From an optimization exercise on the open Yosys and OpenROAD flow, aimed at a short achievable clock period and few clock cycles; shortcuts taken in it are not production practice. RTL that was checked went through simulation tests only; none was proved equivalent to the original. The series may have gaps, and a smaller design here may also do less where the tests do not look. Function not checked in run 5: the RTL went through the layout flow alone.

Figure 1. Metal 1 (run 1).
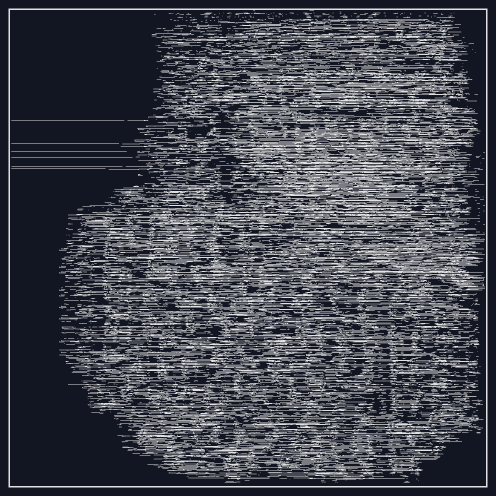
Figure 2. Met2 routing (run 1).
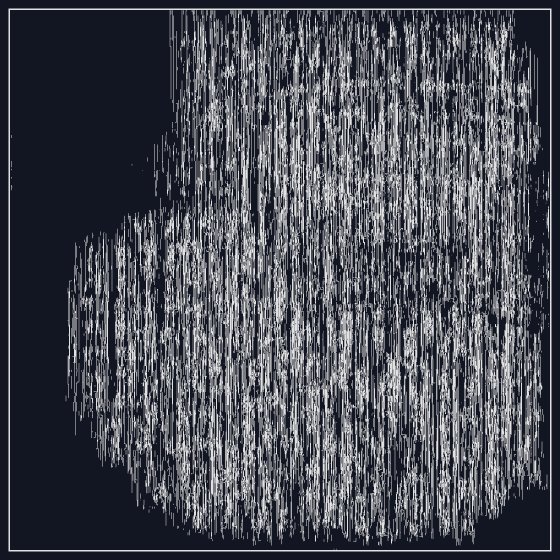
Figure 3. Signal wires on met3 (run 1).
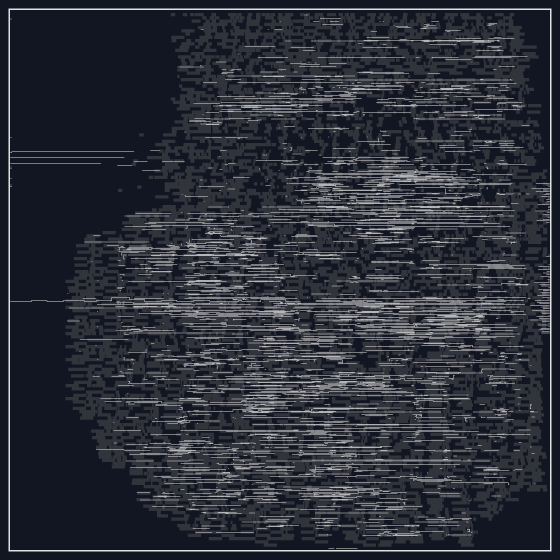
--- design.v ---
module core(
    input  logic        clk,
    input  logic        reset,
    input  logic [31:0] reset_pc,
    output logic        imem_valid,
    output logic [31:0] imem_addr,
    input  logic        imem_ready,
    input  logic        imem_rvalid,
    input  logic [31:0] imem_rdata,
    output logic        dmem_valid,
    output logic [31:0] dmem_addr,
    output logic [31:0] dmem_wdata,
    output logic [3:0]  dmem_rmask,
    output logic [3:0]  dmem_wmask,
    input  logic        dmem_ready,
    input  logic        dmem_rvalid,
    input  logic [31:0] dmem_rdata
);
    logic [31:0] pc_f;       
    logic [31:0] pc_dn;      
    logic [1:0]  out_cnt;    
    logic [1:0]  disc_cnt;   
    logic [1:0]  fq_cnt;     
    logic [31:0] fq0, fq1;
    logic        e_valid;
    logic [31:0] e_pc, e_link, e_imm, e_a, e_b;
    logic        e_fa_m, e_fa_w, e_fb_m, e_fb_w;
    logic        e_use_imm, e_sub, e_alt;
    logic [2:0]  e_f3;
    logic        e_is_load, e_is_store, e_is_br, e_is_jal, e_is_jalr;
    logic        e_sel_add, e_sel_sll, e_sel_slt, e_sel_sltu, e_sel_xor,
                 e_sel_sr, e_sel_or, e_sel_and, e_sel_pcimm, e_sel_link;
    logic [4:0]  e_rd;
    logic        e_wen;
    logic        m_valid;
    logic [31:0] m_res, m_wdata;
    logic [3:0]  m_rmask, m_wmask;
    logic        m_is_load, m_mem, m_issued;
    logic [4:0]  m_rd;
    logic        m_wen;
    logic [2:0]  m_f3;
    logic        w_valid;
    logic [31:0] w_res;
    logic        w_is_load, w_mem;
    logic [4:0]  w_rd;
    logic        w_wen;
    logic [2:0]  w_f3;
    logic [31:0] rf [1:31];
    logic w_done, m_go, hazard, d_go, take, redirect;
    logic [31:0] target;
    assign w_done = !w_valid || !w_mem || dmem_rvalid;
    assign m_go   = (!m_valid || !m_mem || m_issued || dmem_ready) && w_done;
    logic f_acc, resp_ok, d_avail;
    logic [31:0] d_inst;
    assign imem_addr  = pc_f;
    assign imem_valid = ({1'b0, out_cnt} + {1'b0, fq_cnt}) < 3'd2;
    assign f_acc      = imem_valid && imem_ready;
    assign resp_ok    = imem_rvalid && (disc_cnt == 2'd0);
    assign d_inst     = (fq_cnt != 2'd0) ? fq0 : imem_rdata;
    assign d_avail    = (fq_cnt != 2'd0) || resp_ok;
    assign take       = d_avail && d_go && !redirect;
    logic [1:0] out_next;
    assign out_next = out_cnt + {1'b0, f_acc} - {1'b0, imem_rvalid};
    always_ff @(posedge clk) begin
        if (reset) begin
            pc_f     <= reset_pc;
            pc_dn    <= reset_pc;
            out_cnt  <= 2'd0;
            disc_cnt <= 2'd0;
            fq_cnt   <= 2'd0;
        end else begin
            out_cnt <= out_next;
            if (redirect) begin
                pc_f     <= target;
                pc_dn    <= target;
                disc_cnt <= out_next;
                fq_cnt   <= 2'd0;
            end else begin
                if (f_acc) pc_f <= pc_f + 32'd4;
                if (take) pc_dn <= pc_dn + 32'd4;
                if (imem_rvalid && disc_cnt != 2'd0) disc_cnt <= disc_cnt - 2'd1;
                case (fq_cnt)
                    2'd0: if (resp_ok && !take) begin
                        fq0 <= imem_rdata; fq_cnt <= 2'd1;
                    end
                    2'd1: begin
                        if (take && resp_ok) fq0 <= imem_rdata;
                        else if (take) fq_cnt <= 2'd0;
                        else if (resp_ok) begin fq1 <= imem_rdata; fq_cnt <= 2'd2; end
                    end
                    default: begin
                        if (take) begin
                            fq0 <= fq1;
                            if (resp_ok) fq1 <= imem_rdata;
                            else fq_cnt <= 2'd1;
                        end
                    end
                endcase
            end
        end
    end
    logic [4:0] d_op, d_rs1, d_rs2, d_rd;
    logic [2:0] d_f3;
    logic d_is_lui, d_is_auipc, d_is_jal, d_is_jalr, d_is_br, d_is_load,
          d_is_store, d_is_opi, d_is_op, d_wen, d_use1, d_use2;
    logic [31:0] d_imm, d_ra, d_rb;
    assign d_op  = d_inst[6:2];
    assign d_f3  = d_inst[14:12];
    assign d_rs1 = d_inst[19:15];
    assign d_rs2 = d_inst[24:20];
    assign d_rd  = d_inst[11:7];
    assign d_is_load  = d_op == 5'b00000;
    assign d_is_store = d_op == 5'b01000;
    assign d_is_op    = d_op == 5'b01100;
    assign d_is_opi   = d_op == 5'b00100;
    assign d_is_auipc = d_op == 5'b00101;
    assign d_is_lui   = d_op == 5'b01101;
    assign d_is_jal   = d_op == 5'b11011;
    assign d_is_jalr  = d_op == 5'b11001;
    assign d_is_br    = d_op == 5'b11000;
    assign d_wen  = (d_is_load || d_is_op || d_is_opi || d_is_auipc || d_is_lui ||
                     d_is_jal || d_is_jalr) && (d_rd != 5'd0);
    assign d_use1 = d_is_load || d_is_store || d_is_op || d_is_opi || d_is_jalr || d_is_br;
    assign d_use2 = d_is_store || d_is_op || d_is_br;
    always_comb begin
        if (d_is_store)
            d_imm = {{21{d_inst[31]}}, d_inst[30:25], d_inst[11:7]};
        else if (d_is_br)
            d_imm = {{20{d_inst[31]}}, d_inst[7], d_inst[30:25], d_inst[11:8], 1'b0};
        else if (d_is_lui || d_is_auipc)
            d_imm = {d_inst[31:12], 12'b0};
        else if (d_is_jal)
            d_imm = {{12{d_inst[31]}}, d_inst[19:12], d_inst[20], d_inst[30:21], 1'b0};
        else
            d_imm = {{21{d_inst[31]}}, d_inst[30:20]};
    end
    logic [31:0] w_ld_sh, w_ld, w_wd;
    assign w_ld_sh = dmem_rdata >> {w_res[1:0], 3'b000};
    always_comb begin
        case (w_f3)
            3'b000:  w_ld = {{24{w_ld_sh[7]}}, w_ld_sh[7:0]};
            3'b001:  w_ld = {{16{w_ld_sh[15]}}, w_ld_sh[15:0]};
            3'b100:  w_ld = {24'b0, w_ld_sh[7:0]};
            3'b101:  w_ld = {16'b0, w_ld_sh[15:0]};
            default: w_ld = w_ld_sh;
        endcase
    end
    assign w_wd = w_is_load ? w_ld : w_res;
    always_comb begin
        if (w_valid && w_wen && w_rd == d_rs1) d_ra = w_wd;
        else if (d_rs1 == 5'd0) d_ra = 32'b0;
        else d_ra = rf[d_rs1];
        if (w_valid && w_wen && w_rd == d_rs2) d_rb = w_wd;
        else if (d_rs2 == 5'd0) d_rb = 32'b0;
        else d_rb = rf[d_rs2];
    end
    logic d_fa_m, d_fa_w, d_fb_m, d_fb_w;
    assign d_fa_m = d_use1 && e_valid && e_wen && e_rd == d_rs1;
    assign d_fa_w = d_use1 && m_valid && m_wen && m_rd == d_rs1 && !d_fa_m;
    assign d_fb_m = d_use2 && e_valid && e_wen && e_rd == d_rs2;
    assign d_fb_w = d_use2 && m_valid && m_wen && m_rd == d_rs2 && !d_fb_m;
    assign hazard = (e_valid && e_is_load && e_wen &&
                     ((d_use1 && e_rd == d_rs1) || (d_use2 && e_rd == d_rs2))) ||
                    (m_valid && m_is_load && m_wen &&
                     ((d_use1 && m_rd == d_rs1) || (d_use2 && m_rd == d_rs2)));
    assign d_go = m_go && !hazard;
    logic [31:0] fa, fb, opb, sum, sll_r, res;
    logic [32:0] sr_r;
    logic eq, ltu, lt, cond, taken;
    assign fa  = e_fa_m ? m_res : (e_fa_w ? w_res : e_a);
    assign fb  = e_fb_m ? m_res : (e_fb_w ? w_res : e_b);
    assign opb = e_use_imm ? e_imm : fb;
    assign sum = fa + (e_sub ? ~opb : opb) + {31'b0, e_sub};
    assign eq  = fa == opb;
    assign ltu = fa < opb;
    assign lt  = (fa[31] ^ opb[31]) ? fa[31] : ltu;
    assign sll_r = fa << opb[4:0];
    assign sr_r  = $signed({e_alt & fa[31], fa}) >>> opb[4:0];
    assign res = ({32{e_sel_add}}   & sum)
               | ({32{e_sel_sll}}   & sll_r)
               | ({32{e_sel_slt}}   & {31'b0, lt})
               | ({32{e_sel_sltu}}  & {31'b0, ltu})
               | ({32{e_sel_xor}}   & (fa ^ opb))
               | ({32{e_sel_sr}}    & sr_r[31:0])
               | ({32{e_sel_or}}    & (fa | opb))
               | ({32{e_sel_and}}   & (fa & opb))
               | ({32{e_sel_pcimm}} & (e_pc + e_imm))
               | ({32{e_sel_link}}  & e_link);
    always_comb begin
        case (e_f3)
            3'b000:  cond = eq;
            3'b001:  cond = !eq;
            3'b100:  cond = lt;
            3'b101:  cond = !lt;
            3'b110:  cond = ltu;
            3'b111:  cond = !ltu;
            default: cond = 1'b0;
        endcase
    end
    assign taken    = e_valid && (e_is_jal || e_is_jalr || (e_is_br && cond));
    assign redirect = taken && m_go;
    assign target   = e_is_jalr ? {sum[31:1], 1'b0} : (e_pc + e_imm);
    logic [3:0] e_lanes;
    always_comb begin
        case (e_f3[1:0])
            2'b00:   e_lanes = 4'b0001 << sum[1:0];
            2'b01:   e_lanes = 4'b0011 << sum[1:0];
            default: e_lanes = 4'b1111;
        endcase
    end
    assign dmem_valid = m_valid && m_mem && !m_issued;
    assign dmem_addr  = m_res;
    assign dmem_wdata = m_wdata;
    assign dmem_rmask = m_rmask;
    assign dmem_wmask = m_wmask;
    always_ff @(posedge clk) begin
        if (reset) begin
            e_valid <= 1'b0;
        end else if (m_go) begin
            e_valid <= take;
        end
        if (m_go) begin
            e_pc      <= pc_dn;
            e_link    <= pc_dn + 32'd4;
            e_imm     <= d_imm;
            e_a       <= d_is_lui ? 32'b0 : d_ra;
            e_b       <= d_rb;
            e_fa_m    <= d_fa_m;
            e_fa_w    <= d_fa_w;
            e_fb_m    <= d_fb_m;
            e_fb_w    <= d_fb_w;
            e_use_imm <= !(d_is_op || d_is_br);
            e_sub     <= d_is_op && d_inst[30] && d_f3 == 3'b000;
            e_alt     <= d_inst[30];
            e_f3      <= d_f3;
            e_is_load <= d_is_load;
            e_is_store<= d_is_store;
            e_is_br   <= d_is_br;
            e_is_jal  <= d_is_jal;
            e_is_jalr <= d_is_jalr;
            e_sel_add <= ((d_is_op || d_is_opi) && d_f3 == 3'b000) || d_is_lui ||
                         d_is_load || d_is_store;
            e_sel_sll <= (d_is_op || d_is_opi) && d_f3 == 3'b001;
            e_sel_slt <= (d_is_op || d_is_opi) && d_f3 == 3'b010;
            e_sel_sltu<= (d_is_op || d_is_opi) && d_f3 == 3'b011;
            e_sel_xor <= (d_is_op || d_is_opi) && d_f3 == 3'b100;
            e_sel_sr  <= (d_is_op || d_is_opi) && d_f3 == 3'b101;
            e_sel_or  <= (d_is_op || d_is_opi) && d_f3 == 3'b110;
            e_sel_and <= (d_is_op || d_is_opi) && d_f3 == 3'b111;
            e_sel_pcimm <= d_is_auipc;
            e_sel_link  <= d_is_jal || d_is_jalr;
            e_rd      <= d_rd;
            e_wen     <= d_wen;
        end else begin
            e_a    <= fa;
            e_b    <= fb;
            e_fa_m <= 1'b0;
            e_fa_w <= 1'b0;
            e_fb_m <= 1'b0;
            e_fb_w <= 1'b0;
        end
    end
    always_ff @(posedge clk) begin
        if (reset) begin
            m_valid  <= 1'b0;
            m_issued <= 1'b0;
        end else if (m_go) begin
            m_valid  <= e_valid;
            m_issued <= 1'b0;
        end else if (dmem_valid && dmem_ready) begin
            m_issued <= 1'b1;
        end
        if (m_go) begin
            m_res     <= res;
            m_wdata   <= fb << {sum[1:0], 3'b000};
            m_rmask   <= e_is_load ? e_lanes : 4'b0;
            m_wmask   <= e_is_store ? e_lanes : 4'b0;
            m_is_load <= e_is_load;
            m_mem     <= e_is_load || e_is_store;
            m_rd      <= e_rd;
            m_wen     <= e_wen;
            m_f3      <= e_f3;
        end
    end
    always_ff @(posedge clk) begin
        if (reset) begin
            w_valid <= 1'b0;
        end else if (m_valid && m_go) begin
            w_valid <= 1'b1;
        end else if (w_done) begin
            w_valid <= 1'b0;
        end
        if (m_valid && m_go) begin
            w_res     <= m_res;
            w_is_load <= m_is_load;
            w_mem     <= m_mem;
            w_rd      <= m_rd;
            w_wen     <= m_wen;
            w_f3      <= m_f3;
        end
    end
    always_ff @(posedge clk) begin
        if (w_valid && w_wen && w_done)
            rf[w_rd] <= w_wd;
    end
endmodule
--- run.sh ---
#!/bin/bash
# synth_recipe.tcl (not shown) runs the flow's synth.tcl, then flattens the netlist and writes it again
# the make line also repeats each setting of config.mk as NAME=value (left out here)
make -C /OpenROAD-flow-scripts/flow DESIGN_CONFIG=/design/flow/config.mk WORK_HOME=/design/flow/orfs CLKGATE_MAP_FILE= SYNTH_SCRIPT=/design/flow/synth_recipe.tcl finish
--- config.mk ---
export PLATFORM = sky130hd
export DESIGN_NAME = core
export DESIGN_NICKNAME = core
export VERILOG_FILES = /design/flow/design.v
export SDC_FILE = /design/flow/constraint.sdc
export NUM_CORES = 4
export LEC_CHECK = 0
export CAP_MARGIN = 20
export CORE_MARGIN = 2
export CORE_UTILIZATION = 40
export PLACE_DENSITY = 0.6
export SLEW_MARGIN = 20
--- constraint.sdc ---
create_clock -name core_clock -period 10.0 [get_ports {clk}]
set_input_delay 2.0000 -clock core_clock [delete_from_list [all_inputs] [get_ports {clk}]]
set_output_delay 2.0000 -clock core_clock [all_outputs]
set_load 0.01 [all_outputs]
==> metrics.cfg, run 1 <==
[final_layout]
multi_input_area_share_pct=39.03
regMostFlops=rf
n_clock_buffer=196
n_antenna_cell=4
seq_cells=1439
ff_latch_area_um2=42440
largestClassByArea=registers
largest_reg_flops=992
layout.clock.cell_area_share_pct=5.721
drive_gt1_share_pct=9.631
multi_input_area_um2=35310
fillerInstances=18160
fin_nets=7626
nonClkBufAreaFrac_pct=4.166
nMultiInputCombCells=5242
synthToLayoutAreaGrowth_pct=13.06
seq_share_pct=46.92
layout_commonest_cell=edfxtp_1
buffers_excl_clock=405
final_cell_mix=edfxtp_1 (1361), nand2_1 (1301), mux2i_1 (543), a21oi_1 (415), nor2_1 (331)
nNonClkInverters=114
final_area_um2=90450

[timing]
finalHoldViolCount=0
fin_skew_ns=0.04866
drv_slew=0
finalCritPeriodShare_pct=71.65
rsz0062_at_grt=false
relSlewSlack_pct=17.34
worstMarginPinSlew_ns=1.240
final.min_clock_period_ns=7.165
tns_ns=0
fmax_mhz=139.6
setup_viol=0

[detailed_routing]
via_per_inst=6.376
wl_met1_um=118000
dr.first_iter.drc_count=8494
drc=0
antenna_left=0
wl_met3_um=33490
wl_met2_um=133500
wl_per_cell_um=29.76
top_layer=met5
dr.pass1.iters=6

[setup_path]
critPathLaunch=e_fb_w
crit_slowest_cell=nor4bb_1
cp.buffers_inverters=4
worstSetupPathType=reg2reg
crit_top_cell=buf_4
r2r_cells=18
cp.required_ns=10.46
r2r_slack_ns=2.83
max_stage_delay_ns=0.73
r2r-start=e_fb_w
critical_path.top_delay_family=simple AND/OR/NAND/NOR gates
start_kind=flop
cp-end-kind=flop
crit_fanout=30
crit_end=fq1[24]
cp.depth=18
r2r-end=fq1[24]
arrival_ns=7.63
path_cells=buf_4, mux2i_1, nor2_1, a21oi_1, nor2_1, a21oi_1, ha_1, nor4bb_1, nand4_1, nor4_1, a21o_1, nand3_1, a221o_1, buf_4, a21oi_4, inv_4, nor3_4, buf_4

[placement]
dp.final_hpwl_um=189500
postPlaceCellArea_um2=85230
gp_congestion=0.9808
io_buffers=205

[grt]
met2_usage_pct=43.83
busiest_layer=met2
grt.overflow.total=0
antenna_found_initial=21
use_met3_pct=7.001
grt_pass1_wl_um=431800
first_global_vias=61910
grt_max_degree=136
grt_usage_pct=28.73

[clock_tree]
cts_hold_buffers=0
clkLatencyLatePin_ns=0.85
clk_pin_slew_ns=0.06
numCtsBuffers=157
cts-resized-gates=0
cts.htree.levels=4
post-cts-setup-buffers=0
root_buffer=clkbuf_16
cts_sinks=1439
clockBufferDepth=3
cts_tree=built

[logic_synthesis]
ys_top_cells_by_area=edfxtp_1 (51%), mux2i_1 (6.8%), nand2_1 (6.1%)
synth_top_cell_by_area=edfxtp_1
yosys.cell_count.top_type=edfxtp_1
synth-seq-cells=1439
synth_edf_count=1361
synth_flop_cell=edfxtp_1
synth-seq-area-share_pct=53.04
synthTopCellsByCount=edfxtp_1 (1361), nand2_1 (1305), mux2i_1 (547)
netlist_area_um2=80000
yosys.area.top_type_share_pct=51.09
avgSynthCellArea_um2=10.81
syn_inst=7401
synth.distinct_cells=97
yosysWarnings=1
ys_async_sr_fraction_pct=0

[die]
die_area_um2=203600
core_um2=199200
pin_count=208
tap_cells=2656
fp.dieW_um=451.2
die_h_um=451.2
rows=164
start_util_pct=40.15

[flow_run]
drv_cap=0

[hold_path]
hold_path_end=w_f3[0]
min_path_cells=0
worstHoldStart=m_f3[0]
hold_path_class=reg2reg

[outcome]
status=complete, no violations

Testbench counts for the RTL of run 1, summed over its fixed seeds: cycles 16,467.
Back to the opening pictures, Figure 1:
longest straight run: 124 um
nets with wire on the layer: 7107
wire length on this layer: 118 mm
main direction: horizontal
share of all routed wire: 39%
M1 GR Usage: 37.95%
WL final: 301900 um
routed via count: 64690

Back to the opening pictures, Figure 2:
nets with wire on the layer: 6265
longest straight run: 141 um
main direction: vertical
share of all routed wire: 44%

Back to the opening pictures, Figure 3:
longest straight run: 211 um
nets with wire on the layer: 897
wire length on this layer: 33.5 mm
share of all routed wire: 11%

## run 1: metrics by stage
step | util [%] | setup WS [ns] | std cells | hold slack, ns
2_1_floorplan | - | 0.5822 | 7401 | 0.4003
3_3_place_gp | 42.78 | 2.945 | 9855 | 0.4081
3_5_place_dp | 42.78 | 2.971 | 9855 | 0.4257
4_1_cts | 45.38 | 2.938 | 10140 | 0.4400
5_1_grt | 45.39 | 2.523 | 10140 | 0.4571
6_report | 45.40 | 2.835 | 10150 | 0.4395
## run 1: cells by family after synthesis
family / after synthesis / synth area share, %
xor gates and xnor gates: 170 / 1.861
muxes: 704 / 9.977
AOI/OAI and AO/OA: 1725 / 15.31
and+or+nand+nor: 2478 / 13.69
adders and majority gates: 165 / 2.609
DFF: 1439 / 53.04
buffers and inverters: 720 / 3.519
--- run 2 (changed files replaced; the others as in run 1) ---
==> design.v <==
module ks_add (
    input  logic [31:0] a,
    input  logic [31:0] b,
    input  logic        cin,
    output logic [31:0] s,
    output logic        cout
);
    logic [31:0] p0, g0, g1, p1, g2, p2, g3, p3, g4, p4, g5;
    always_comb begin
        p0 = a ^ b;
        g0 = a & b;
        g0[0] = g0[0] | (p0[0] & cin);
        for (int i = 0; i < 32; i++) begin
            g1[i] = (i >= 1) ? (g0[i] | (p0[i] & g0[i-1])) : g0[i];
            p1[i] = (i >= 1) ? (p0[i] & p0[i-1]) : p0[i];
        end
        for (int i = 0; i < 32; i++) begin
            g2[i] = (i >= 2) ? (g1[i] | (p1[i] & g1[i-2])) : g1[i];
            p2[i] = (i >= 2) ? (p1[i] & p1[i-2]) : p1[i];
        end
        for (int i = 0; i < 32; i++) begin
            g3[i] = (i >= 4) ? (g2[i] | (p2[i] & g2[i-4])) : g2[i];
            p3[i] = (i >= 4) ? (p2[i] & p2[i-4]) : p2[i];
        end
        for (int i = 0; i < 32; i++) begin
            g4[i] = (i >= 8) ? (g3[i] | (p3[i] & g3[i-8])) : g3[i];
            p4[i] = (i >= 8) ? (p3[i] & p3[i-8]) : p3[i];
        end
        for (int i = 0; i < 32; i++) begin
            g5[i] = (i >= 16) ? (g4[i] | (p4[i] & g4[i-16])) : g4[i];
        end
        s[0] = p0[0] ^ cin;
        for (int i = 1; i < 32; i++)
            s[i] = p0[i] ^ g5[i-1];
        cout = g5[31];
    end
endmodule
module core(
    input  logic        clk,
    input  logic        reset,
    input  logic [31:0] reset_pc,
    output logic        imem_valid,
    output logic [31:0] imem_addr,
    input  logic        imem_ready,
    input  logic        imem_rvalid,
    input  logic [31:0] imem_rdata,
    output logic        dmem_valid,
    output logic [31:0] dmem_addr,
    output logic [31:0] dmem_wdata,
    output logic [3:0]  dmem_rmask,
    output logic [3:0]  dmem_wmask,
    input  logic        dmem_ready,
    input  logic        dmem_rvalid,
    input  logic [31:0] dmem_rdata
);
    logic        ev_slow, ev_fast, ev_dred, facc_q;
    logic [31:0] cand_t, cand_t4, cand_d;
    logic [31:0] pc_seq;     
    logic [31:0] pc_dq;      
    logic [1:0]  out_cnt;    
    logic [1:0]  disc_cnt;   
    logic [1:0]  fq_cnt;
    logic [31:0] fq [0:2];
    logic [31:1] fq_oh1 [0:2];   
    logic        fq_pred [0:2];  
    logic        fp [0:2];       
    logic        btb_v   [0:3];
    logic [31:2] btb_tag [0:3];
    logic [31:2] btb_tgt [0:3];
    logic [1:0]  btb_rr;
    logic [31:1] fq_oh2 [0:2];
    logic        e_valid;
    logic [31:0] e_target, e_link, e_pc, e_a, e_b, e_sd;
    logic        e_pred;     
    logic        e_fast;     
    logic        e_btb;      
    logic        e_sub, e_alt;
    logic [2:0]  e_f3;
    logic        e_is_load, e_is_store, e_is_br, e_is_jal, e_is_jalr;
    logic        e_sel_add, e_sel_sll, e_sel_slt, e_sel_sltu, e_sel_xor,
                 e_sel_sr, e_sel_or, e_sel_and, e_sel_pcimm, e_sel_link;
    logic [4:0]  e_rd;
    logic        e_wen;      
    logic        x_valid;
    logic [4:0]  x_rd;
    logic [31:0] x_res;
    logic        m_valid;
    logic [31:0] m_addr, m_wdata;
    logic [3:0]  m_rmask, m_wmask;
    logic [4:0]  m_rd;
    logic [2:0]  m_f3;
    logic        m_load;
    logic [2:0]  sq_cnt;
    logic [1:0]  sq_wp, sq_rp;
    logic [31:0] sq_addr  [0:3];
    logic [31:0] sq_wdata [0:3];
    logic [3:0]  sq_rmask [0:3];
    logic [3:0]  sq_wmask [0:3];
    logic [4:0]  sq_rd    [0:3];
    logic [2:0]  sq_f3    [0:3];
    logic        sq_load  [0:3];
    logic [1:0]  oq_cnt, oq_wp, oq_rp;
    logic [4:0]  oq_rd    [0:3];
    logic [2:0]  oq_f3    [0:3];
    logic [1:0]  oq_alow  [0:3];
    logic        oq_load  [0:3];
    logic        wb_valid;
    logic [4:0]  wb_rd;
    logic [2:0]  wb_f3;
    logic [1:0]  wb_alow;
    logic [31:0] wb_data;
    logic [31:1] pending;
    logic        sq_ld_valid;    
    logic [4:0]  sq_ld_rd;
    logic [31:0] rf [1:31];
    logic take, d_shift, redirect, hazard, d_redir, d_pred;
    logic [31:0] d_tgt;
    logic [31:0] target;
    logic f_acc, resp_ok, d_valid;
    logic [1:0] out_next;
    logic [31:0] pc_f, pc_d;
    assign pc_f = ev_slow ? cand_t : ev_fast ? (facc_q ? cand_t4 : cand_t) :
                  ev_dred ? cand_d : pc_seq;
    assign pc_d = (ev_slow || ev_fast) ? cand_t : ev_dred ? cand_d : pc_dq;
    logic        fast_redir, slow_redir;
    logic [31:0] fast_tgt, fast_tgt4;
    assign fast_tgt   = e_pred ? e_link : e_target;
    assign fast_tgt4  = fast_tgt + 32'd4;
    assign imem_addr  = fast_redir ? fast_tgt : pc_f;
    assign imem_valid = ({1'b0, out_cnt} + {1'b0, fq_cnt}) < 3'd3;
    assign f_acc      = imem_valid && imem_ready;
    assign resp_ok    = imem_rvalid && (disc_cnt == 2'd0);
    assign out_next   = out_cnt + {1'b0, f_acc} - {1'b0, imem_rvalid};
    assign d_valid    = fq_cnt != 2'd0;
    logic        f_hit;
    logic [31:0] f_ptgt;
    always_comb begin
        f_hit  = 1'b0;
        f_ptgt = pc_f + 32'd4;
        for (int i = 0; i < 4; i++)
            if (btb_v[i] && btb_tag[i] == pc_f[31:2]) begin
                f_hit  = 1'b1;
                f_ptgt = {btb_tgt[i], 2'b00};
            end
    end
    logic [1:0] fp_pos;
    assign fp_pos = out_cnt - {1'b0, imem_rvalid};
    always_ff @(posedge clk) begin
        for (int i = 0; i < 3; i++) begin
            if (f_acc && fp_pos == i[1:0])
                fp[i] <= f_hit && !fast_redir;
            else if (imem_rvalid)
                fp[i] <= fp[(i < 2) ? i + 1 : i];
        end
    end
    always_ff @(posedge clk) begin
        cand_t  <= reset ? reset_pc : (e_pred ? e_link : target);
        cand_t4 <= fast_tgt4;
        cand_d  <= d_tgt;
        facc_q  <= f_acc;
        pc_seq  <= f_acc ? f_ptgt : pc_f;
        pc_dq   <= d_shift ? (d_pred ? d_tgt : pc_d + 32'd4) : pc_d;
        if (reset) begin
            ev_slow  <= 1'b1;
            ev_fast  <= 1'b0;
            ev_dred  <= 1'b0;
            out_cnt  <= 2'd0;
            disc_cnt <= 2'd0;
            fq_cnt   <= 2'd0;
        end else begin
            ev_slow <= slow_redir;
            ev_fast <= fast_redir;
            ev_dred <= d_redir;
            out_cnt <= out_next;
            if (redirect || d_redir) begin
                disc_cnt <= fast_redir ? out_next - {1'b0, f_acc} : out_next;
                fq_cnt   <= 2'd0;
            end else begin
                if (imem_rvalid && disc_cnt != 2'd0) disc_cnt <= disc_cnt - 2'd1;
                fq_cnt <= fq_cnt + {1'b0, resp_ok} - {1'b0, d_shift};
            end
        end
    end
    logic [31:1] in_oh1, in_oh2;
    always_comb begin
        for (int r = 1; r < 32; r++) begin
            in_oh1[r] = imem_rdata[19:15] == r[4:0];
            in_oh2[r] = imem_rdata[24:20] == r[4:0];
        end
    end
    logic [31:0] fq_keep [0:2];
    logic [31:0] fq_next [0:2];
    logic [31:1] oh1_keep [0:2], oh1_next [0:2], oh2_keep [0:2], oh2_next [0:2];
    logic        pr_keep [0:2], pr_next [0:2];
    always_comb begin
        for (int i = 0; i < 3; i++) begin
            if (fq_cnt == i[1:0]) begin    
                fq_keep[i] = imem_rdata; oh1_keep[i] = in_oh1; oh2_keep[i] = in_oh2;
                pr_keep[i] = fp[0];
            end else begin
                fq_keep[i] = fq[i]; oh1_keep[i] = fq_oh1[i]; oh2_keep[i] = fq_oh2[i];
                pr_keep[i] = fq_pred[i];
            end
            if (fq_cnt == i[1:0] + 2'd1) begin
                fq_next[i] = imem_rdata; oh1_next[i] = in_oh1; oh2_next[i] = in_oh2;
                pr_next[i] = fp[0];
            end else begin
                pr_next[i]  = fq_pred[(i < 2) ? i + 1 : i];
                fq_next[i]  = fq[(i < 2) ? i + 1 : i];
                oh1_next[i] = fq_oh1[(i < 2) ? i + 1 : i];
                oh2_next[i] = fq_oh2[(i < 2) ? i + 1 : i];
            end
        end
    end
    always_ff @(posedge clk) begin
        for (int i = 0; i < 3; i++) begin
            fq[i]     <= d_shift ? fq_next[i]  : fq_keep[i];
            fq_oh1[i] <= d_shift ? oh1_next[i] : oh1_keep[i];
            fq_oh2[i] <= d_shift ? oh2_next[i] : oh2_keep[i];
            fq_pred[i] <= d_shift ? pr_next[i] : pr_keep[i];
        end
    end
    logic [31:0] d_inst;
    logic [4:0]  d_op, d_rs1, d_rs2, d_rd;
    logic [2:0]  d_f3;
    logic d_is_lui, d_is_auipc, d_is_jal, d_is_jalr, d_is_br, d_is_load,
          d_is_store, d_is_opi, d_is_op, d_wen, d_use1, d_use2, d_mem;
    logic [31:0] d_imm, d_ra, d_rb;
    assign d_inst = fq[0];
    assign d_op   = d_inst[6:2];
    assign d_f3   = d_inst[14:12];
    assign d_rs1  = d_inst[19:15];
    assign d_rs2  = d_inst[24:20];
    assign d_rd   = d_inst[11:7];
    assign d_is_load  = d_op == 5'b00000;
    assign d_is_store = d_op == 5'b01000;
    assign d_is_op    = d_op == 5'b01100;
    assign d_is_opi   = d_op == 5'b00100;
    assign d_is_auipc = d_op == 5'b00101;
    assign d_is_lui   = d_op == 5'b01101;
    assign d_is_jal   = d_op == 5'b11011;
    assign d_is_jalr  = d_op == 5'b11001;
    assign d_is_br    = d_op == 5'b11000;
    assign d_mem      = d_is_load || d_is_store;
    assign d_wen  = (d_is_load || d_is_op || d_is_opi || d_is_auipc || d_is_lui ||
                     d_is_jal || d_is_jalr) && (d_rd != 5'd0);
    assign d_use1 = d_is_load || d_is_store || d_is_op || d_is_opi || d_is_jalr || d_is_br;
    assign d_use2 = d_is_store || d_is_op || d_is_br;
    always_comb begin
        if (d_is_store)
            d_imm = {{21{d_inst[31]}}, d_inst[30:25], d_inst[11:7]};
        else if (d_is_br)
            d_imm = {{20{d_inst[31]}}, d_inst[7], d_inst[30:25], d_inst[11:8], 1'b0};
        else if (d_is_lui || d_is_auipc)
            d_imm = {d_inst[31:12], 12'b0};
        else if (d_is_jal)
            d_imm = {{12{d_inst[31]}}, d_inst[19:12], d_inst[20], d_inst[30:21], 1'b0};
        else
            d_imm = {{21{d_inst[31]}}, d_inst[30:20]};
    end
    logic [31:0] rf_a, rf_b;
    always_comb begin
        rf_a = 32'b0;
        rf_b = 32'b0;
        for (int r = 1; r < 32; r++) begin
            rf_a = rf_a | ({32{fq_oh1[0][r]}} & rf[r]);
            rf_b = rf_b | ({32{fq_oh2[0][r]}} & rf[r]);
        end
        d_ra = (x_valid && x_rd == d_rs1) ? x_res : rf_a;
        d_rb = (x_valid && x_rd == d_rs2) ? x_res : rf_b;
    end
    logic [2:0] mem_inflight;
    assign mem_inflight = sq_cnt + {2'b0, m_valid} +
                          {2'b0, e_valid && (e_is_load || e_is_store)};
    logic d_pend1, d_pend2, d_pendd;
    assign d_pend1 = |(fq_oh1[0] & pending);
    assign d_pend2 = |(fq_oh2[0] & pending);
    assign d_pendd = (d_rd  != 5'd0) && pending[d_rd];
    assign hazard = (d_use1 && d_pend1) || (d_use2 && d_pend2) || (d_wen && d_pendd) ||
                    (d_mem && mem_inflight >= 3'd3);
    assign d_shift = d_valid && !hazard;
    logic d_fa, d_fb;
    assign d_fa = d_use1 && e_valid && e_wen && e_rd == d_rs1;
    assign d_fb = e_valid && e_wen && e_rd == d_rs2;
    assign take    = d_shift && !redirect;
    assign d_pred  = fq_pred[0];
    assign d_tgt   = pc_d + d_imm;
    assign d_redir = d_shift && d_is_jal && !d_pred && !redirect;
    logic [31:0] fa, fb, opb, sum, sll_r, res;
    logic [32:0] sr_r;
    logic eq, ltu, lt, ge_u, cond, taken;
    assign fa  = e_a;
    assign opb = e_b;        
    assign fb  = e_sd;       
    ks_add add_i (.a(fa), .b(opb ^ {32{e_sub}}), .cin(e_sub), .s(sum), .cout());
    ks_add cmp_i (.a(fa), .b(~opb), .cin(1'b1), .s(), .cout(ge_u));
    assign eq  = fa == opb;
    assign ltu = !ge_u;
    assign lt  = (fa[31] ^ opb[31]) ? fa[31] : ltu;
    assign sll_r = fa << opb[4:0];
    assign sr_r  = $signed({e_alt & fa[31], fa}) >>> opb[4:0];
    assign res = ({32{e_sel_add}}   & sum)
               | ({32{e_sel_sll}}   & sll_r)
               | ({32{e_sel_slt}}   & {31'b0, lt})
               | ({32{e_sel_sltu}}  & {31'b0, ltu})
               | ({32{e_sel_xor}}   & (fa ^ opb))
               | ({32{e_sel_sr}}    & sr_r[31:0])
               | ({32{e_sel_or}}    & (fa | opb))
               | ({32{e_sel_and}}   & (fa & opb))
               | ({32{e_sel_pcimm}} & e_target)
               | ({32{e_sel_link}}  & e_link);
    always_comb begin
        case (e_f3)
            3'b000:  cond = eq;
            3'b001:  cond = !eq;
            3'b100:  cond = lt;
            3'b101:  cond = !lt;
            3'b110:  cond = ltu;
            3'b111:  cond = !ltu;
            default: cond = 1'b0;
        endcase
    end
    assign taken    = e_is_jal || e_is_jalr || (e_is_br && cond);
    assign redirect = e_valid && (taken != e_pred);
    assign fast_redir = e_valid && e_fast && ((eq ^ e_f3[0]) != e_pred);
    assign slow_redir = redirect && !e_fast;
    assign target   = e_is_jalr ? {sum[31:1], 1'b0} : e_target;
    logic [3:0] e_lanes;
    always_comb begin
        case (e_f3[1:0])
            2'b00:   e_lanes = 4'b0001 << sum[1:0];
            2'b01:   e_lanes = 4'b0011 << sum[1:0];
            default: e_lanes = 4'b1111;
        endcase
    end
    always_ff @(posedge clk) begin
        if (reset) e_valid <= 1'b0;
        else       e_valid <= take;
        e_target  <= d_tgt;
        e_fast    <= d_is_br && d_f3[2:1] == 2'b00;
        e_pc      <= pc_d;
        e_pred    <= d_pred || d_is_jal;
        e_btb     <= d_pred;
        e_link    <= pc_d + 32'd4;
        e_a       <= d_fa ? res : (d_is_lui ? 32'b0 : d_ra);
        e_b       <= (d_is_op || d_is_br) ? (d_fb ? res : d_rb) : d_imm;
        e_sd      <= d_fb ? res : d_rb;
        e_sub     <= d_is_op && d_inst[30] && d_f3 == 3'b000;
        e_alt     <= d_inst[30];
        e_f3      <= d_f3;
        e_is_load <= d_is_load;
        e_is_store<= d_is_store;
        e_is_br   <= d_is_br;
        e_is_jal  <= d_is_jal;
        e_is_jalr <= d_is_jalr;
        e_sel_add <= ((d_is_op || d_is_opi) && d_f3 == 3'b000) || d_is_lui ||
                     d_is_load || d_is_store;
        e_sel_sll <= (d_is_op || d_is_opi) && d_f3 == 3'b001;
        e_sel_slt <= (d_is_op || d_is_opi) && d_f3 == 3'b010;
        e_sel_sltu<= (d_is_op || d_is_opi) && d_f3 == 3'b011;
        e_sel_xor <= (d_is_op || d_is_opi) && d_f3 == 3'b100;
        e_sel_sr  <= (d_is_op || d_is_opi) && d_f3 == 3'b101;
        e_sel_or  <= (d_is_op || d_is_opi) && d_f3 == 3'b110;
        e_sel_and <= (d_is_op || d_is_opi) && d_f3 == 3'b111;
        e_sel_pcimm <= d_is_auipc;
        e_sel_link  <= d_is_jal || d_is_jalr;
        e_rd      <= d_rd;
        e_wen     <= d_wen && !d_is_load;
    end
    always_ff @(posedge clk) begin
        if (reset) begin
            for (int i = 0; i < 4; i++) btb_v[i] <= 1'b0;
            btb_rr <= 2'd0;
        end else if (e_valid && taken && !e_btb && (e_is_br || e_is_jal)) begin
            btb_v[btb_rr]   <= 1'b1;
            btb_tag[btb_rr] <= e_pc[31:2];
            btb_tgt[btb_rr] <= e_target[31:2];
            btb_rr <= btb_rr + 2'd1;
        end
    end
    always_ff @(posedge clk) begin
        if (reset) x_valid <= 1'b0;
        else       x_valid <= e_valid && e_wen;
        x_rd  <= e_rd;
        x_res <= res;
    end
    always_ff @(posedge clk) begin
        if (reset) m_valid <= 1'b0;
        else       m_valid <= e_valid && (e_is_load || e_is_store);
        m_addr  <= sum;
        m_wdata <= fb << {sum[1:0], 3'b000};
        m_rmask <= e_is_load ? e_lanes : 4'b0;
        m_wmask <= e_is_store ? e_lanes : 4'b0;
        m_rd    <= e_rd;
        m_f3    <= e_f3;
        m_load  <= e_is_load;
    end
    logic        req_sq;      
    logic        req_valid, acc;
    logic [4:0]  req_rd;
    logic [2:0]  req_f3;
    logic        req_load;
    assign req_sq     = sq_cnt != 3'd0;
    assign req_valid  = req_sq || m_valid;
    assign dmem_valid = req_valid && (oq_cnt != 2'd3);
    assign dmem_addr  = req_sq ? sq_addr[sq_rp]  : m_addr;
    assign dmem_wdata = req_sq ? sq_wdata[sq_rp] : m_wdata;
    assign dmem_rmask = req_sq ? sq_rmask[sq_rp] : m_rmask;
    assign dmem_wmask = req_sq ? sq_wmask[sq_rp] : m_wmask;
    assign req_rd     = req_sq ? sq_rd[sq_rp]    : m_rd;
    assign req_f3     = req_sq ? sq_f3[sq_rp]    : m_f3;
    assign req_load   = req_sq ? sq_load[sq_rp]  : m_load;
    assign acc        = dmem_valid && dmem_ready;
    logic sq_push, sq_pop;
    assign sq_pop  = acc && req_sq;
    assign sq_push = m_valid && !(acc && !req_sq);
    logic oq_push, oq_pop;
    assign oq_push = acc;
    assign oq_pop  = dmem_rvalid && (oq_cnt != 2'd0);
    always_ff @(posedge clk) begin
        if (reset) begin
            sq_cnt <= 3'd0;
            sq_wp  <= 2'd0;
            sq_rp  <= 2'd0;
            oq_cnt <= 2'd0;
            oq_wp  <= 2'd0;
            oq_rp  <= 2'd0;
        end else begin
            oq_wp  <= oq_wp + {1'b0, oq_push};
            oq_rp  <= oq_rp + {1'b0, oq_pop};
            sq_cnt <= sq_cnt + {2'b0, sq_push} - {2'b0, sq_pop};
            sq_wp  <= sq_wp + {1'b0, sq_push};
            sq_rp  <= sq_rp + {1'b0, sq_pop};
            oq_cnt <= oq_cnt + {1'b0, oq_push} - {1'b0, oq_pop};
        end
    end
    always_ff @(posedge clk) begin
        for (int i = 0; i < 4; i++) begin
            if (sq_wp == i[1:0]) begin
                sq_addr[i]  <= m_addr;
                sq_wdata[i] <= m_wdata;
                sq_rmask[i] <= m_rmask;
                sq_wmask[i] <= m_wmask;
                sq_rd[i]    <= m_rd;
                sq_f3[i]    <= m_f3;
                sq_load[i]  <= m_load;
            end
        end
        for (int i = 0; i < 4; i++) begin
            if (oq_wp == i[1:0]) begin
                oq_rd[i]   <= req_rd;
                oq_f3[i]   <= req_f3;
                oq_alow[i] <= dmem_addr[1:0];
                oq_load[i] <= req_load;
            end
        end
    end
    always_ff @(posedge clk) begin
        if (reset) wb_valid <= 1'b0;
        else       wb_valid <= oq_pop && oq_load[oq_rp];
        wb_rd   <= oq_rd[oq_rp];
        wb_f3   <= oq_f3[oq_rp];
        wb_alow <= oq_alow[oq_rp];
        wb_data <= dmem_rdata;
    end
    logic [31:0] wb_sh, wb_ld;
    assign wb_sh = wb_data >> {wb_alow, 3'b000};
    always_comb begin
        case (wb_f3)
            3'b000:  wb_ld = {{24{wb_sh[7]}}, wb_sh[7:0]};
            3'b001:  wb_ld = {{16{wb_sh[15]}}, wb_sh[15:0]};
            3'b100:  wb_ld = {24'b0, wb_sh[7:0]};
            3'b101:  wb_ld = {16'b0, wb_sh[15:0]};
            default: wb_ld = wb_sh;
        endcase
    end
    always_ff @(posedge clk) begin
        if (reset) sq_ld_valid <= 1'b0;
        else       sq_ld_valid <= d_shift && d_is_load && d_wen && redirect;
        sq_ld_rd <= d_rd;
        for (int i = 1; i < 32; i++) begin
            if (reset)
                pending[i] <= 1'b0;
            else if (d_shift && d_is_load && d_wen && d_rd == i[4:0])
                pending[i] <= 1'b1;
            else if ((wb_valid && wb_rd == i[4:0]) || (sq_ld_valid && sq_ld_rd == i[4:0]))
                pending[i] <= 1'b0;
        end
    end
    always_ff @(posedge clk) begin
        for (int i = 1; i < 32; i++) begin
            if (x_valid && x_rd == i[4:0])
                rf[i] <= x_res;
            else if (wb_valid && wb_rd == i[4:0])
                rf[i] <= wb_ld;
        end
    end
endmodule
==> config.mk <==
export PLATFORM = sky130hd
export DESIGN_NAME = core
export DESIGN_NICKNAME = core
export VERILOG_FILES = /design/flow/design.v
export SDC_FILE = /design/flow/constraint.sdc
export NUM_CORES = 4
export LEC_CHECK = 0
export CAP_MARGIN = 20
export CORE_MARGIN = 2
export CORE_UTILIZATION = 40
export PLACE_DENSITY = 0.45
export SETUP_SLACK_MARGIN = 5
export SLEW_MARGIN = 20
export TNS_END_PERCENT = 100
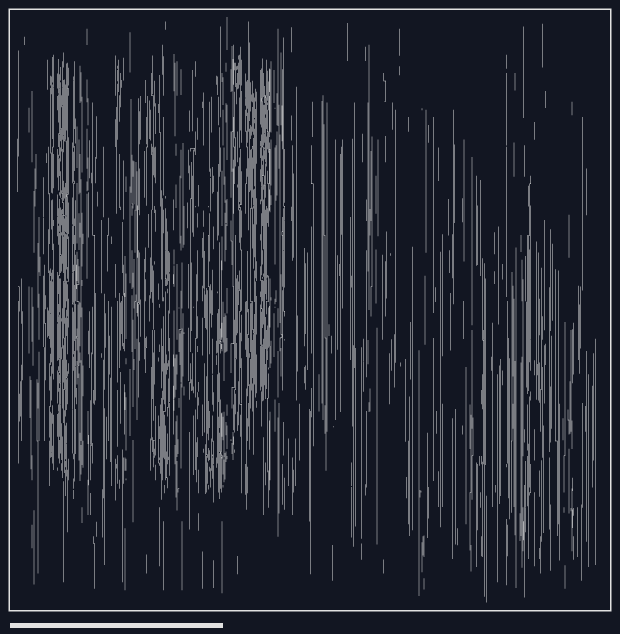
Figure 4: run 2, signal wires on met4.
The bar under the picture is 200 um long.
main direction: vertical
longest straight run: 320 um
wire length on this layer: 56.0 mm
share of all routed wire: 8.2%
nets with wire on the layer: 467
routed via count: 112900
WL final: 684700 um

==> metrics.cfg, run 2 <==
[logic_synthesis]
synth-simple-area-share_pct=12.26  ; -1.4 points
synth_xor_area_share_pct=1.763  ; -0.098 points
netlist_area_um2=125200  ; +56%
synth-compound-area-share_pct=19.78  ; +4.5 points
synth_mux_area_share_pct=6.623  ; -3.4 points
yosys.area.top_type_share_pct=43.01  ; -8.1 points
yosys.cell_count.top_type=edfxtp_1
synth_edf_count=1793  ; +32%
syn_inst=11940  ; +61%
synth_top_cell_by_area=edfxtp_1
synth.distinct_cells=113  ; +16%
ys_async_sr_fraction_pct=0  ; unchanged
avgSynthCellArea_um2=10.49  ; -3.0%
ys_top_cells_by_area=edfxtp_1 (43%), dfxtp_1 (10%), o21ai_0 (4.1%)
synthTopCellsByCount=edfxtp_1 (1793), nand2_1 (1190), nor2_1 (1026)
synth_fa_ha_area_share_pct=1.939  ; -0.67 points
synth_top_family_by_area=compound AO/OA/AOI/OAI gates
synth-seq-area-share_pct=53.50  ; +0.46 points
synth-seq-cells=2449  ; +70%
synth_flop_cell=edfxtp_1
yosysWarnings=27  ; +26

[timing]
tns_ns=0  ; unchanged
hold_ws_ns=0.4455  ; +0.005944 ns
drv_slew=0  ; unchanged
final.min_clock_period_ns=6.481  ; -0.6847 ns
fin_skew_ns=0.06333  ; +0.01467 ns
relSlewSlack_pct=7.369  ; -10 points
fmax_mhz=154.3  ; +11%
finalHoldViolCount=0  ; unchanged
rsz0062_at_grt=true
worstMarginPinSlew_ns=1.389  ; +0.1496 ns
setup_viol=0  ; unchanged
finalCritPeriodShare_pct=64.81  ; -6.8 points
fin_ws_ns=3.519  ; +0.6847 ns

[hold_path]
worstHoldStart=e_rd[4]
min_path_cells=0  ; unchanged
hold_path_class=reg2reg
hold_path_end=x_rd[4]

[die]
rows=205  ; +25%
pin_count=208  ; unchanged
die_h_um=563.4  ; +25%
start_util_pct=40.17  ; about the same
core_um2=311600  ; +56%
fp.dieW_um=563.4  ; +25%
die_area_um2=317400  ; +56%

[final_layout]
fin_nets=12250  ; +61%
final_cell_mix=edfxtp_1 (1793), nand2_1 (1120), nor2_1 (997), o21ai_0 (992), a21oi_1 (865)
final_cells=16380  ; +61%
fillerInstances=28850  ; +59%
largest_reg_flops=992  ; unchanged
regMostFlops=rf
utilization_pct=46.51  ; +1.1 points
layout_commonest_cell=edfxtp_1
drive_gt1_share_pct=15.48  ; +5.8 points
synthToLayoutAreaGrowth_pct=15.80
largest_registers=rf (992), sq_addr (128), sq_wdata (128)
final_area_um2=145000  ; +60%

[setup_path]
arrival_ns=4.48  ; -3.15 ns
r2r_slack_ns=4.18  ; +1.35 ns
crit_end=imem_addr[20]
cp.required_ns=8.00  ; -2.46 ns
crit_slowest_cell=or3b_4
worstSetupPathType=reg2out
r2r_cells=14  ; -4
path_cells=inv_1, ha_1, nor4_4, or3b_4, nor4_4, xnor2_2, xnor2_2, buf_12, buf_12, and3_4, buf_12, buf_6, mux2i_4, buf_6
max_stage_delay_ns=0.49  ; -0.24 ns
crit_top_cell=buf_12
critical_path.top_delay_family=simple AND/OR/NAND/NOR gates
cp.depth=14  ; -4
cp-end-kind=output port
r2r-end=btb_tag[2][11]
start_kind=flop
r2r-start=e_b[27]
critPathLaunch=e_b[27]
crit_fanout=6  ; -80%
cp.buffers_inverters=6  ; +2

[placement]
dp.cells=15670  ; +59%
postPlaceCellArea_um2=132600  ; +56%
post-place-ws_ns=2.798  ; -0.1732 ns
dp.final_hpwl_um=429200  ; +130%
io_buffers=205  ; unchanged
gp_congestion=0.9943  ; +1.4%

[clock_tree]
cts_hold_buffers=0  ; unchanged
numCtsBuffers=291  ; +85%
cts_sinks=2449  ; +70%
cts.htree.levels=5  ; +1
clockBufferDepth=4  ; +1
cts_tree=built
clk_pin_slew_ns=0.06  ; about the same
clkLatencyLatePin_ns=0.95  ; +0.10 ns
root_buffer=clkbuf_16

[outcome]
status=complete, no violations

[grt]
grt_max_degree=145  ; +6.6%
first_global_vias=103700  ; +68%
grt.overflow.total=0  ; unchanged
grt_usage_pct=41.67  ; +13 points
antenna_found_initial=69  ; +230%
grt_pass1_wl_um=908600  ; +110%

[detailed_routing]
dr.pass1.iters=13  ; +7
dr.first_iter.drc_count=20410  ; +140%
via_per_inst=6.893  ; +8.1%
drc=0  ; unchanged
wl_per_cell_um=41.80  ; +40%
antenna_left=0  ; unchanged

[flow_run]
drv_cap=0  ; unchanged

Testbench counts for the RTL of run 2, summed over its fixed seeds: cycles 16,826.
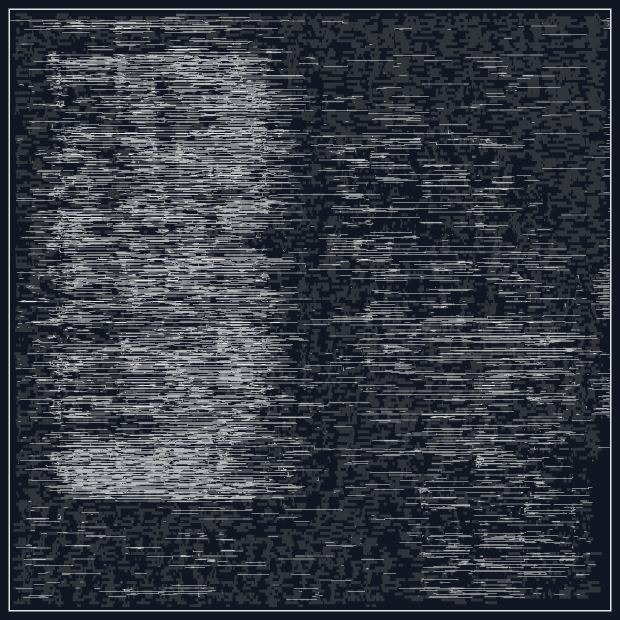
Figure 5: run 2, signal wires on met3.
wire length on this layer: 87.1 mm
nets with wire on the layer: 1810
main direction: horizontal
longest straight run: 221 um

[run 2: cell count changes after synthesis, moves of 177 or more]
cell,delta
o21ai_0,+885
nor2_1,+652
dfxtp_1,+578
a21oi_1,+465
a22oi_1,+438
edfxtp_1,+432
clkbuf_1,+391
mux2i_1,-331
a311oi_1,-323
a221oi_1,+277
a22o_1,+277
a211oi_1,-222
and3_1,-177
[run 2: what timing repair did]
action | 4_1_cts | 5_1_grt
gates resized for setup | 398 | 99
setup buffers | 73 | 37
cloned | 13 | 4
pin swaps | 14 | 10
setup endpoints to repair | 785 | 525
[run 2: layout make-up]
cell class | instances | area (um2) | area share, %
Clock inverter | 160 | 1891 | 1.304
Timing Repair Buffer | 797 | 7279 | 5.022
Antenna cell | 51 | 127.6 | 0.08804
Sequential cell | 2449 | 67070 | 46.27
Inverter | 226 | 865.8 | 0.5973
Multi-Input combinational cell | 8189 | 54680 | 37.72
Tap cell | 4140 | 5180 | 3.574
Clock buffer | 369 | 7863 | 5.424
[run 2: per-layer routing]
metal  part of all wire (%)  GRT usage [%]
met1                     37          52.41
met2                     42          60.63
met3                     13          13.74
met4                    8.2          28.31
met5                  0.070         0.1506
Figure 6. The clock network (run 2).
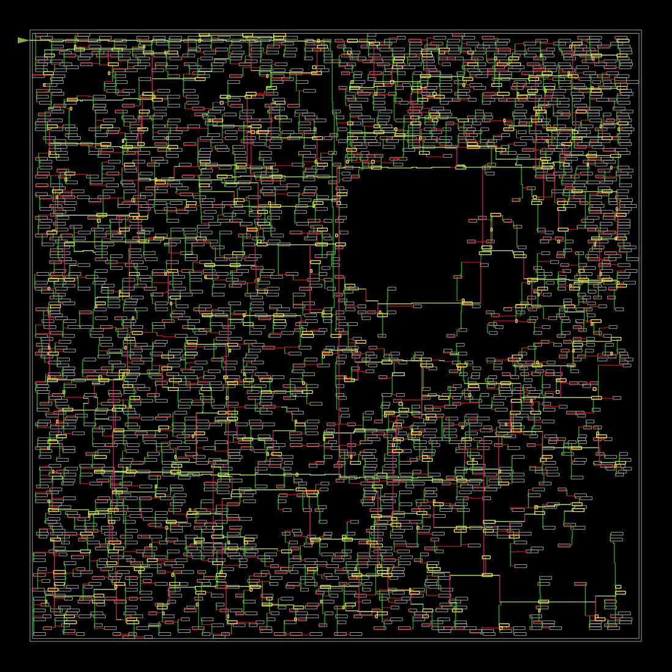

==> run 2 -> run 3 <==
--- a/design.v
+++ b/design.v
@@ -337,7 +337,7 @@
         if (reset) e_valid <= 1'b0;
         else       e_valid <= take;
         e_target  <= d_tgt;
-        e_fast    <= d_is_br && d_f3[2:1] == 2'b00;
+        e_fast    <= 1'b0;    
         e_pc      <= pc_d;
         e_pred    <= d_pred || d_is_jal;
         e_btb     <= d_pred;
@@ -367,15 +367,23 @@
         e_rd      <= d_rd;
         e_wen     <= d_wen && !d_is_load;
     end
+    logic        bi_valid;
+    logic [31:2] bi_tag, bi_tgt;
     always_ff @(posedge clk) begin
+        bi_tag <= e_pc[31:2];
+        bi_tgt <= e_target[31:2];
         if (reset) begin
+            bi_valid <= 1'b0;
             for (int i = 0; i < 4; i++) btb_v[i] <= 1'b0;
             btb_rr <= 2'd0;
-        end else if (e_valid && taken && !e_btb && (e_is_br || e_is_jal)) begin
-            btb_v[btb_rr]   <= 1'b1;
-            btb_tag[btb_rr] <= e_pc[31:2];
-            btb_tgt[btb_rr] <= e_target[31:2];
-            btb_rr <= btb_rr + 2'd1;
+        end else begin
+            bi_valid <= e_valid && taken && !e_btb && (e_is_br || e_is_jal);
+            if (bi_valid) begin
+                btb_v[btb_rr]   <= 1'b1;
+                btb_tag[btb_rr] <= bi_tag;
+                btb_tgt[btb_rr] <= bi_tgt;
+                btb_rr <= btb_rr + 2'd1;
+            end
         end
     end
     always_ff @(posedge clk) begin
--- a/config.mk
+++ b/config.mk
@@ -8,7 +8,7 @@
 export CAP_MARGIN = 20
 export CORE_MARGIN = 2
 export CORE_UTILIZATION = 40
-export PLACE_DENSITY = 0.45
+export PLACE_DENSITY = 0.5
 export SETUP_SLACK_MARGIN = 5
 export SLEW_MARGIN = 20
 export TNS_END_PERCENT = 100
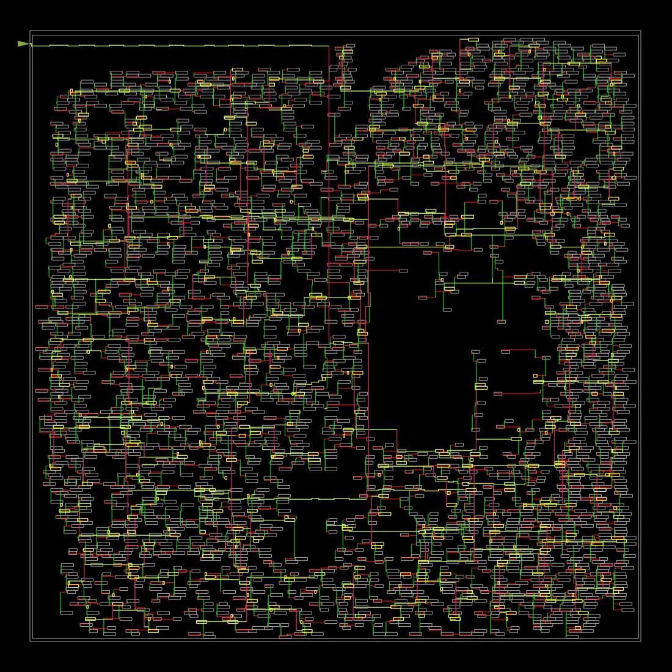
Figure 7: run 3, the clock network.
Layout clock buffers: 396
clock latency on the worst-skew pair: 0.96 ns
seq_cells: 2475

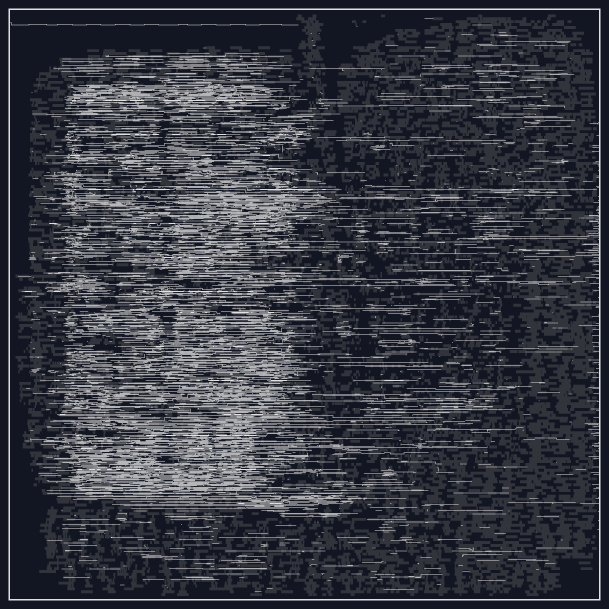
Figure 8: run 3, signal wires on met3.
share of all routed wire: 13%
nets with wire on the layer: 1661
wire length on this layer: 81.4 mm
longest straight run: 235 um
main direction: horizontal

==> metrics.cfg, run 3 <==
[clock_tree]
clk_pin_slew_ns=0.06  ; about the same
cts_tree=built
numCtsBuffers=289  ; -0.69%
root_buffer=clkbuf_16
cts_sinks=2475  ; +1.1%
cts_hold_buffers=0  ; unchanged
cts.htree.levels=5  ; unchanged
clockBufferDepth=4  ; unchanged

[die]
core_um2=300300  ; -3.6%
pin_count=208  ; unchanged
fp.dieW_um=553.6  ; -1.7%
die_area_um2=306500  ; -3.5%
start_util_pct=40.23  ; +0.067 points
die_h_um=553.6  ; -1.7%
rows=201  ; -2.0%

[logic_synthesis]
ys_top_cells_by_area=edfxtp_1 (45%), dfxtp_1 (11%), a21oi_1 (3.6%)
synth.distinct_cells=96  ; -15%
netlist_area_um2=120800  ; -3.5%
yosysWarnings=27  ; unchanged
synthTopCellsByCount=edfxtp_1 (1793), nand2_1 (1133), nor2_1 (903)
ys_async_sr_fraction_pct=0  ; unchanged
synth_edf_count=1793  ; unchanged
avgSynthCellArea_um2=10.84  ; +3.4%
syn_inst=11140  ; -6.6%
synth-seq-area-share_pct=55.87  ; +2.4 points
synth-seq-cells=2475  ; +1.1%
yosys.cell_count.top_type=edfxtp_1
synth_top_cell_by_area=edfxtp_1
synth_flop_cell=edfxtp_1
yosys.area.top_type_share_pct=44.57  ; +1.6 points

[final_layout]
fin_nets=11410  ; -6.8%
fillerInstances=27550  ; -4.5%
drive_gt1_share_pct=13.95  ; -1.5 points
final_area_um2=139000  ; -4.1%
largest_registers=rf (992), sq_addr (128), sq_wdata (128)
regMostFlops=rf
layout_commonest_cell=edfxtp_1
final_cell_mix=edfxtp_1 (1793), nand2_1 (1097), nor2_1 (881), a21oi_1 (840), o21ai_0 (814)
largest_reg_flops=992  ; unchanged
final_cells=15360  ; -6.2%
utilization_pct=46.30  ; -0.22 points
synthToLayoutAreaGrowth_pct=15.07

[setup_path]
crit_fanout=32  ; +26
crit_slowest_cell=o21ai_0
worstSetupPathType=reg2reg
critPathLaunch=e_sub
cp.required_ns=10.72  ; +2.72 ns
r2r_cells=14  ; unchanged
r2r-start=e_sub
max_stage_delay_ns=0.76  ; +0.27 ns
r2r_slack_ns=4.86  ; +0.68 ns
critical_path.top_delay_family=compound AO/OA/AOI/OAI gates
r2r-end=e_sd[28]
path_cells=buf_4, mux2_2, inv_1, fa_1, nor2b_1, o31a_1, a211o_1, o2111ai_1, nand3b_1, a31oi_1, xnor2_2, a211oi_1, buf_4, o21ai_0
arrival_ns=5.86  ; +1.38 ns
cp-end-kind=flop
cp.depth=14  ; unchanged
crit_top_cell=buf_4
cp.buffers_inverters=3  ; -3
crit_end=e_sd[28]
start_kind=flop

[placement]
postPlaceCellArea_um2=127700  ; -3.7%
gp_congestion=1.008  ; +1.4%
post-place-ws_ns=4.134  ; +1.336 ns
dp.final_hpwl_um=369900  ; -14%
dp.cells=14710  ; -6.1%
io_buffers=205  ; unchanged

[flow_run]
drv_cap=0  ; unchanged

[grt]
first_global_vias=96300  ; -7.1%
antenna_found_initial=59  ; -14%
met2_usage_pct=56.26  ; -4.4 points
busiest_layer=met2
grt_usage_pct=38.59  ; -3.1 points
grt_max_degree=152  ; +4.8%
use_met1_pct=47.93  ; -4.5 points
use_met3_pct=14.04  ; +0.30 points
grt_pass1_wl_um=820900  ; -9.7%
grt.overflow.total=0  ; unchanged

[detailed_routing]
wl_met3_um=81440  ; -6.5%
wl_per_cell_um=39.85  ; -4.7%
drc=0  ; unchanged
dr.first_iter.drc_count=18320  ; -10%
via_per_inst=6.818  ; -1.1%
wl_met2_um=257000  ; -11%
dr_total_vias=104700  ; -7.2%
dr.pass1.iters=14  ; +1
wl_um=612300  ; -11%
antenna_left=0  ; unchanged
top_layer=met5
wl_met1_um=223900  ; -12%

[timing]
fmax_mhz=194.6  ; +26%
tns_ns=0  ; unchanged
drv_slew=0  ; unchanged
setup_viol=0  ; unchanged
finalCritPeriodShare_pct=51.40  ; -13 points
worstMarginPinSlew_ns=1.333  ; -0.05604 ns
relSlewSlack_pct=11.11  ; +3.7 points
fin_ws_ns=4.860  ; +1.341 ns
fin_skew_ns=0.06209  ; -0.001249 ns
final.min_clock_period_ns=5.140  ; -1.341 ns
finalHoldViolCount=0  ; unchanged
rsz0062_at_grt=true
hold_ws_ns=0.3208  ; -0.1246 ns

[hold_path]
hold_path_class=reg2reg
worstHoldStart=e_pc[2]
hold_path_end=bi_tag[2]
min_path_cells=0  ; unchanged

[outcome]
status=complete, no violations

Testbench counts for the RTL of run 3, summed over its fixed seeds: cycles 17,564.
==> run 3: final cells by class <==
class                           instances  area, um2  share of cell area (%)
Multi-Input combinational cell       7480      49550                   35.64
Timing Repair Buffer                  691       6417                   4.616
Clock buffer                          396       8267                   5.947
Sequential cell                      2475      67550                   48.59
Tap cell                             3958       4952                   3.562
Antenna cell                           46      115.1                 0.08280
Clock inverter                        133       1466                   1.055
Inverter                              184      699.4                  0.5031
==> run 3: logic make-up after synthesis <==
kind of cell    count (synthesis)  synth area share [%]
xor+xnor                      289                 2.095
buf+inv                      1190                 3.824
mux                           508                 6.076
flops                        2475                 55.87
simple gates                 2962                 10.95
fa+ha+maj                     190                 1.999
compound gates               3529                 19.19
==> run 3: repair_timing <==
| action | 4_1_cts | 5_1_grt |
|---|---|---|
| endpoints found under the setup margin | 524 | 216 |
| resized for setup | 103 | 66 |
| pin swaps | 10 | 4 |
| cloned | 11 | 0 |
| setup buffers | 38 | 22 |
Figure 9. Metal 1 (run 3).
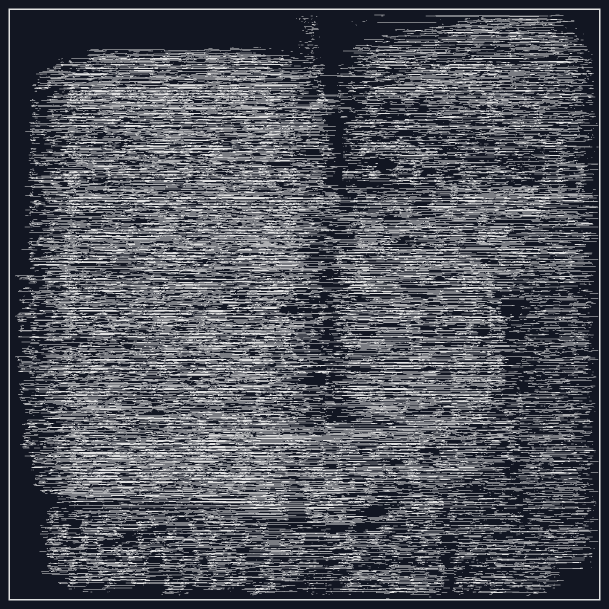

==> run 3 -> run 4 <==
--- a/design.v
+++ b/design.v
@@ -53,8 +53,8 @@
     input  logic        dmem_rvalid,
     input  logic [31:0] dmem_rdata
 );
-    logic        ev_slow, ev_fast, ev_dred, facc_q;
-    logic [31:0] cand_t, cand_t4, cand_d;
+    logic        ev_slow, ev_dred;
+    logic [31:0] cand_t, cand_d;
     logic [31:0] pc_seq;     
     logic [31:0] pc_dq;      
     logic [1:0]  out_cnt;    
@@ -72,7 +72,6 @@
     logic        e_valid;
     logic [31:0] e_target, e_link, e_pc, e_a, e_b, e_sd;
     logic        e_pred;     
-    logic        e_fast;     
     logic        e_btb;      
     logic        e_sub, e_alt;
     logic [2:0]  e_f3;
@@ -119,18 +118,16 @@
     logic f_acc, resp_ok, d_valid;
     logic [1:0] out_next;
     logic [31:0] pc_f, pc_d;
-    assign pc_f = ev_slow ? cand_t : ev_fast ? (facc_q ? cand_t4 : cand_t) :
-                  ev_dred ? cand_d : pc_seq;
-    assign pc_d = (ev_slow || ev_fast) ? cand_t : ev_dred ? cand_d : pc_dq;
-    logic        fast_redir, slow_redir;
-    logic [31:0] fast_tgt, fast_tgt4;
-    assign fast_tgt   = e_pred ? e_link : e_target;
-    assign fast_tgt4  = fast_tgt + 32'd4;
-    assign imem_addr  = fast_redir ? fast_tgt : pc_f;
+    assign pc_f = ev_slow ? cand_t : ev_dred ? cand_d : pc_seq;
+    assign pc_d = ev_slow ? cand_t : ev_dred ? cand_d : pc_dq;
+    assign imem_addr  = pc_f;
     assign imem_valid = ({1'b0, out_cnt} + {1'b0, fq_cnt}) < 3'd3;
     assign f_acc      = imem_valid && imem_ready;
     assign resp_ok    = imem_rvalid && (disc_cnt == 2'd0);
-    assign out_next   = out_cnt + {1'b0, f_acc} - {1'b0, imem_rvalid};
+    logic [1:0] out_inc, out_dec;
+    assign out_inc    = out_cnt + 2'd1;
+    assign out_dec    = out_cnt - 2'd1;
+    assign out_next   = (f_acc == imem_rvalid) ? out_cnt : (f_acc ? out_inc : out_dec);
     assign d_valid    = fq_cnt != 2'd0;
     logic        f_hit;
     logic [31:0] f_ptgt;
@@ -148,32 +145,28 @@
     always_ff @(posedge clk) begin
         for (int i = 0; i < 3; i++) begin
             if (f_acc && fp_pos == i[1:0])
-                fp[i] <= f_hit && !fast_redir;
+                fp[i] <= f_hit;
             else if (imem_rvalid)
                 fp[i] <= fp[(i < 2) ? i + 1 : i];
         end
     end
     always_ff @(posedge clk) begin
         cand_t  <= reset ? reset_pc : (e_pred ? e_link : target);
-        cand_t4 <= fast_tgt4;
         cand_d  <= d_tgt;
-        facc_q  <= f_acc;
         pc_seq  <= f_acc ? f_ptgt : pc_f;
         pc_dq   <= d_shift ? (d_pred ? d_tgt : pc_d + 32'd4) : pc_d;
         if (reset) begin
             ev_slow  <= 1'b1;
-            ev_fast  <= 1'b0;
             ev_dred  <= 1'b0;
             out_cnt  <= 2'd0;
             disc_cnt <= 2'd0;
             fq_cnt   <= 2'd0;
         end else begin
-            ev_slow <= slow_redir;
-            ev_fast <= fast_redir;
+            ev_slow <= redirect;
             ev_dred <= d_redir;
             out_cnt <= out_next;
             if (redirect || d_redir) begin
-                disc_cnt <= fast_redir ? out_next - {1'b0, f_acc} : out_next;
+                disc_cnt <= out_next;
                 fq_cnt   <= 2'd0;
             end else begin
                 if (imem_rvalid && disc_cnt != 2'd0) disc_cnt <= disc_cnt - 2'd1;
@@ -322,8 +315,6 @@
     end
     assign taken    = e_is_jal || e_is_jalr || (e_is_br && cond);
     assign redirect = e_valid && (taken != e_pred);
-    assign fast_redir = e_valid && e_fast && ((eq ^ e_f3[0]) != e_pred);
-    assign slow_redir = redirect && !e_fast;
     assign target   = e_is_jalr ? {sum[31:1], 1'b0} : e_target;
     logic [3:0] e_lanes;
     always_comb begin
@@ -337,7 +328,6 @@
         if (reset) e_valid <= 1'b0;
         else       e_valid <= take;
         e_target  <= d_tgt;
-        e_fast    <= 1'b0;    
         e_pc      <= pc_d;
         e_pred    <= d_pred || d_is_jal;
         e_btb     <= d_pred;
@@ -380,11 +370,13 @@
             bi_valid <= e_valid && taken && !e_btb && (e_is_br || e_is_jal);
             if (bi_valid) begin
                 btb_v[btb_rr]   <= 1'b1;
-                btb_tag[btb_rr] <= bi_tag;
-                btb_tgt[btb_rr] <= bi_tgt;
                 btb_rr <= btb_rr + 2'd1;
             end
         end
+        if (bi_valid) begin
+            btb_tag[btb_rr] <= bi_tag;
+            btb_tgt[btb_rr] <= bi_tgt;
+        end
     end
     always_ff @(posedge clk) begin
         if (reset) x_valid <= 1'b0;
==> flow/run.sh (new file) <==
#!/bin/bash
# Layout flow: the standard flow (standard.sh, which runs the standard
# synthesis and the ORFS steps) with two settings changed through the
# environment:
#  - timing repair aims at a setup slack of SETUP_SLACK_MARGIN ns below the
#    (unchanged) 10 ns clock, so it keeps improving paths past 5 ns;
#  - the port buffers that ORFS inserts use buf_4 cells.
# make's output goes to flow_make.log; each ORFS step writes its own log
# under orfs/logs/.
set -uo pipefail
export SETUP_SLACK_MARGIN=7
export BUFFER_PORTS_ARGS="-buffer_cell sky130_fd_sc_hd__buf_4"
bash standard.sh > flow_make.log 2>&1
==> standard.sh (new file) <==
#!/bin/bash
# synth_recipe.tcl (not shown) runs the flow's synth.tcl, then flattens the netlist and writes it again
# the make line also repeats each setting of config.mk as NAME=value (left out here)
make -C /OpenROAD-flow-scripts/flow DESIGN_CONFIG=/design/flow/config.mk WORK_HOME=/design/flow/orfs CLKGATE_MAP_FILE= SYNTH_SCRIPT=/design/flow/synth_recipe.tcl "${@:-finish}"
--- a/config.mk
+++ b/config.mk
@@ -9,6 +9,5 @@
 export CORE_MARGIN = 2
 export CORE_UTILIZATION = 40
 export PLACE_DENSITY = 0.5
-export SETUP_SLACK_MARGIN = 5
 export SLEW_MARGIN = 20
 export TNS_END_PERCENT = 100
removed: run.sh
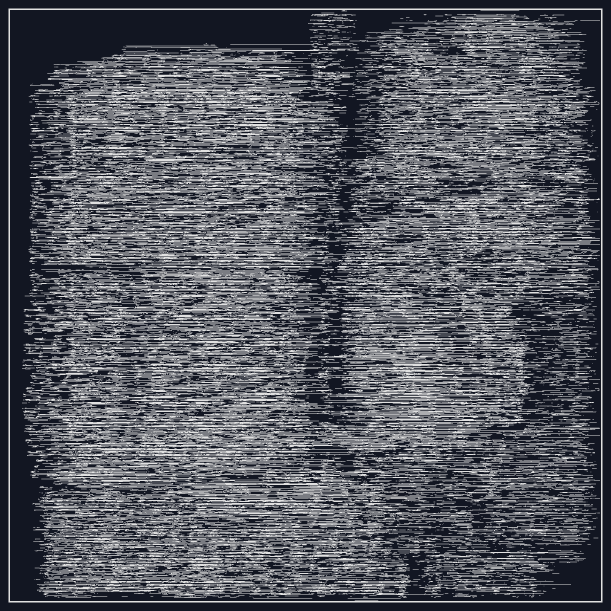
Figure 10: run 4, metal 1.
wire length on this layer: 241 mm
longest straight run: 195 um
share of all routed wire: 36%
main direction: horizontal

==> metrics.cfg, run 4 <==
[detailed_routing]
dr.pass1.iters=12  ; -2
drc=0  ; unchanged
wl_um=670700  ; +9.5%
dr.first_iter.drc_count=21040  ; +15%
antenna_left=0  ; unchanged
dr_total_vias=113900  ; +8.7%
via_per_inst=6.881  ; +0.92%

[final_layout]
fillerInstances=25750  ; -6.5%
utilization_pct=53.21  ; +6.9 points
fin_nets=12580  ; +10%
n_antenna_cell=46  ; unchanged
drive_gt1_share_pct=30.43  ; +16 points
nMultiInputCombCells=7664  ; +2.5%
largest_reg_flops=992  ; unchanged
ff_latch_area_um2=67630  ; +0.13%
layout_commonest_cell=edfxtp_1
seq_share_pct=41.98  ; -6.6 points
multi_input_area_share_pct=36.86  ; +1.2 points
seq_cells=2475  ; unchanged
buffers_excl_clock=1584  ; +130%
nNonClkInverters=279  ; +52%
largest_registers=rf (992), sq_addr (128), sq_wdata (128)
largestClassByArea=registers
regMostFlops=rf

[grt]
grt_usage_pct=41.56  ; +3.0 points
grt_max_degree=97  ; -36%
grt_pass1_wl_um=887700  ; +8.1%
grt.overflow.total=0  ; unchanged
antenna_found_initial=45  ; -24%

[die]
start_util_pct=40.20  ; about the same
rows=202  ; +0.50%
pin_count=208  ; unchanged

[clock_tree]
post-cts-setup-buffers=642  ; +1600%
cts_hold_buffers=0  ; unchanged
clockBufferDepth=4  ; unchanged
clkLatencyLatePin_ns=0.94  ; -0.02 ns
cts_sinks=2475  ; unchanged
clk_pin_slew_ns=0.06  ; about the same
cts_tree=built

[hold_path]
worstHoldStart=e_pc[2]
hold_path_end=bi_tag[2]
hold_path_class=reg2reg

[setup_path]
cp-end-kind=output port
r2r_cells=19  ; +5
crit_fanout=5  ; -84%
cp.depth=6  ; -8
r2r-end=fq[2][12]
max_stage_delay_ns=0.49  ; -0.27 ns
arrival_ns=2.66  ; -3.20 ns
critPathLaunch=sq_rp[0]
r2r-start=fq_oh1[0][13]
r2r_slack_ns=5.75  ; +0.89 ns
cp.buffers_inverters=4  ; +1
path_cells=buf_12, buf_8, buf_16, mux4_2, mux2_4, buf_6

[logic_synthesis]
synth_top_cell_by_area=edfxtp_1
synth_xor_area_share_pct=2.040  ; -0.055 points
yosys.cell_count.top_type=edfxtp_1
netlist_area_um2=121700  ; +0.74%
synth-seq-cells=2475  ; unchanged
ys_top_cells_by_area=edfxtp_1 (44%), dfxtp_1 (11%), nand2_1 (3.7%)
synth-compound-area-share_pct=19.16  ; -0.029 points
yosys.area.top_type_share_pct=44.24  ; -0.33 points
syn_inst=11400  ; +2.3%
synth_mux_area_share_pct=6.003  ; -0.073 points
yosysWarnings=27  ; unchanged
synth_edf_count=1793  ; unchanged
synth_fa_ha_area_share_pct=1.964  ; -0.035 points
synth-seq-area-share_pct=55.46  ; -0.41 points

[placement]
gp_congestion=1.021  ; +1.3%
dp.final_hpwl_um=378600  ; +2.4%

[timing]
drv_slew=0  ; unchanged
finalCritPeriodShare_pct=46.63  ; -4.8 points
tns_ns=0  ; unchanged
rsz0062_at_grt=true
fin_skew_ns=0.05919  ; -0.002891 ns
final.min_clock_period_ns=4.663  ; -0.4764 ns
setup_viol=0  ; unchanged

[flow_run]
drv_cap=0  ; unchanged

[outcome]
status=complete, no violations

Testbench counts for the RTL of run 4, summed over its fixed seeds: cycles 17,564.
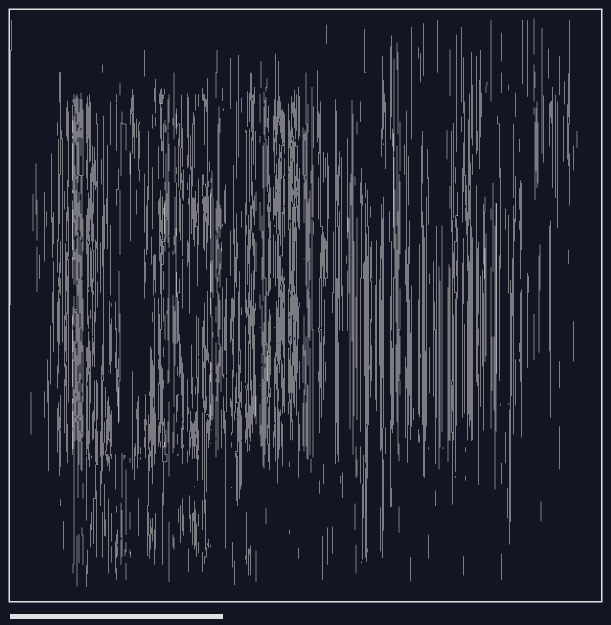
Figure 11: run 4, signal wires on met4.
The bar under the picture is 200 um long.
share of all routed wire: 8.9%
longest straight run: 343 um
main direction: vertical

[run 4: changes by cell type after synthesis, sizes merged, moves of 16 or more]
cell / previous run / this run
mux2i: 118 / 135
clkbuf: 815 / 831
nand4: 202 / 226
o2111ai: 13 / 30
xnor2: 209 / 189
nor3: 169 / 143
o21ai: 859 / 903
o22ai: 139 / 216
nand2: 1134 / 1194
inv: 182 / 275
nor2: 904 / 976
mux2: 233 / 207
o31ai: 27 / 9
o2bb2ai: 63 / 3
[run 4: routing by layer]
metal	global-route usage, %	part of all wire (%)	up-vias	routed length, um
li1	-	-	44990	-
met1	52.37	36	55930	241400
met2	59.51	41	10030	277400
met3	14.40	14	2879	91840
met4	28.90	8.9	50	59480
met5	0.5938	0.088	-	587
[run 4: per-stage QoR]
step | setup slack, ns | cell area [um2] | instances | hold WS [ns]
global route | 5.267 | 161000 | 16520 | 0.3298
floorplan | 5.497 | 124400 | 11400 | 0.3096
global placement | 4.341 | 129500 | 14970 | 0.3142
finish | 5.337 | 161100 | 16550 | 0.3214
detailed placement | 4.343 | 129600 | 14970 | 0.3132
CTS | 5.246 | 155000 | 16260 | 0.3258
--- run 5 (changed files replaced; the others as in run 4) ---
removed: flow/run.sh
removed: standard.sh
==> design.v <==
typedef logic [31:0] word;
localparam true = 1'b1;
localparam false = 1'b0;
localparam one = 1'b1;
localparam zero = 1'b0;
typedef logic [32-1:0] instruction;
typedef logic [4:0] regname; 
typedef logic [6:0] opcode;
typedef logic [2:0] funct3;
typedef logic [6:0] funct7;
typedef logic [4:0] shamt;
typedef enum {
     r_format = 0
    ,i_format
    ,s_format
    ,b_format
    ,u_format
    ,j_format
} instr_format;
typedef enum logic[2:0] {
	ADD_SUB_BEQ = 3'b000,
	SLL_BNE = 3'b001,
	SLT = 3'b010,
	SLTU = 3'b011,
	XOR_BLT = 3'b100,
	SRL_SRA_BGE = 3'b101,
	OR_BLTU = 3'b110,
	AND_BGEU = 3'b111
}	funct3_t;
typedef enum logic [6:0] {
	ADD_SRL = 7'b0000000,
	SUB_SRA = 7'b0100000
} funct7_t;
function automatic logic [4:0] get_rd(logic [31:0] instr);
  get_rd = instr[11:7];
endfunction
function automatic logic [4:0] get_rs1(logic [31:0] instr);
  get_rs1 = instr[19:15];
endfunction
function automatic logic [4:0] get_rs2(logic [31:0] instr);
  get_rs2 = instr[24:20];
endfunction
typedef enum logic [4:0] {
    q_load   = 5'b00000,
    q_store  = 5'b01000,
    q_op     = 5'b01100,
    q_op_i   = 5'b00100,
    q_auipc  = 5'b00101,
    q_lui    = 5'b01101,
    q_jal    = 5'b11011,
    q_jalr   = 5'b11001,
    q_branch = 5'b11000,
    q_unknown = 5'b11111
} opcode_q;
function automatic logic [4:0] get_opcode(logic [31:0] instr);
    case (instr[6:2])
            q_load:     get_opcode = q_load;
            q_store:    get_opcode = q_store;
            q_branch:   get_opcode = q_branch;
            q_jalr:     get_opcode = q_jalr;
            q_jal:      get_opcode = q_jal;
            q_op_i:     get_opcode = q_op_i;
            q_op:       get_opcode = q_op;
            q_auipc:    get_opcode = q_auipc;
            q_lui:      get_opcode = q_lui;
        default:
            get_opcode = q_unknown;
    endcase
endfunction
function automatic logic [2:0] get_funct3(logic [31:0] instr);
  get_funct3 = instr[14:12];
endfunction
function automatic logic [6:0] get_funct7(logic [31:0] instr);
  get_funct7 = instr[31:25];
endfunction
function automatic logic [2:0] get_format(logic [4:0] op);
    case(op)
        q_load, q_op_i, q_jalr:  get_format = i_format;
        q_op:                     get_format = r_format;
        q_store:                  get_format = s_format;
        q_lui, q_auipc:           get_format = u_format;
        q_branch:                 get_format = b_format;
        q_jal:                    get_format = j_format;   
        default:                  get_format = r_format;
    endcase
endfunction
function automatic logic [32-1:0] get_imm(logic [31:0] instr, logic [2:0] format);
    case(format)
        i_format : get_imm = { {(32 - 32 + 21){instr[31]}},           instr[30:25], instr[24:21], instr[20] };
        s_format : get_imm = { {(32 - 32 + 21){instr[31]}},           instr[30:25], instr[11:8], instr[7] };
        b_format: get_imm = {{20{instr[31]}}, instr[7], instr[30:25], instr[11:8], 1'b0};  
        u_format : get_imm = { instr[31], instr[30:20], instr[19:12], {12{1'b0}} };
        j_format: get_imm = {{12{instr[31]}}, instr[19:12], instr[20], instr[30:25], instr[24:21], 1'b0};  
        default: get_imm = {32{1'b0}};       
    endcase 
endfunction
function automatic logic [4:0] get_shamt(logic [31:0] instr);
    get_shamt = instr[24:20];
endfunction
function automatic logic get_writeback(logic [4:0] in);
    case (in)
        q_load:   get_writeback = 1'b1;
        q_op_i:   get_writeback = 1'b1;
        q_op:     get_writeback = 1'b1;
        q_auipc:  get_writeback = 1'b1;
        q_lui:    get_writeback = 1'b1;
        q_jal:    get_writeback = 1'b1;
        q_jalr:   get_writeback = 1'b1;
        default:  get_writeback = 1'b0;
    endcase
endfunction
typedef enum logic [2:0] {
     memory_b = 0
    ,memory_h = 1
    ,memory_w = 2
    ,memory_bu = 4
    ,memory_hu = 5
}   memory_op;
function automatic logic [2:0] cast_to_memory_op(logic [2:0] in);
    case (in)
        memory_b: cast_to_memory_op = memory_b;
        memory_h: cast_to_memory_op = memory_h;
        memory_w: cast_to_memory_op = memory_w;
        memory_bu: cast_to_memory_op = memory_bu;
        memory_hu: cast_to_memory_op = memory_hu;
        default: cast_to_memory_op = memory_b;
    endcase;
endfunction
function automatic logic [31:0] shuffle_load_data(logic [31:0] in, logic [31:0] low_addr); begin
    case (low_addr[1:0])
        2'b00:  shuffle_load_data = { in[31:24], in[23:16], in[15:8], in[7:0] };
        2'b01:  shuffle_load_data = { in[7:0], in[31:24], in[23:16], in[15:8] };
        2'b10:  shuffle_load_data = { in[15:8], in[7:0], in[31:24], in[23:16] };
        2'b11:  shuffle_load_data = { in[23:16], in[15:8], in[7:0], in[31:24] };
    endcase
end
endfunction
function automatic logic [31:0] shuffle_store_data(logic [31:0] in, logic [31:0] low_addr); begin
    case (low_addr[1:0])
        2'b00:  shuffle_store_data = { in[31:24], in[23:16], in[15:8], in[7:0] };
        2'b01:  shuffle_store_data = { in[23:16], in[15:8], in[7:0], in[31:24] };
        2'b10:  shuffle_store_data = { in[15:8], in[7:0], in[31:24], in[23:16] };
        2'b11:  shuffle_store_data = { in[7:0], in[31:24], in[23:16], in[15:8] };
    endcase
end
endfunction
function automatic logic [31:0] subset_load_data(logic [31:0] in, logic [2:0] op);
    case (op)
        memory_b:   subset_load_data = { {24{in[7]}}, in[7:0] };
        memory_h:   subset_load_data = { {16{in[15]}}, in[15:0] };
        memory_w:   subset_load_data = in;
        memory_bu:  subset_load_data = { {24{1'b0}}, in[7:0] };
        memory_hu:  subset_load_data = { {16{1'b0}}, in[15:0] };
        default:    subset_load_data = in;
    endcase
endfunction
function automatic logic [3:0] shuffle_store_mask(logic [3:0] mask, logic [31:0] low_addr);
    case (low_addr[1:0])
        2'b00:  shuffle_store_mask = { mask[3], mask[2], mask[1], mask[0] };
        2'b01:  shuffle_store_mask = { mask[2], mask[1], mask[0], mask[3] };
        2'b10:  shuffle_store_mask = { mask[1], mask[0], mask[3], mask[2] };
        2'b11:  shuffle_store_mask = { mask[0], mask[3], mask[2], mask[1] };
    endcase
endfunction
function automatic logic [3:0] memory_mask(logic [2:0] op);
    case (op)
        memory_b, memory_bu:    memory_mask = 4'b0001;
        memory_h, memory_hu:    memory_mask = 4'b0011;
        default:                memory_mask = 4'b1111;
    endcase
endfunction
module register_file(
	input logic clk,
	input logic rst,
	input logic read_enable,
	input logic write_enable,
	input logic [31:0] write_data,  
	input logic [4:0] rs1,  
	input logic [4:0] rs2,  
	input logic [4:0] rd,   
	output logic [31:0] read_data1,
	output logic [31:0] read_data2
);
	logic [31:0] registers [31:0];
	always_ff@(posedge clk) begin
		if (rst) begin
			for (int i = 0; i<32; i++)
				registers[i] <= 32'b0;
		end
		else if (write_enable & rd != 0) 
			registers[rd] <= write_data;
	end
	always_ff@(posedge clk) begin
		if (read_enable) begin
			read_data1 <= registers[rs1];
			read_data2 <= registers[rs2];
		end
	end
endmodule
module alu (
    input logic enable,
    input logic [31:0] pc,
    input logic [31:0] operand_1,
    input logic [31:0] operand_2,
    input logic [4:0] opcode_t,
    input logic [31:0] immediate,
    input logic [2:0] function3,
    input logic [6:0] function7,
    output logic [31:0] result,
    output logic [31:0] next_pc
);
    always_comb begin
        result = 32'b0;
        if (enable) begin
            next_pc = pc + 4;  
            case (opcode_t)
                q_load, q_store: result = operand_1 + $signed(immediate); 
                q_op: begin
                    case (function3)
                        ADD_SUB_BEQ: begin
                            case (function7)
                                ADD_SRL: result = operand_1 + operand_2;
                                SUB_SRA: result = operand_1 - operand_2;
                                default: result = 32'b0;
                            endcase
                        end
                        SLL_BNE: result = operand_1 << operand_2[4:0];
                        SLT: result = ($signed(operand_1) < $signed(operand_2)) ? 32'b1 : 32'b0;  
                        SLTU: result = (operand_1 < operand_2) ? 32'b1 : 32'b0; 
                        XOR_BLT: result = operand_1 ^ operand_2;
                        SRL_SRA_BGE: begin
                            case (function7)
                                ADD_SRL: result = operand_1 >> operand_2[4:0]; 
                                SUB_SRA: result = $signed(operand_1) >>> operand_2[4:0]; 
                                default: result = 32'b0;
                            endcase
                        end
                        OR_BLTU: result = operand_1 | operand_2;
                        AND_BGEU: result = operand_1 & operand_2;
                        default: result = 32'b0;
                    endcase
                end
                q_op_i: begin
                    case (function3)
                        ADD_SUB_BEQ: result = operand_1 + $signed(immediate); 
                        SLL_BNE: result = operand_1 << immediate[4:0];
                        SLT: result = ($signed(operand_1) < $signed(immediate)) ? 32'b1 : 32'b0; 
                        SLTU: result = (operand_1 < immediate) ? 32'b1 : 32'b0; 
                        XOR_BLT: result = operand_1 ^ immediate;
                        SRL_SRA_BGE: begin
                            case (function7)
                                ADD_SRL: result = operand_1 >> immediate[4:0]; 
                                SUB_SRA: result = $signed(operand_1) >>> immediate[4:0]; 
                                default: result = 32'b0;
                            endcase
                        end
                        OR_BLTU: result = operand_1 | immediate;
                        AND_BGEU: result = operand_1 & immediate;
                        default: result = 32'b0;
                    endcase
                end
                q_branch: begin
                    case (function3)
                        ADD_SUB_BEQ: if (operand_1 == operand_2) next_pc = pc + $signed(immediate);
                        SLL_BNE: if (operand_1 != operand_2) next_pc = pc + $signed(immediate);
                        XOR_BLT: if ($signed(operand_1) < $signed(operand_2)) next_pc = pc + $signed(immediate);
                        SRL_SRA_BGE: if ($signed(operand_1) >= $signed(operand_2)) next_pc = pc + $signed(immediate);
                        OR_BLTU: if (operand_1 < operand_2) next_pc = pc + immediate;
                        AND_BGEU: if (operand_1 >= operand_2) next_pc = pc + immediate;
                        default: next_pc = pc + 4;
                    endcase
                end
                q_lui: result = immediate;
                q_auipc: result = pc + immediate;
                q_jal: begin
                    result = pc + 4;
                    next_pc = pc + $signed(immediate);
                end
                q_jalr: begin
                    result = pc + 4;
                    next_pc = (operand_1 + $signed(immediate)) & ~32'b1;  
                end
                default: result = 32'b0;
            endcase
        end else begin
            result = 32'b0;  
            next_pc = pc;    
        end
    end
endmodule
module core(
    input logic       clk
    ,input logic      reset
    ,input logic      [32-1:0] reset_pc
    ,output logic     imem_valid
    ,output logic     [32-1:0] imem_addr
    ,input  logic     imem_ready
    ,input  logic     imem_rvalid
    ,input  logic     [31:0] imem_rdata
    ,output logic     dmem_valid
    ,output logic     [32-1:0] dmem_addr
    ,output logic     [31:0] dmem_wdata
    ,output logic     [3:0] dmem_rmask
    ,output logic     [3:0] dmem_wmask
    ,input  logic     dmem_ready
    ,input  logic     dmem_rvalid
    ,input  logic     [31:0] dmem_rdata
    );
typedef enum logic [2:0] {
    stage_fetch
    ,stage_decode
    ,stage_execute
    ,stage_mem
    ,stage_writeback
}   stage;
stage   current_stage;
logic [4:0] inst_code;
funct3 inst_funct3;
funct7 inst_funct7;
word imm;
regname rs1;
regname rs2;
regname rd;
word data1;
word data2;
word write_data;
word alu_data;
word alu_result;
logic [2:0] format;
logic write_enable;
logic read_enable;
logic exec_enable;
logic wb_valid;
logic is_mem_op;
logic memory_stage_complete;
logic fetch_pending;
word pc;
word next_pc;
register_file r (
    .clk(clk), 
    .rst(reset), 
    .read_enable(read_enable),
    .write_enable(write_enable), 
    .write_data(write_data), 
    .rs1(rs1), 
    .rs2(rs2), 
    .rd(rd), 
    .read_data1(data1), 
    .read_data2(data2)
);
alu a (
    .enable(exec_enable),
    .pc(pc),
    .operand_1(data1), 
    .operand_2(data2), 
    .opcode_t(inst_code), 
    .immediate(imm), 
    .function3(inst_funct3), 
    .function7(inst_funct7), 
    .result(alu_data),
    .next_pc(next_pc)
);
instruction latched_instruction;
always @(posedge clk) begin
	if (current_stage == stage_fetch && fetch_pending && imem_rvalid) 
		latched_instruction <= imem_rdata;
end
instruction fetched_instruction;
assign fetched_instruction = latched_instruction;
assign imem_addr = pc;
assign imem_valid = (stage_fetch == current_stage) && !fetch_pending;
always_ff @(posedge clk) begin
    if (reset)
        fetch_pending <= false;
    else if (imem_valid && imem_ready)
        fetch_pending <= true;
    else if (imem_rvalid)
        fetch_pending <= false;
end
assign read_enable = (current_stage == stage_decode) ? true : false;
assign wb_valid = get_writeback(inst_code);
assign is_mem_op = (inst_code == q_load || inst_code == q_store);
always_comb begin
    if (is_mem_op) begin
        if (dmem_rvalid)
            memory_stage_complete = true;
        else
            memory_stage_complete = false;
    end else
        memory_stage_complete = true;
end
assign write_enable = (memory_stage_complete && current_stage == stage_writeback && wb_valid) ? true: false;
always_comb begin
	inst_code = get_opcode(fetched_instruction);
	inst_funct3 = get_funct3(fetched_instruction);
	inst_funct7 = get_funct7(fetched_instruction);
	rs1 = get_rs1(fetched_instruction);
	rs2 = get_rs2(fetched_instruction);
	rd = get_rd(fetched_instruction); 
	format = get_format(inst_code);
	imm = get_imm(fetched_instruction, format);
end
assign exec_enable = (current_stage == stage_execute) ? true : false;
always_ff @(posedge clk) begin
    if (exec_enable)
        alu_result <= alu_data;
end
always_comb begin
    dmem_valid = false;
    dmem_addr = 0;
    dmem_wdata = 0;
    dmem_rmask = 0;
    dmem_wmask = 0;
    if (current_stage == stage_mem && is_mem_op) begin
        dmem_addr = alu_result[32 - 1:0];
        dmem_valid = true;
        if (inst_code == q_store) begin
            dmem_wmask = shuffle_store_mask(memory_mask(cast_to_memory_op(inst_funct3)), alu_result);
            dmem_wdata = shuffle_store_data(data2, alu_result);
        end else begin
            dmem_rmask = shuffle_store_mask(memory_mask(cast_to_memory_op(inst_funct3)), alu_result);
        end
    end
end
always_comb begin
    if (inst_code == q_load)
        write_data = subset_load_data(
                    shuffle_load_data(dmem_rdata, alu_result),
                    cast_to_memory_op(inst_funct3));
    else
        write_data = alu_result;
end
always @(posedge clk) begin
   if (reset)
      pc <= reset_pc;
   else if (current_stage == stage_execute)
      pc <= next_pc;
end
always_ff @(posedge clk) begin
    if (reset)
        current_stage <= stage_fetch;
    else begin
        case (current_stage)
            stage_fetch: begin
                if (fetch_pending && imem_rvalid)
                    current_stage <= stage_decode;
            end stage_decode: begin
                current_stage <= stage_execute;
            end stage_execute: begin
                current_stage <= stage_mem;
            end stage_mem: begin
                if (!is_mem_op || dmem_ready)
                    current_stage <= stage_writeback;
            end stage_writeback: begin
                if (memory_stage_complete)
                    current_stage <= stage_fetch;
            end default: begin
                current_stage <= stage_fetch;
            end
        endcase
    end
end
endmodule
==> run.sh <==
#!/bin/bash
# synth_recipe.tcl (not shown) runs the flow's synth.tcl, then flattens the netlist and writes it again
# the make line also repeats each setting of config.mk as NAME=value (left out here)
make -C /OpenROAD-flow-scripts/flow DESIGN_CONFIG=/design/flow/config.mk WORK_HOME=/design/flow/orfs CLKGATE_MAP_FILE= SYNTH_SCRIPT=/design/flow/synth_recipe.tcl finish
==> config.mk <==
export PLATFORM = sky130hd
export DESIGN_NAME = core
export DESIGN_NICKNAME = core
export VERILOG_FILES = /design/flow/design.v
export SDC_FILE = /design/flow/constraint.sdc
export NUM_CORES = 4
export LEC_CHECK = 0
export CAP_MARGIN = 20
export CORE_MARGIN = 2
export CORE_UTILIZATION = 40
export PLACE_DENSITY = 0.6
export SLEW_MARGIN = 20
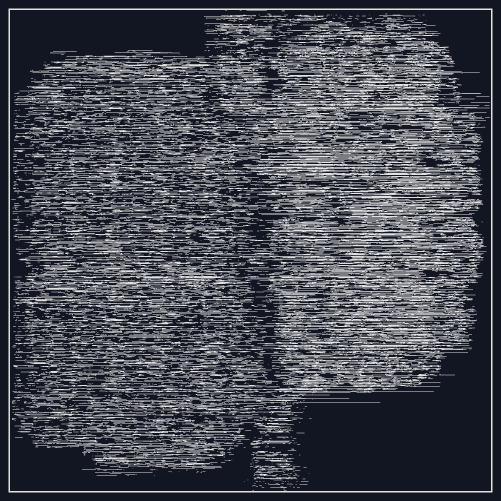
Figure 12: run 5, metal 1.
share of all routed wire: 35%
nets with wire on the layer: 7037
wire length on this layer: 129 mm
main direction: horizontal
WL final: 366700 um
routed via count: 66980
M1 GR Usage: 42.46%

==> metrics.cfg, run 5 <==
[outcome]
status=complete, no violations

[detailed_routing]
top_layer=met5
dr.first_iter.drc_count=9894  ; -53%
wl_met1_um=129000  ; -47%
wl_met3_um=35980  ; -61%
drc=0  ; unchanged
antenna_left=0  ; unchanged
via_per_inst=6.782  ; -1.4%
dr.pass1.iters=6  ; -6
wl_met2_um=168400  ; -39%

[logic_synthesis]
synth_top_cell_by_area=edfxtp_1
yosys.cell_count.top_type=nor2_1
yosys.area.top_type_share_pct=43.48  ; -0.76 points
synth-seq-area-share_pct=43.70  ; -12 points
synth_flop_cell=edfxtp_1
synth_xor_area_share_pct=1.188  ; -0.85 points
syn_inst=7156  ; -37%
synth-seq-cells=1191  ; -52%
netlist_area_um2=81640  ; -33%
synth_edf_count=1182  ; -34%
synth_mux_area_share_pct=22.73  ; +17 points
ys_async_sr_fraction_pct=0
synth_fa_ha_area_share_pct=3.929  ; +2.0 points
synth-compound-area-share_pct=11.95  ; -7.2 points
yosysWarnings=3  ; -89%

[timing]
tns_ns=0  ; unchanged
drv_slew=0  ; unchanged
hold_ws_ns=0.5693  ; +0.2479 ns
final.min_clock_period_ns=6.813  ; +2.149 ns
finalCritPeriodShare_pct=68.13  ; +21 points
setup_viol=0  ; unchanged
fin_ws_ns=3.187  ; -2.149 ns
rsz0062_at_grt=false
fin_skew_ns=0.02882  ; -0.03037 ns

[setup_path]
arrival_ns=7.30  ; +4.64 ns
path_cells=buf_4, clkinv_1, nor2_1, buf_4, nand3b_1, nand2_1, a21oi_1, inv_1, ha_1, nand2b_1, a21oi_1, o21ai_0, nand4_1, a211oi_1, o2111ai_1, a21oi_1, nor3_1, o32ai_1, nand3_1
max_stage_delay_ns=0.81  ; +0.32 ns
start_kind=flop
r2r_slack_ns=3.19  ; -2.56 ns
cp-end-kind=flop
crit_fanout=23  ; +18

[clock_tree]
clkLatencyLatePin_ns=0.81  ; -0.13 ns
cts_tree=built
post-cts-setup-buffers=0  ; -100%
cts_sinks=1191  ; -52%
clk_pin_slew_ns=0.06  ; about the same
clockBufferDepth=3  ; -1
cts_hold_buffers=0  ; unchanged

[die]
rows=165  ; -18%
start_util_pct=40.31  ; +0.12 points
pin_count=208  ; unchanged

[final_layout]
regMostFlops=r.registers
largest_reg_flops=1024  ; +3.2%
utilization_pct=45.00  ; -8.2 points
final_cells=9875  ; -40%
fin_nets=7446  ; -41%
layout_commonest_cell=nor2_1
final_area_um2=91140  ; -43%
drive_gt1_share_pct=19.76  ; -11 points

[grt]
grt_usage_pct=34.46  ; -7.1 points
met2_usage_pct=53.97  ; -5.5 points
grt_max_degree=124  ; +28%
use_met3_pct=6.373  ; -8.0 points
busiest_layer=met2
grt.overflow.total=0  ; unchanged

[placement]
dp.final_hpwl_um=249400  ; -34%
post-place-ws_ns=3.593  ; -0.7497 ns
gp_congestion=1.061  ; +3.9%
dp.cells=9627  ; -36%
postPlaceCellArea_um2=86840  ; -33%

[flow_run]
drv_cap=0  ; unchanged

[hold_path]
hold_path_class=reg2reg

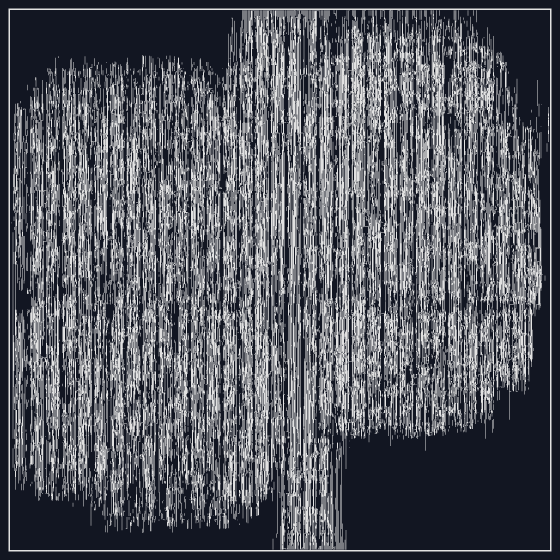
Figure 13: run 5, met2 routing.
share of all routed wire: 46%
nets with wire on the layer: 6287

## run 5: changes by cell type in the layout (fill, tap and decap cells not counted), sizes merged, moves of 270 or more
| cell | change |
|---|---|
| o21ai | -518 |
| nand2 | -848 |
| nor2 | +419 |
| a22oi | -403 |
| a22o | -270 |
| buf | -1305 |
| a21oi | -548 |
| dfxtp | -673 |
| mux4 | +587 |
| edfxtp | -611 |
## run 5: worst max-delay path, delay by kind of cell, from the launching register on
family	cells	cell delay [ns]
fa+ha+maj	1	0.36
simple gates	7	1.94
compound gates	7	2.46
flops	1	0.32
buf+inv	4	1.40
## run 5: area by class of cell
cell class                      instances  area [um2]
Fill cell                           18570      111400
Multi-Input combinational cell       5130       43130
Sequential cell                      1191       35680
Timing Repair Buffer                  446        4014
Clock buffer                          167        3520
Tap cell                             2672        3343
Clock inverter                         69       720.7
Inverter                              189       711.9
Antenna cell                           11       27.53
## run 5: worst paths after layout
| check | start | to | cells past startpoint |
|---|---|---|---|
| worst max-delay path | a.opcode_t[0] | alu_result[29] | 19 |
| worst min-delay path | fetch_pending | current_stage[2] | 2 |
| worst max register to register | a.opcode_t[0] | alu_result[29] | 19 |
| worst min register to register | fetch_pending | current_stage[2] | 2 |

==> layout pictures side by side <==
Met2 routing.
(a)
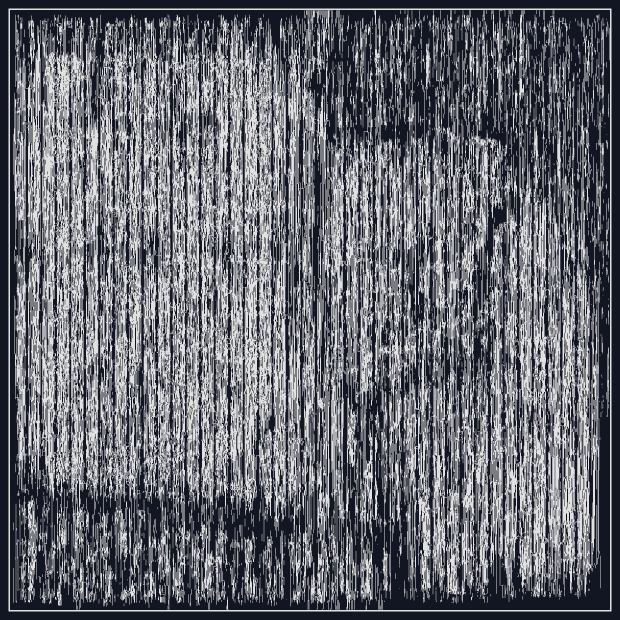
(b)
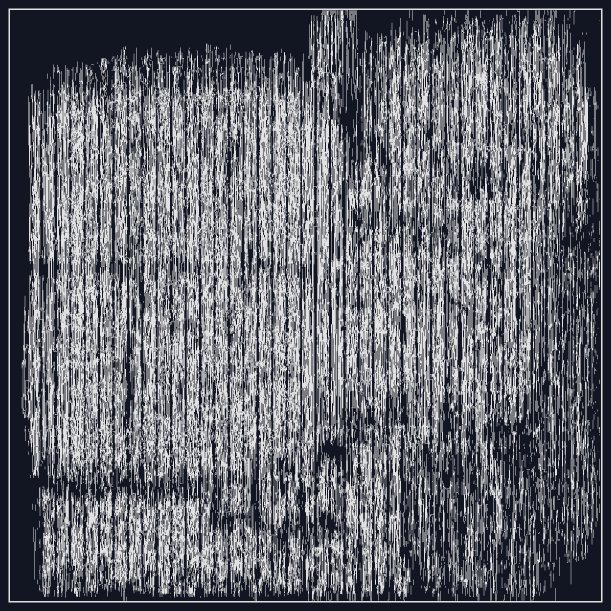
(b) comes from run 4.
(a) comes from run 2.

Key to (b):
share of all routed wire: 41%
longest straight run: 184 um
nets with wire on the layer: 10492
wire length on this layer: 277 mm
main direction: vertical


==> screenshots <==
The clock network.
picture 1
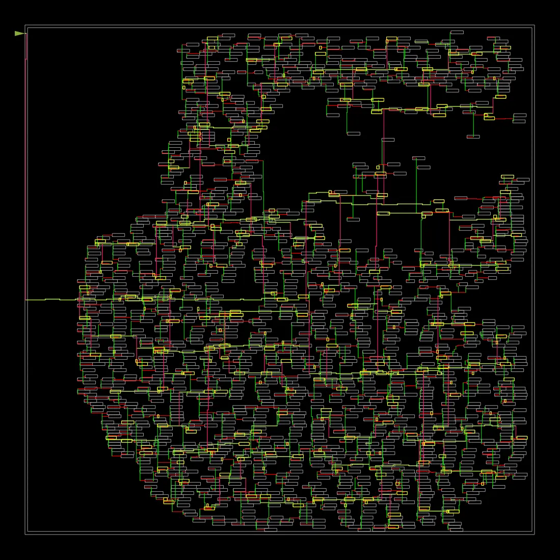
picture 2
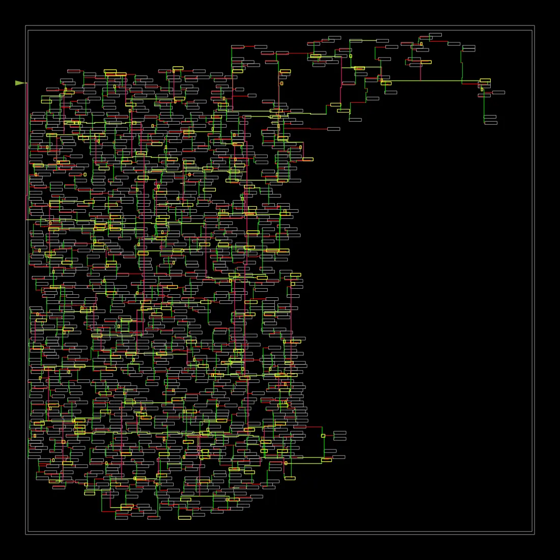
picture 3
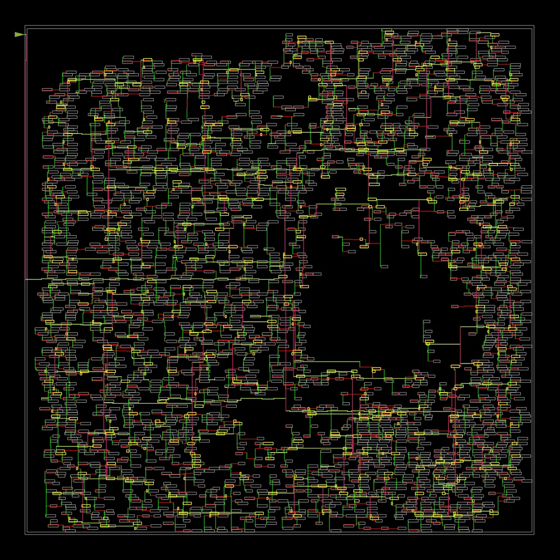
| picture | from |
|---|---|
| picture 1 | run 1 |
| picture 2 | run 5 |
| picture 3 | run 4 |
The one with the most clock buffers is picture 3.

## afterwards: timing with drivers on the ports
How much do the figures lean on ideal ports? The routed layouts below were timed once more, with nothing changed but the port constraints.
Step 1 (the two cells are an assumption about what drives the block):
set clk [get_ports {clk}]
set_driving_cell -lib_cell sky130_fd_sc_hd__clkbuf_16 $clk
set_driving_cell -lib_cell sky130_fd_sc_hd__buf_2 [delete_from_list [all_inputs] $clk]
Step 2, shift: input delay + t, output delay - t, t = (earliest + latest rising clock arrival at the registers) / 2. This alone moves slack from input paths to output paths.
a / b / c = ideal / step 1 / step 2; a / b = the first two.
run | t, ns | slack for setup (ns) | cell pins on the clock port's net
run 1 | 0.921 | 2.835 / 2.835 / 2.835 | 1
run 2 | 1.026 | 3.519 / 3.415 / 4.177 | 1
run 3 | 1.027 | 4.860 / 4.860 / 4.860 | 1
run 4 | 1.017 | 5.337 / 5.234 / 5.746 | 1
run 5 | 0.874 | 3.187 / 3.187 / 3.187 | 1
After both steps setup and hold are still met in every run listed.
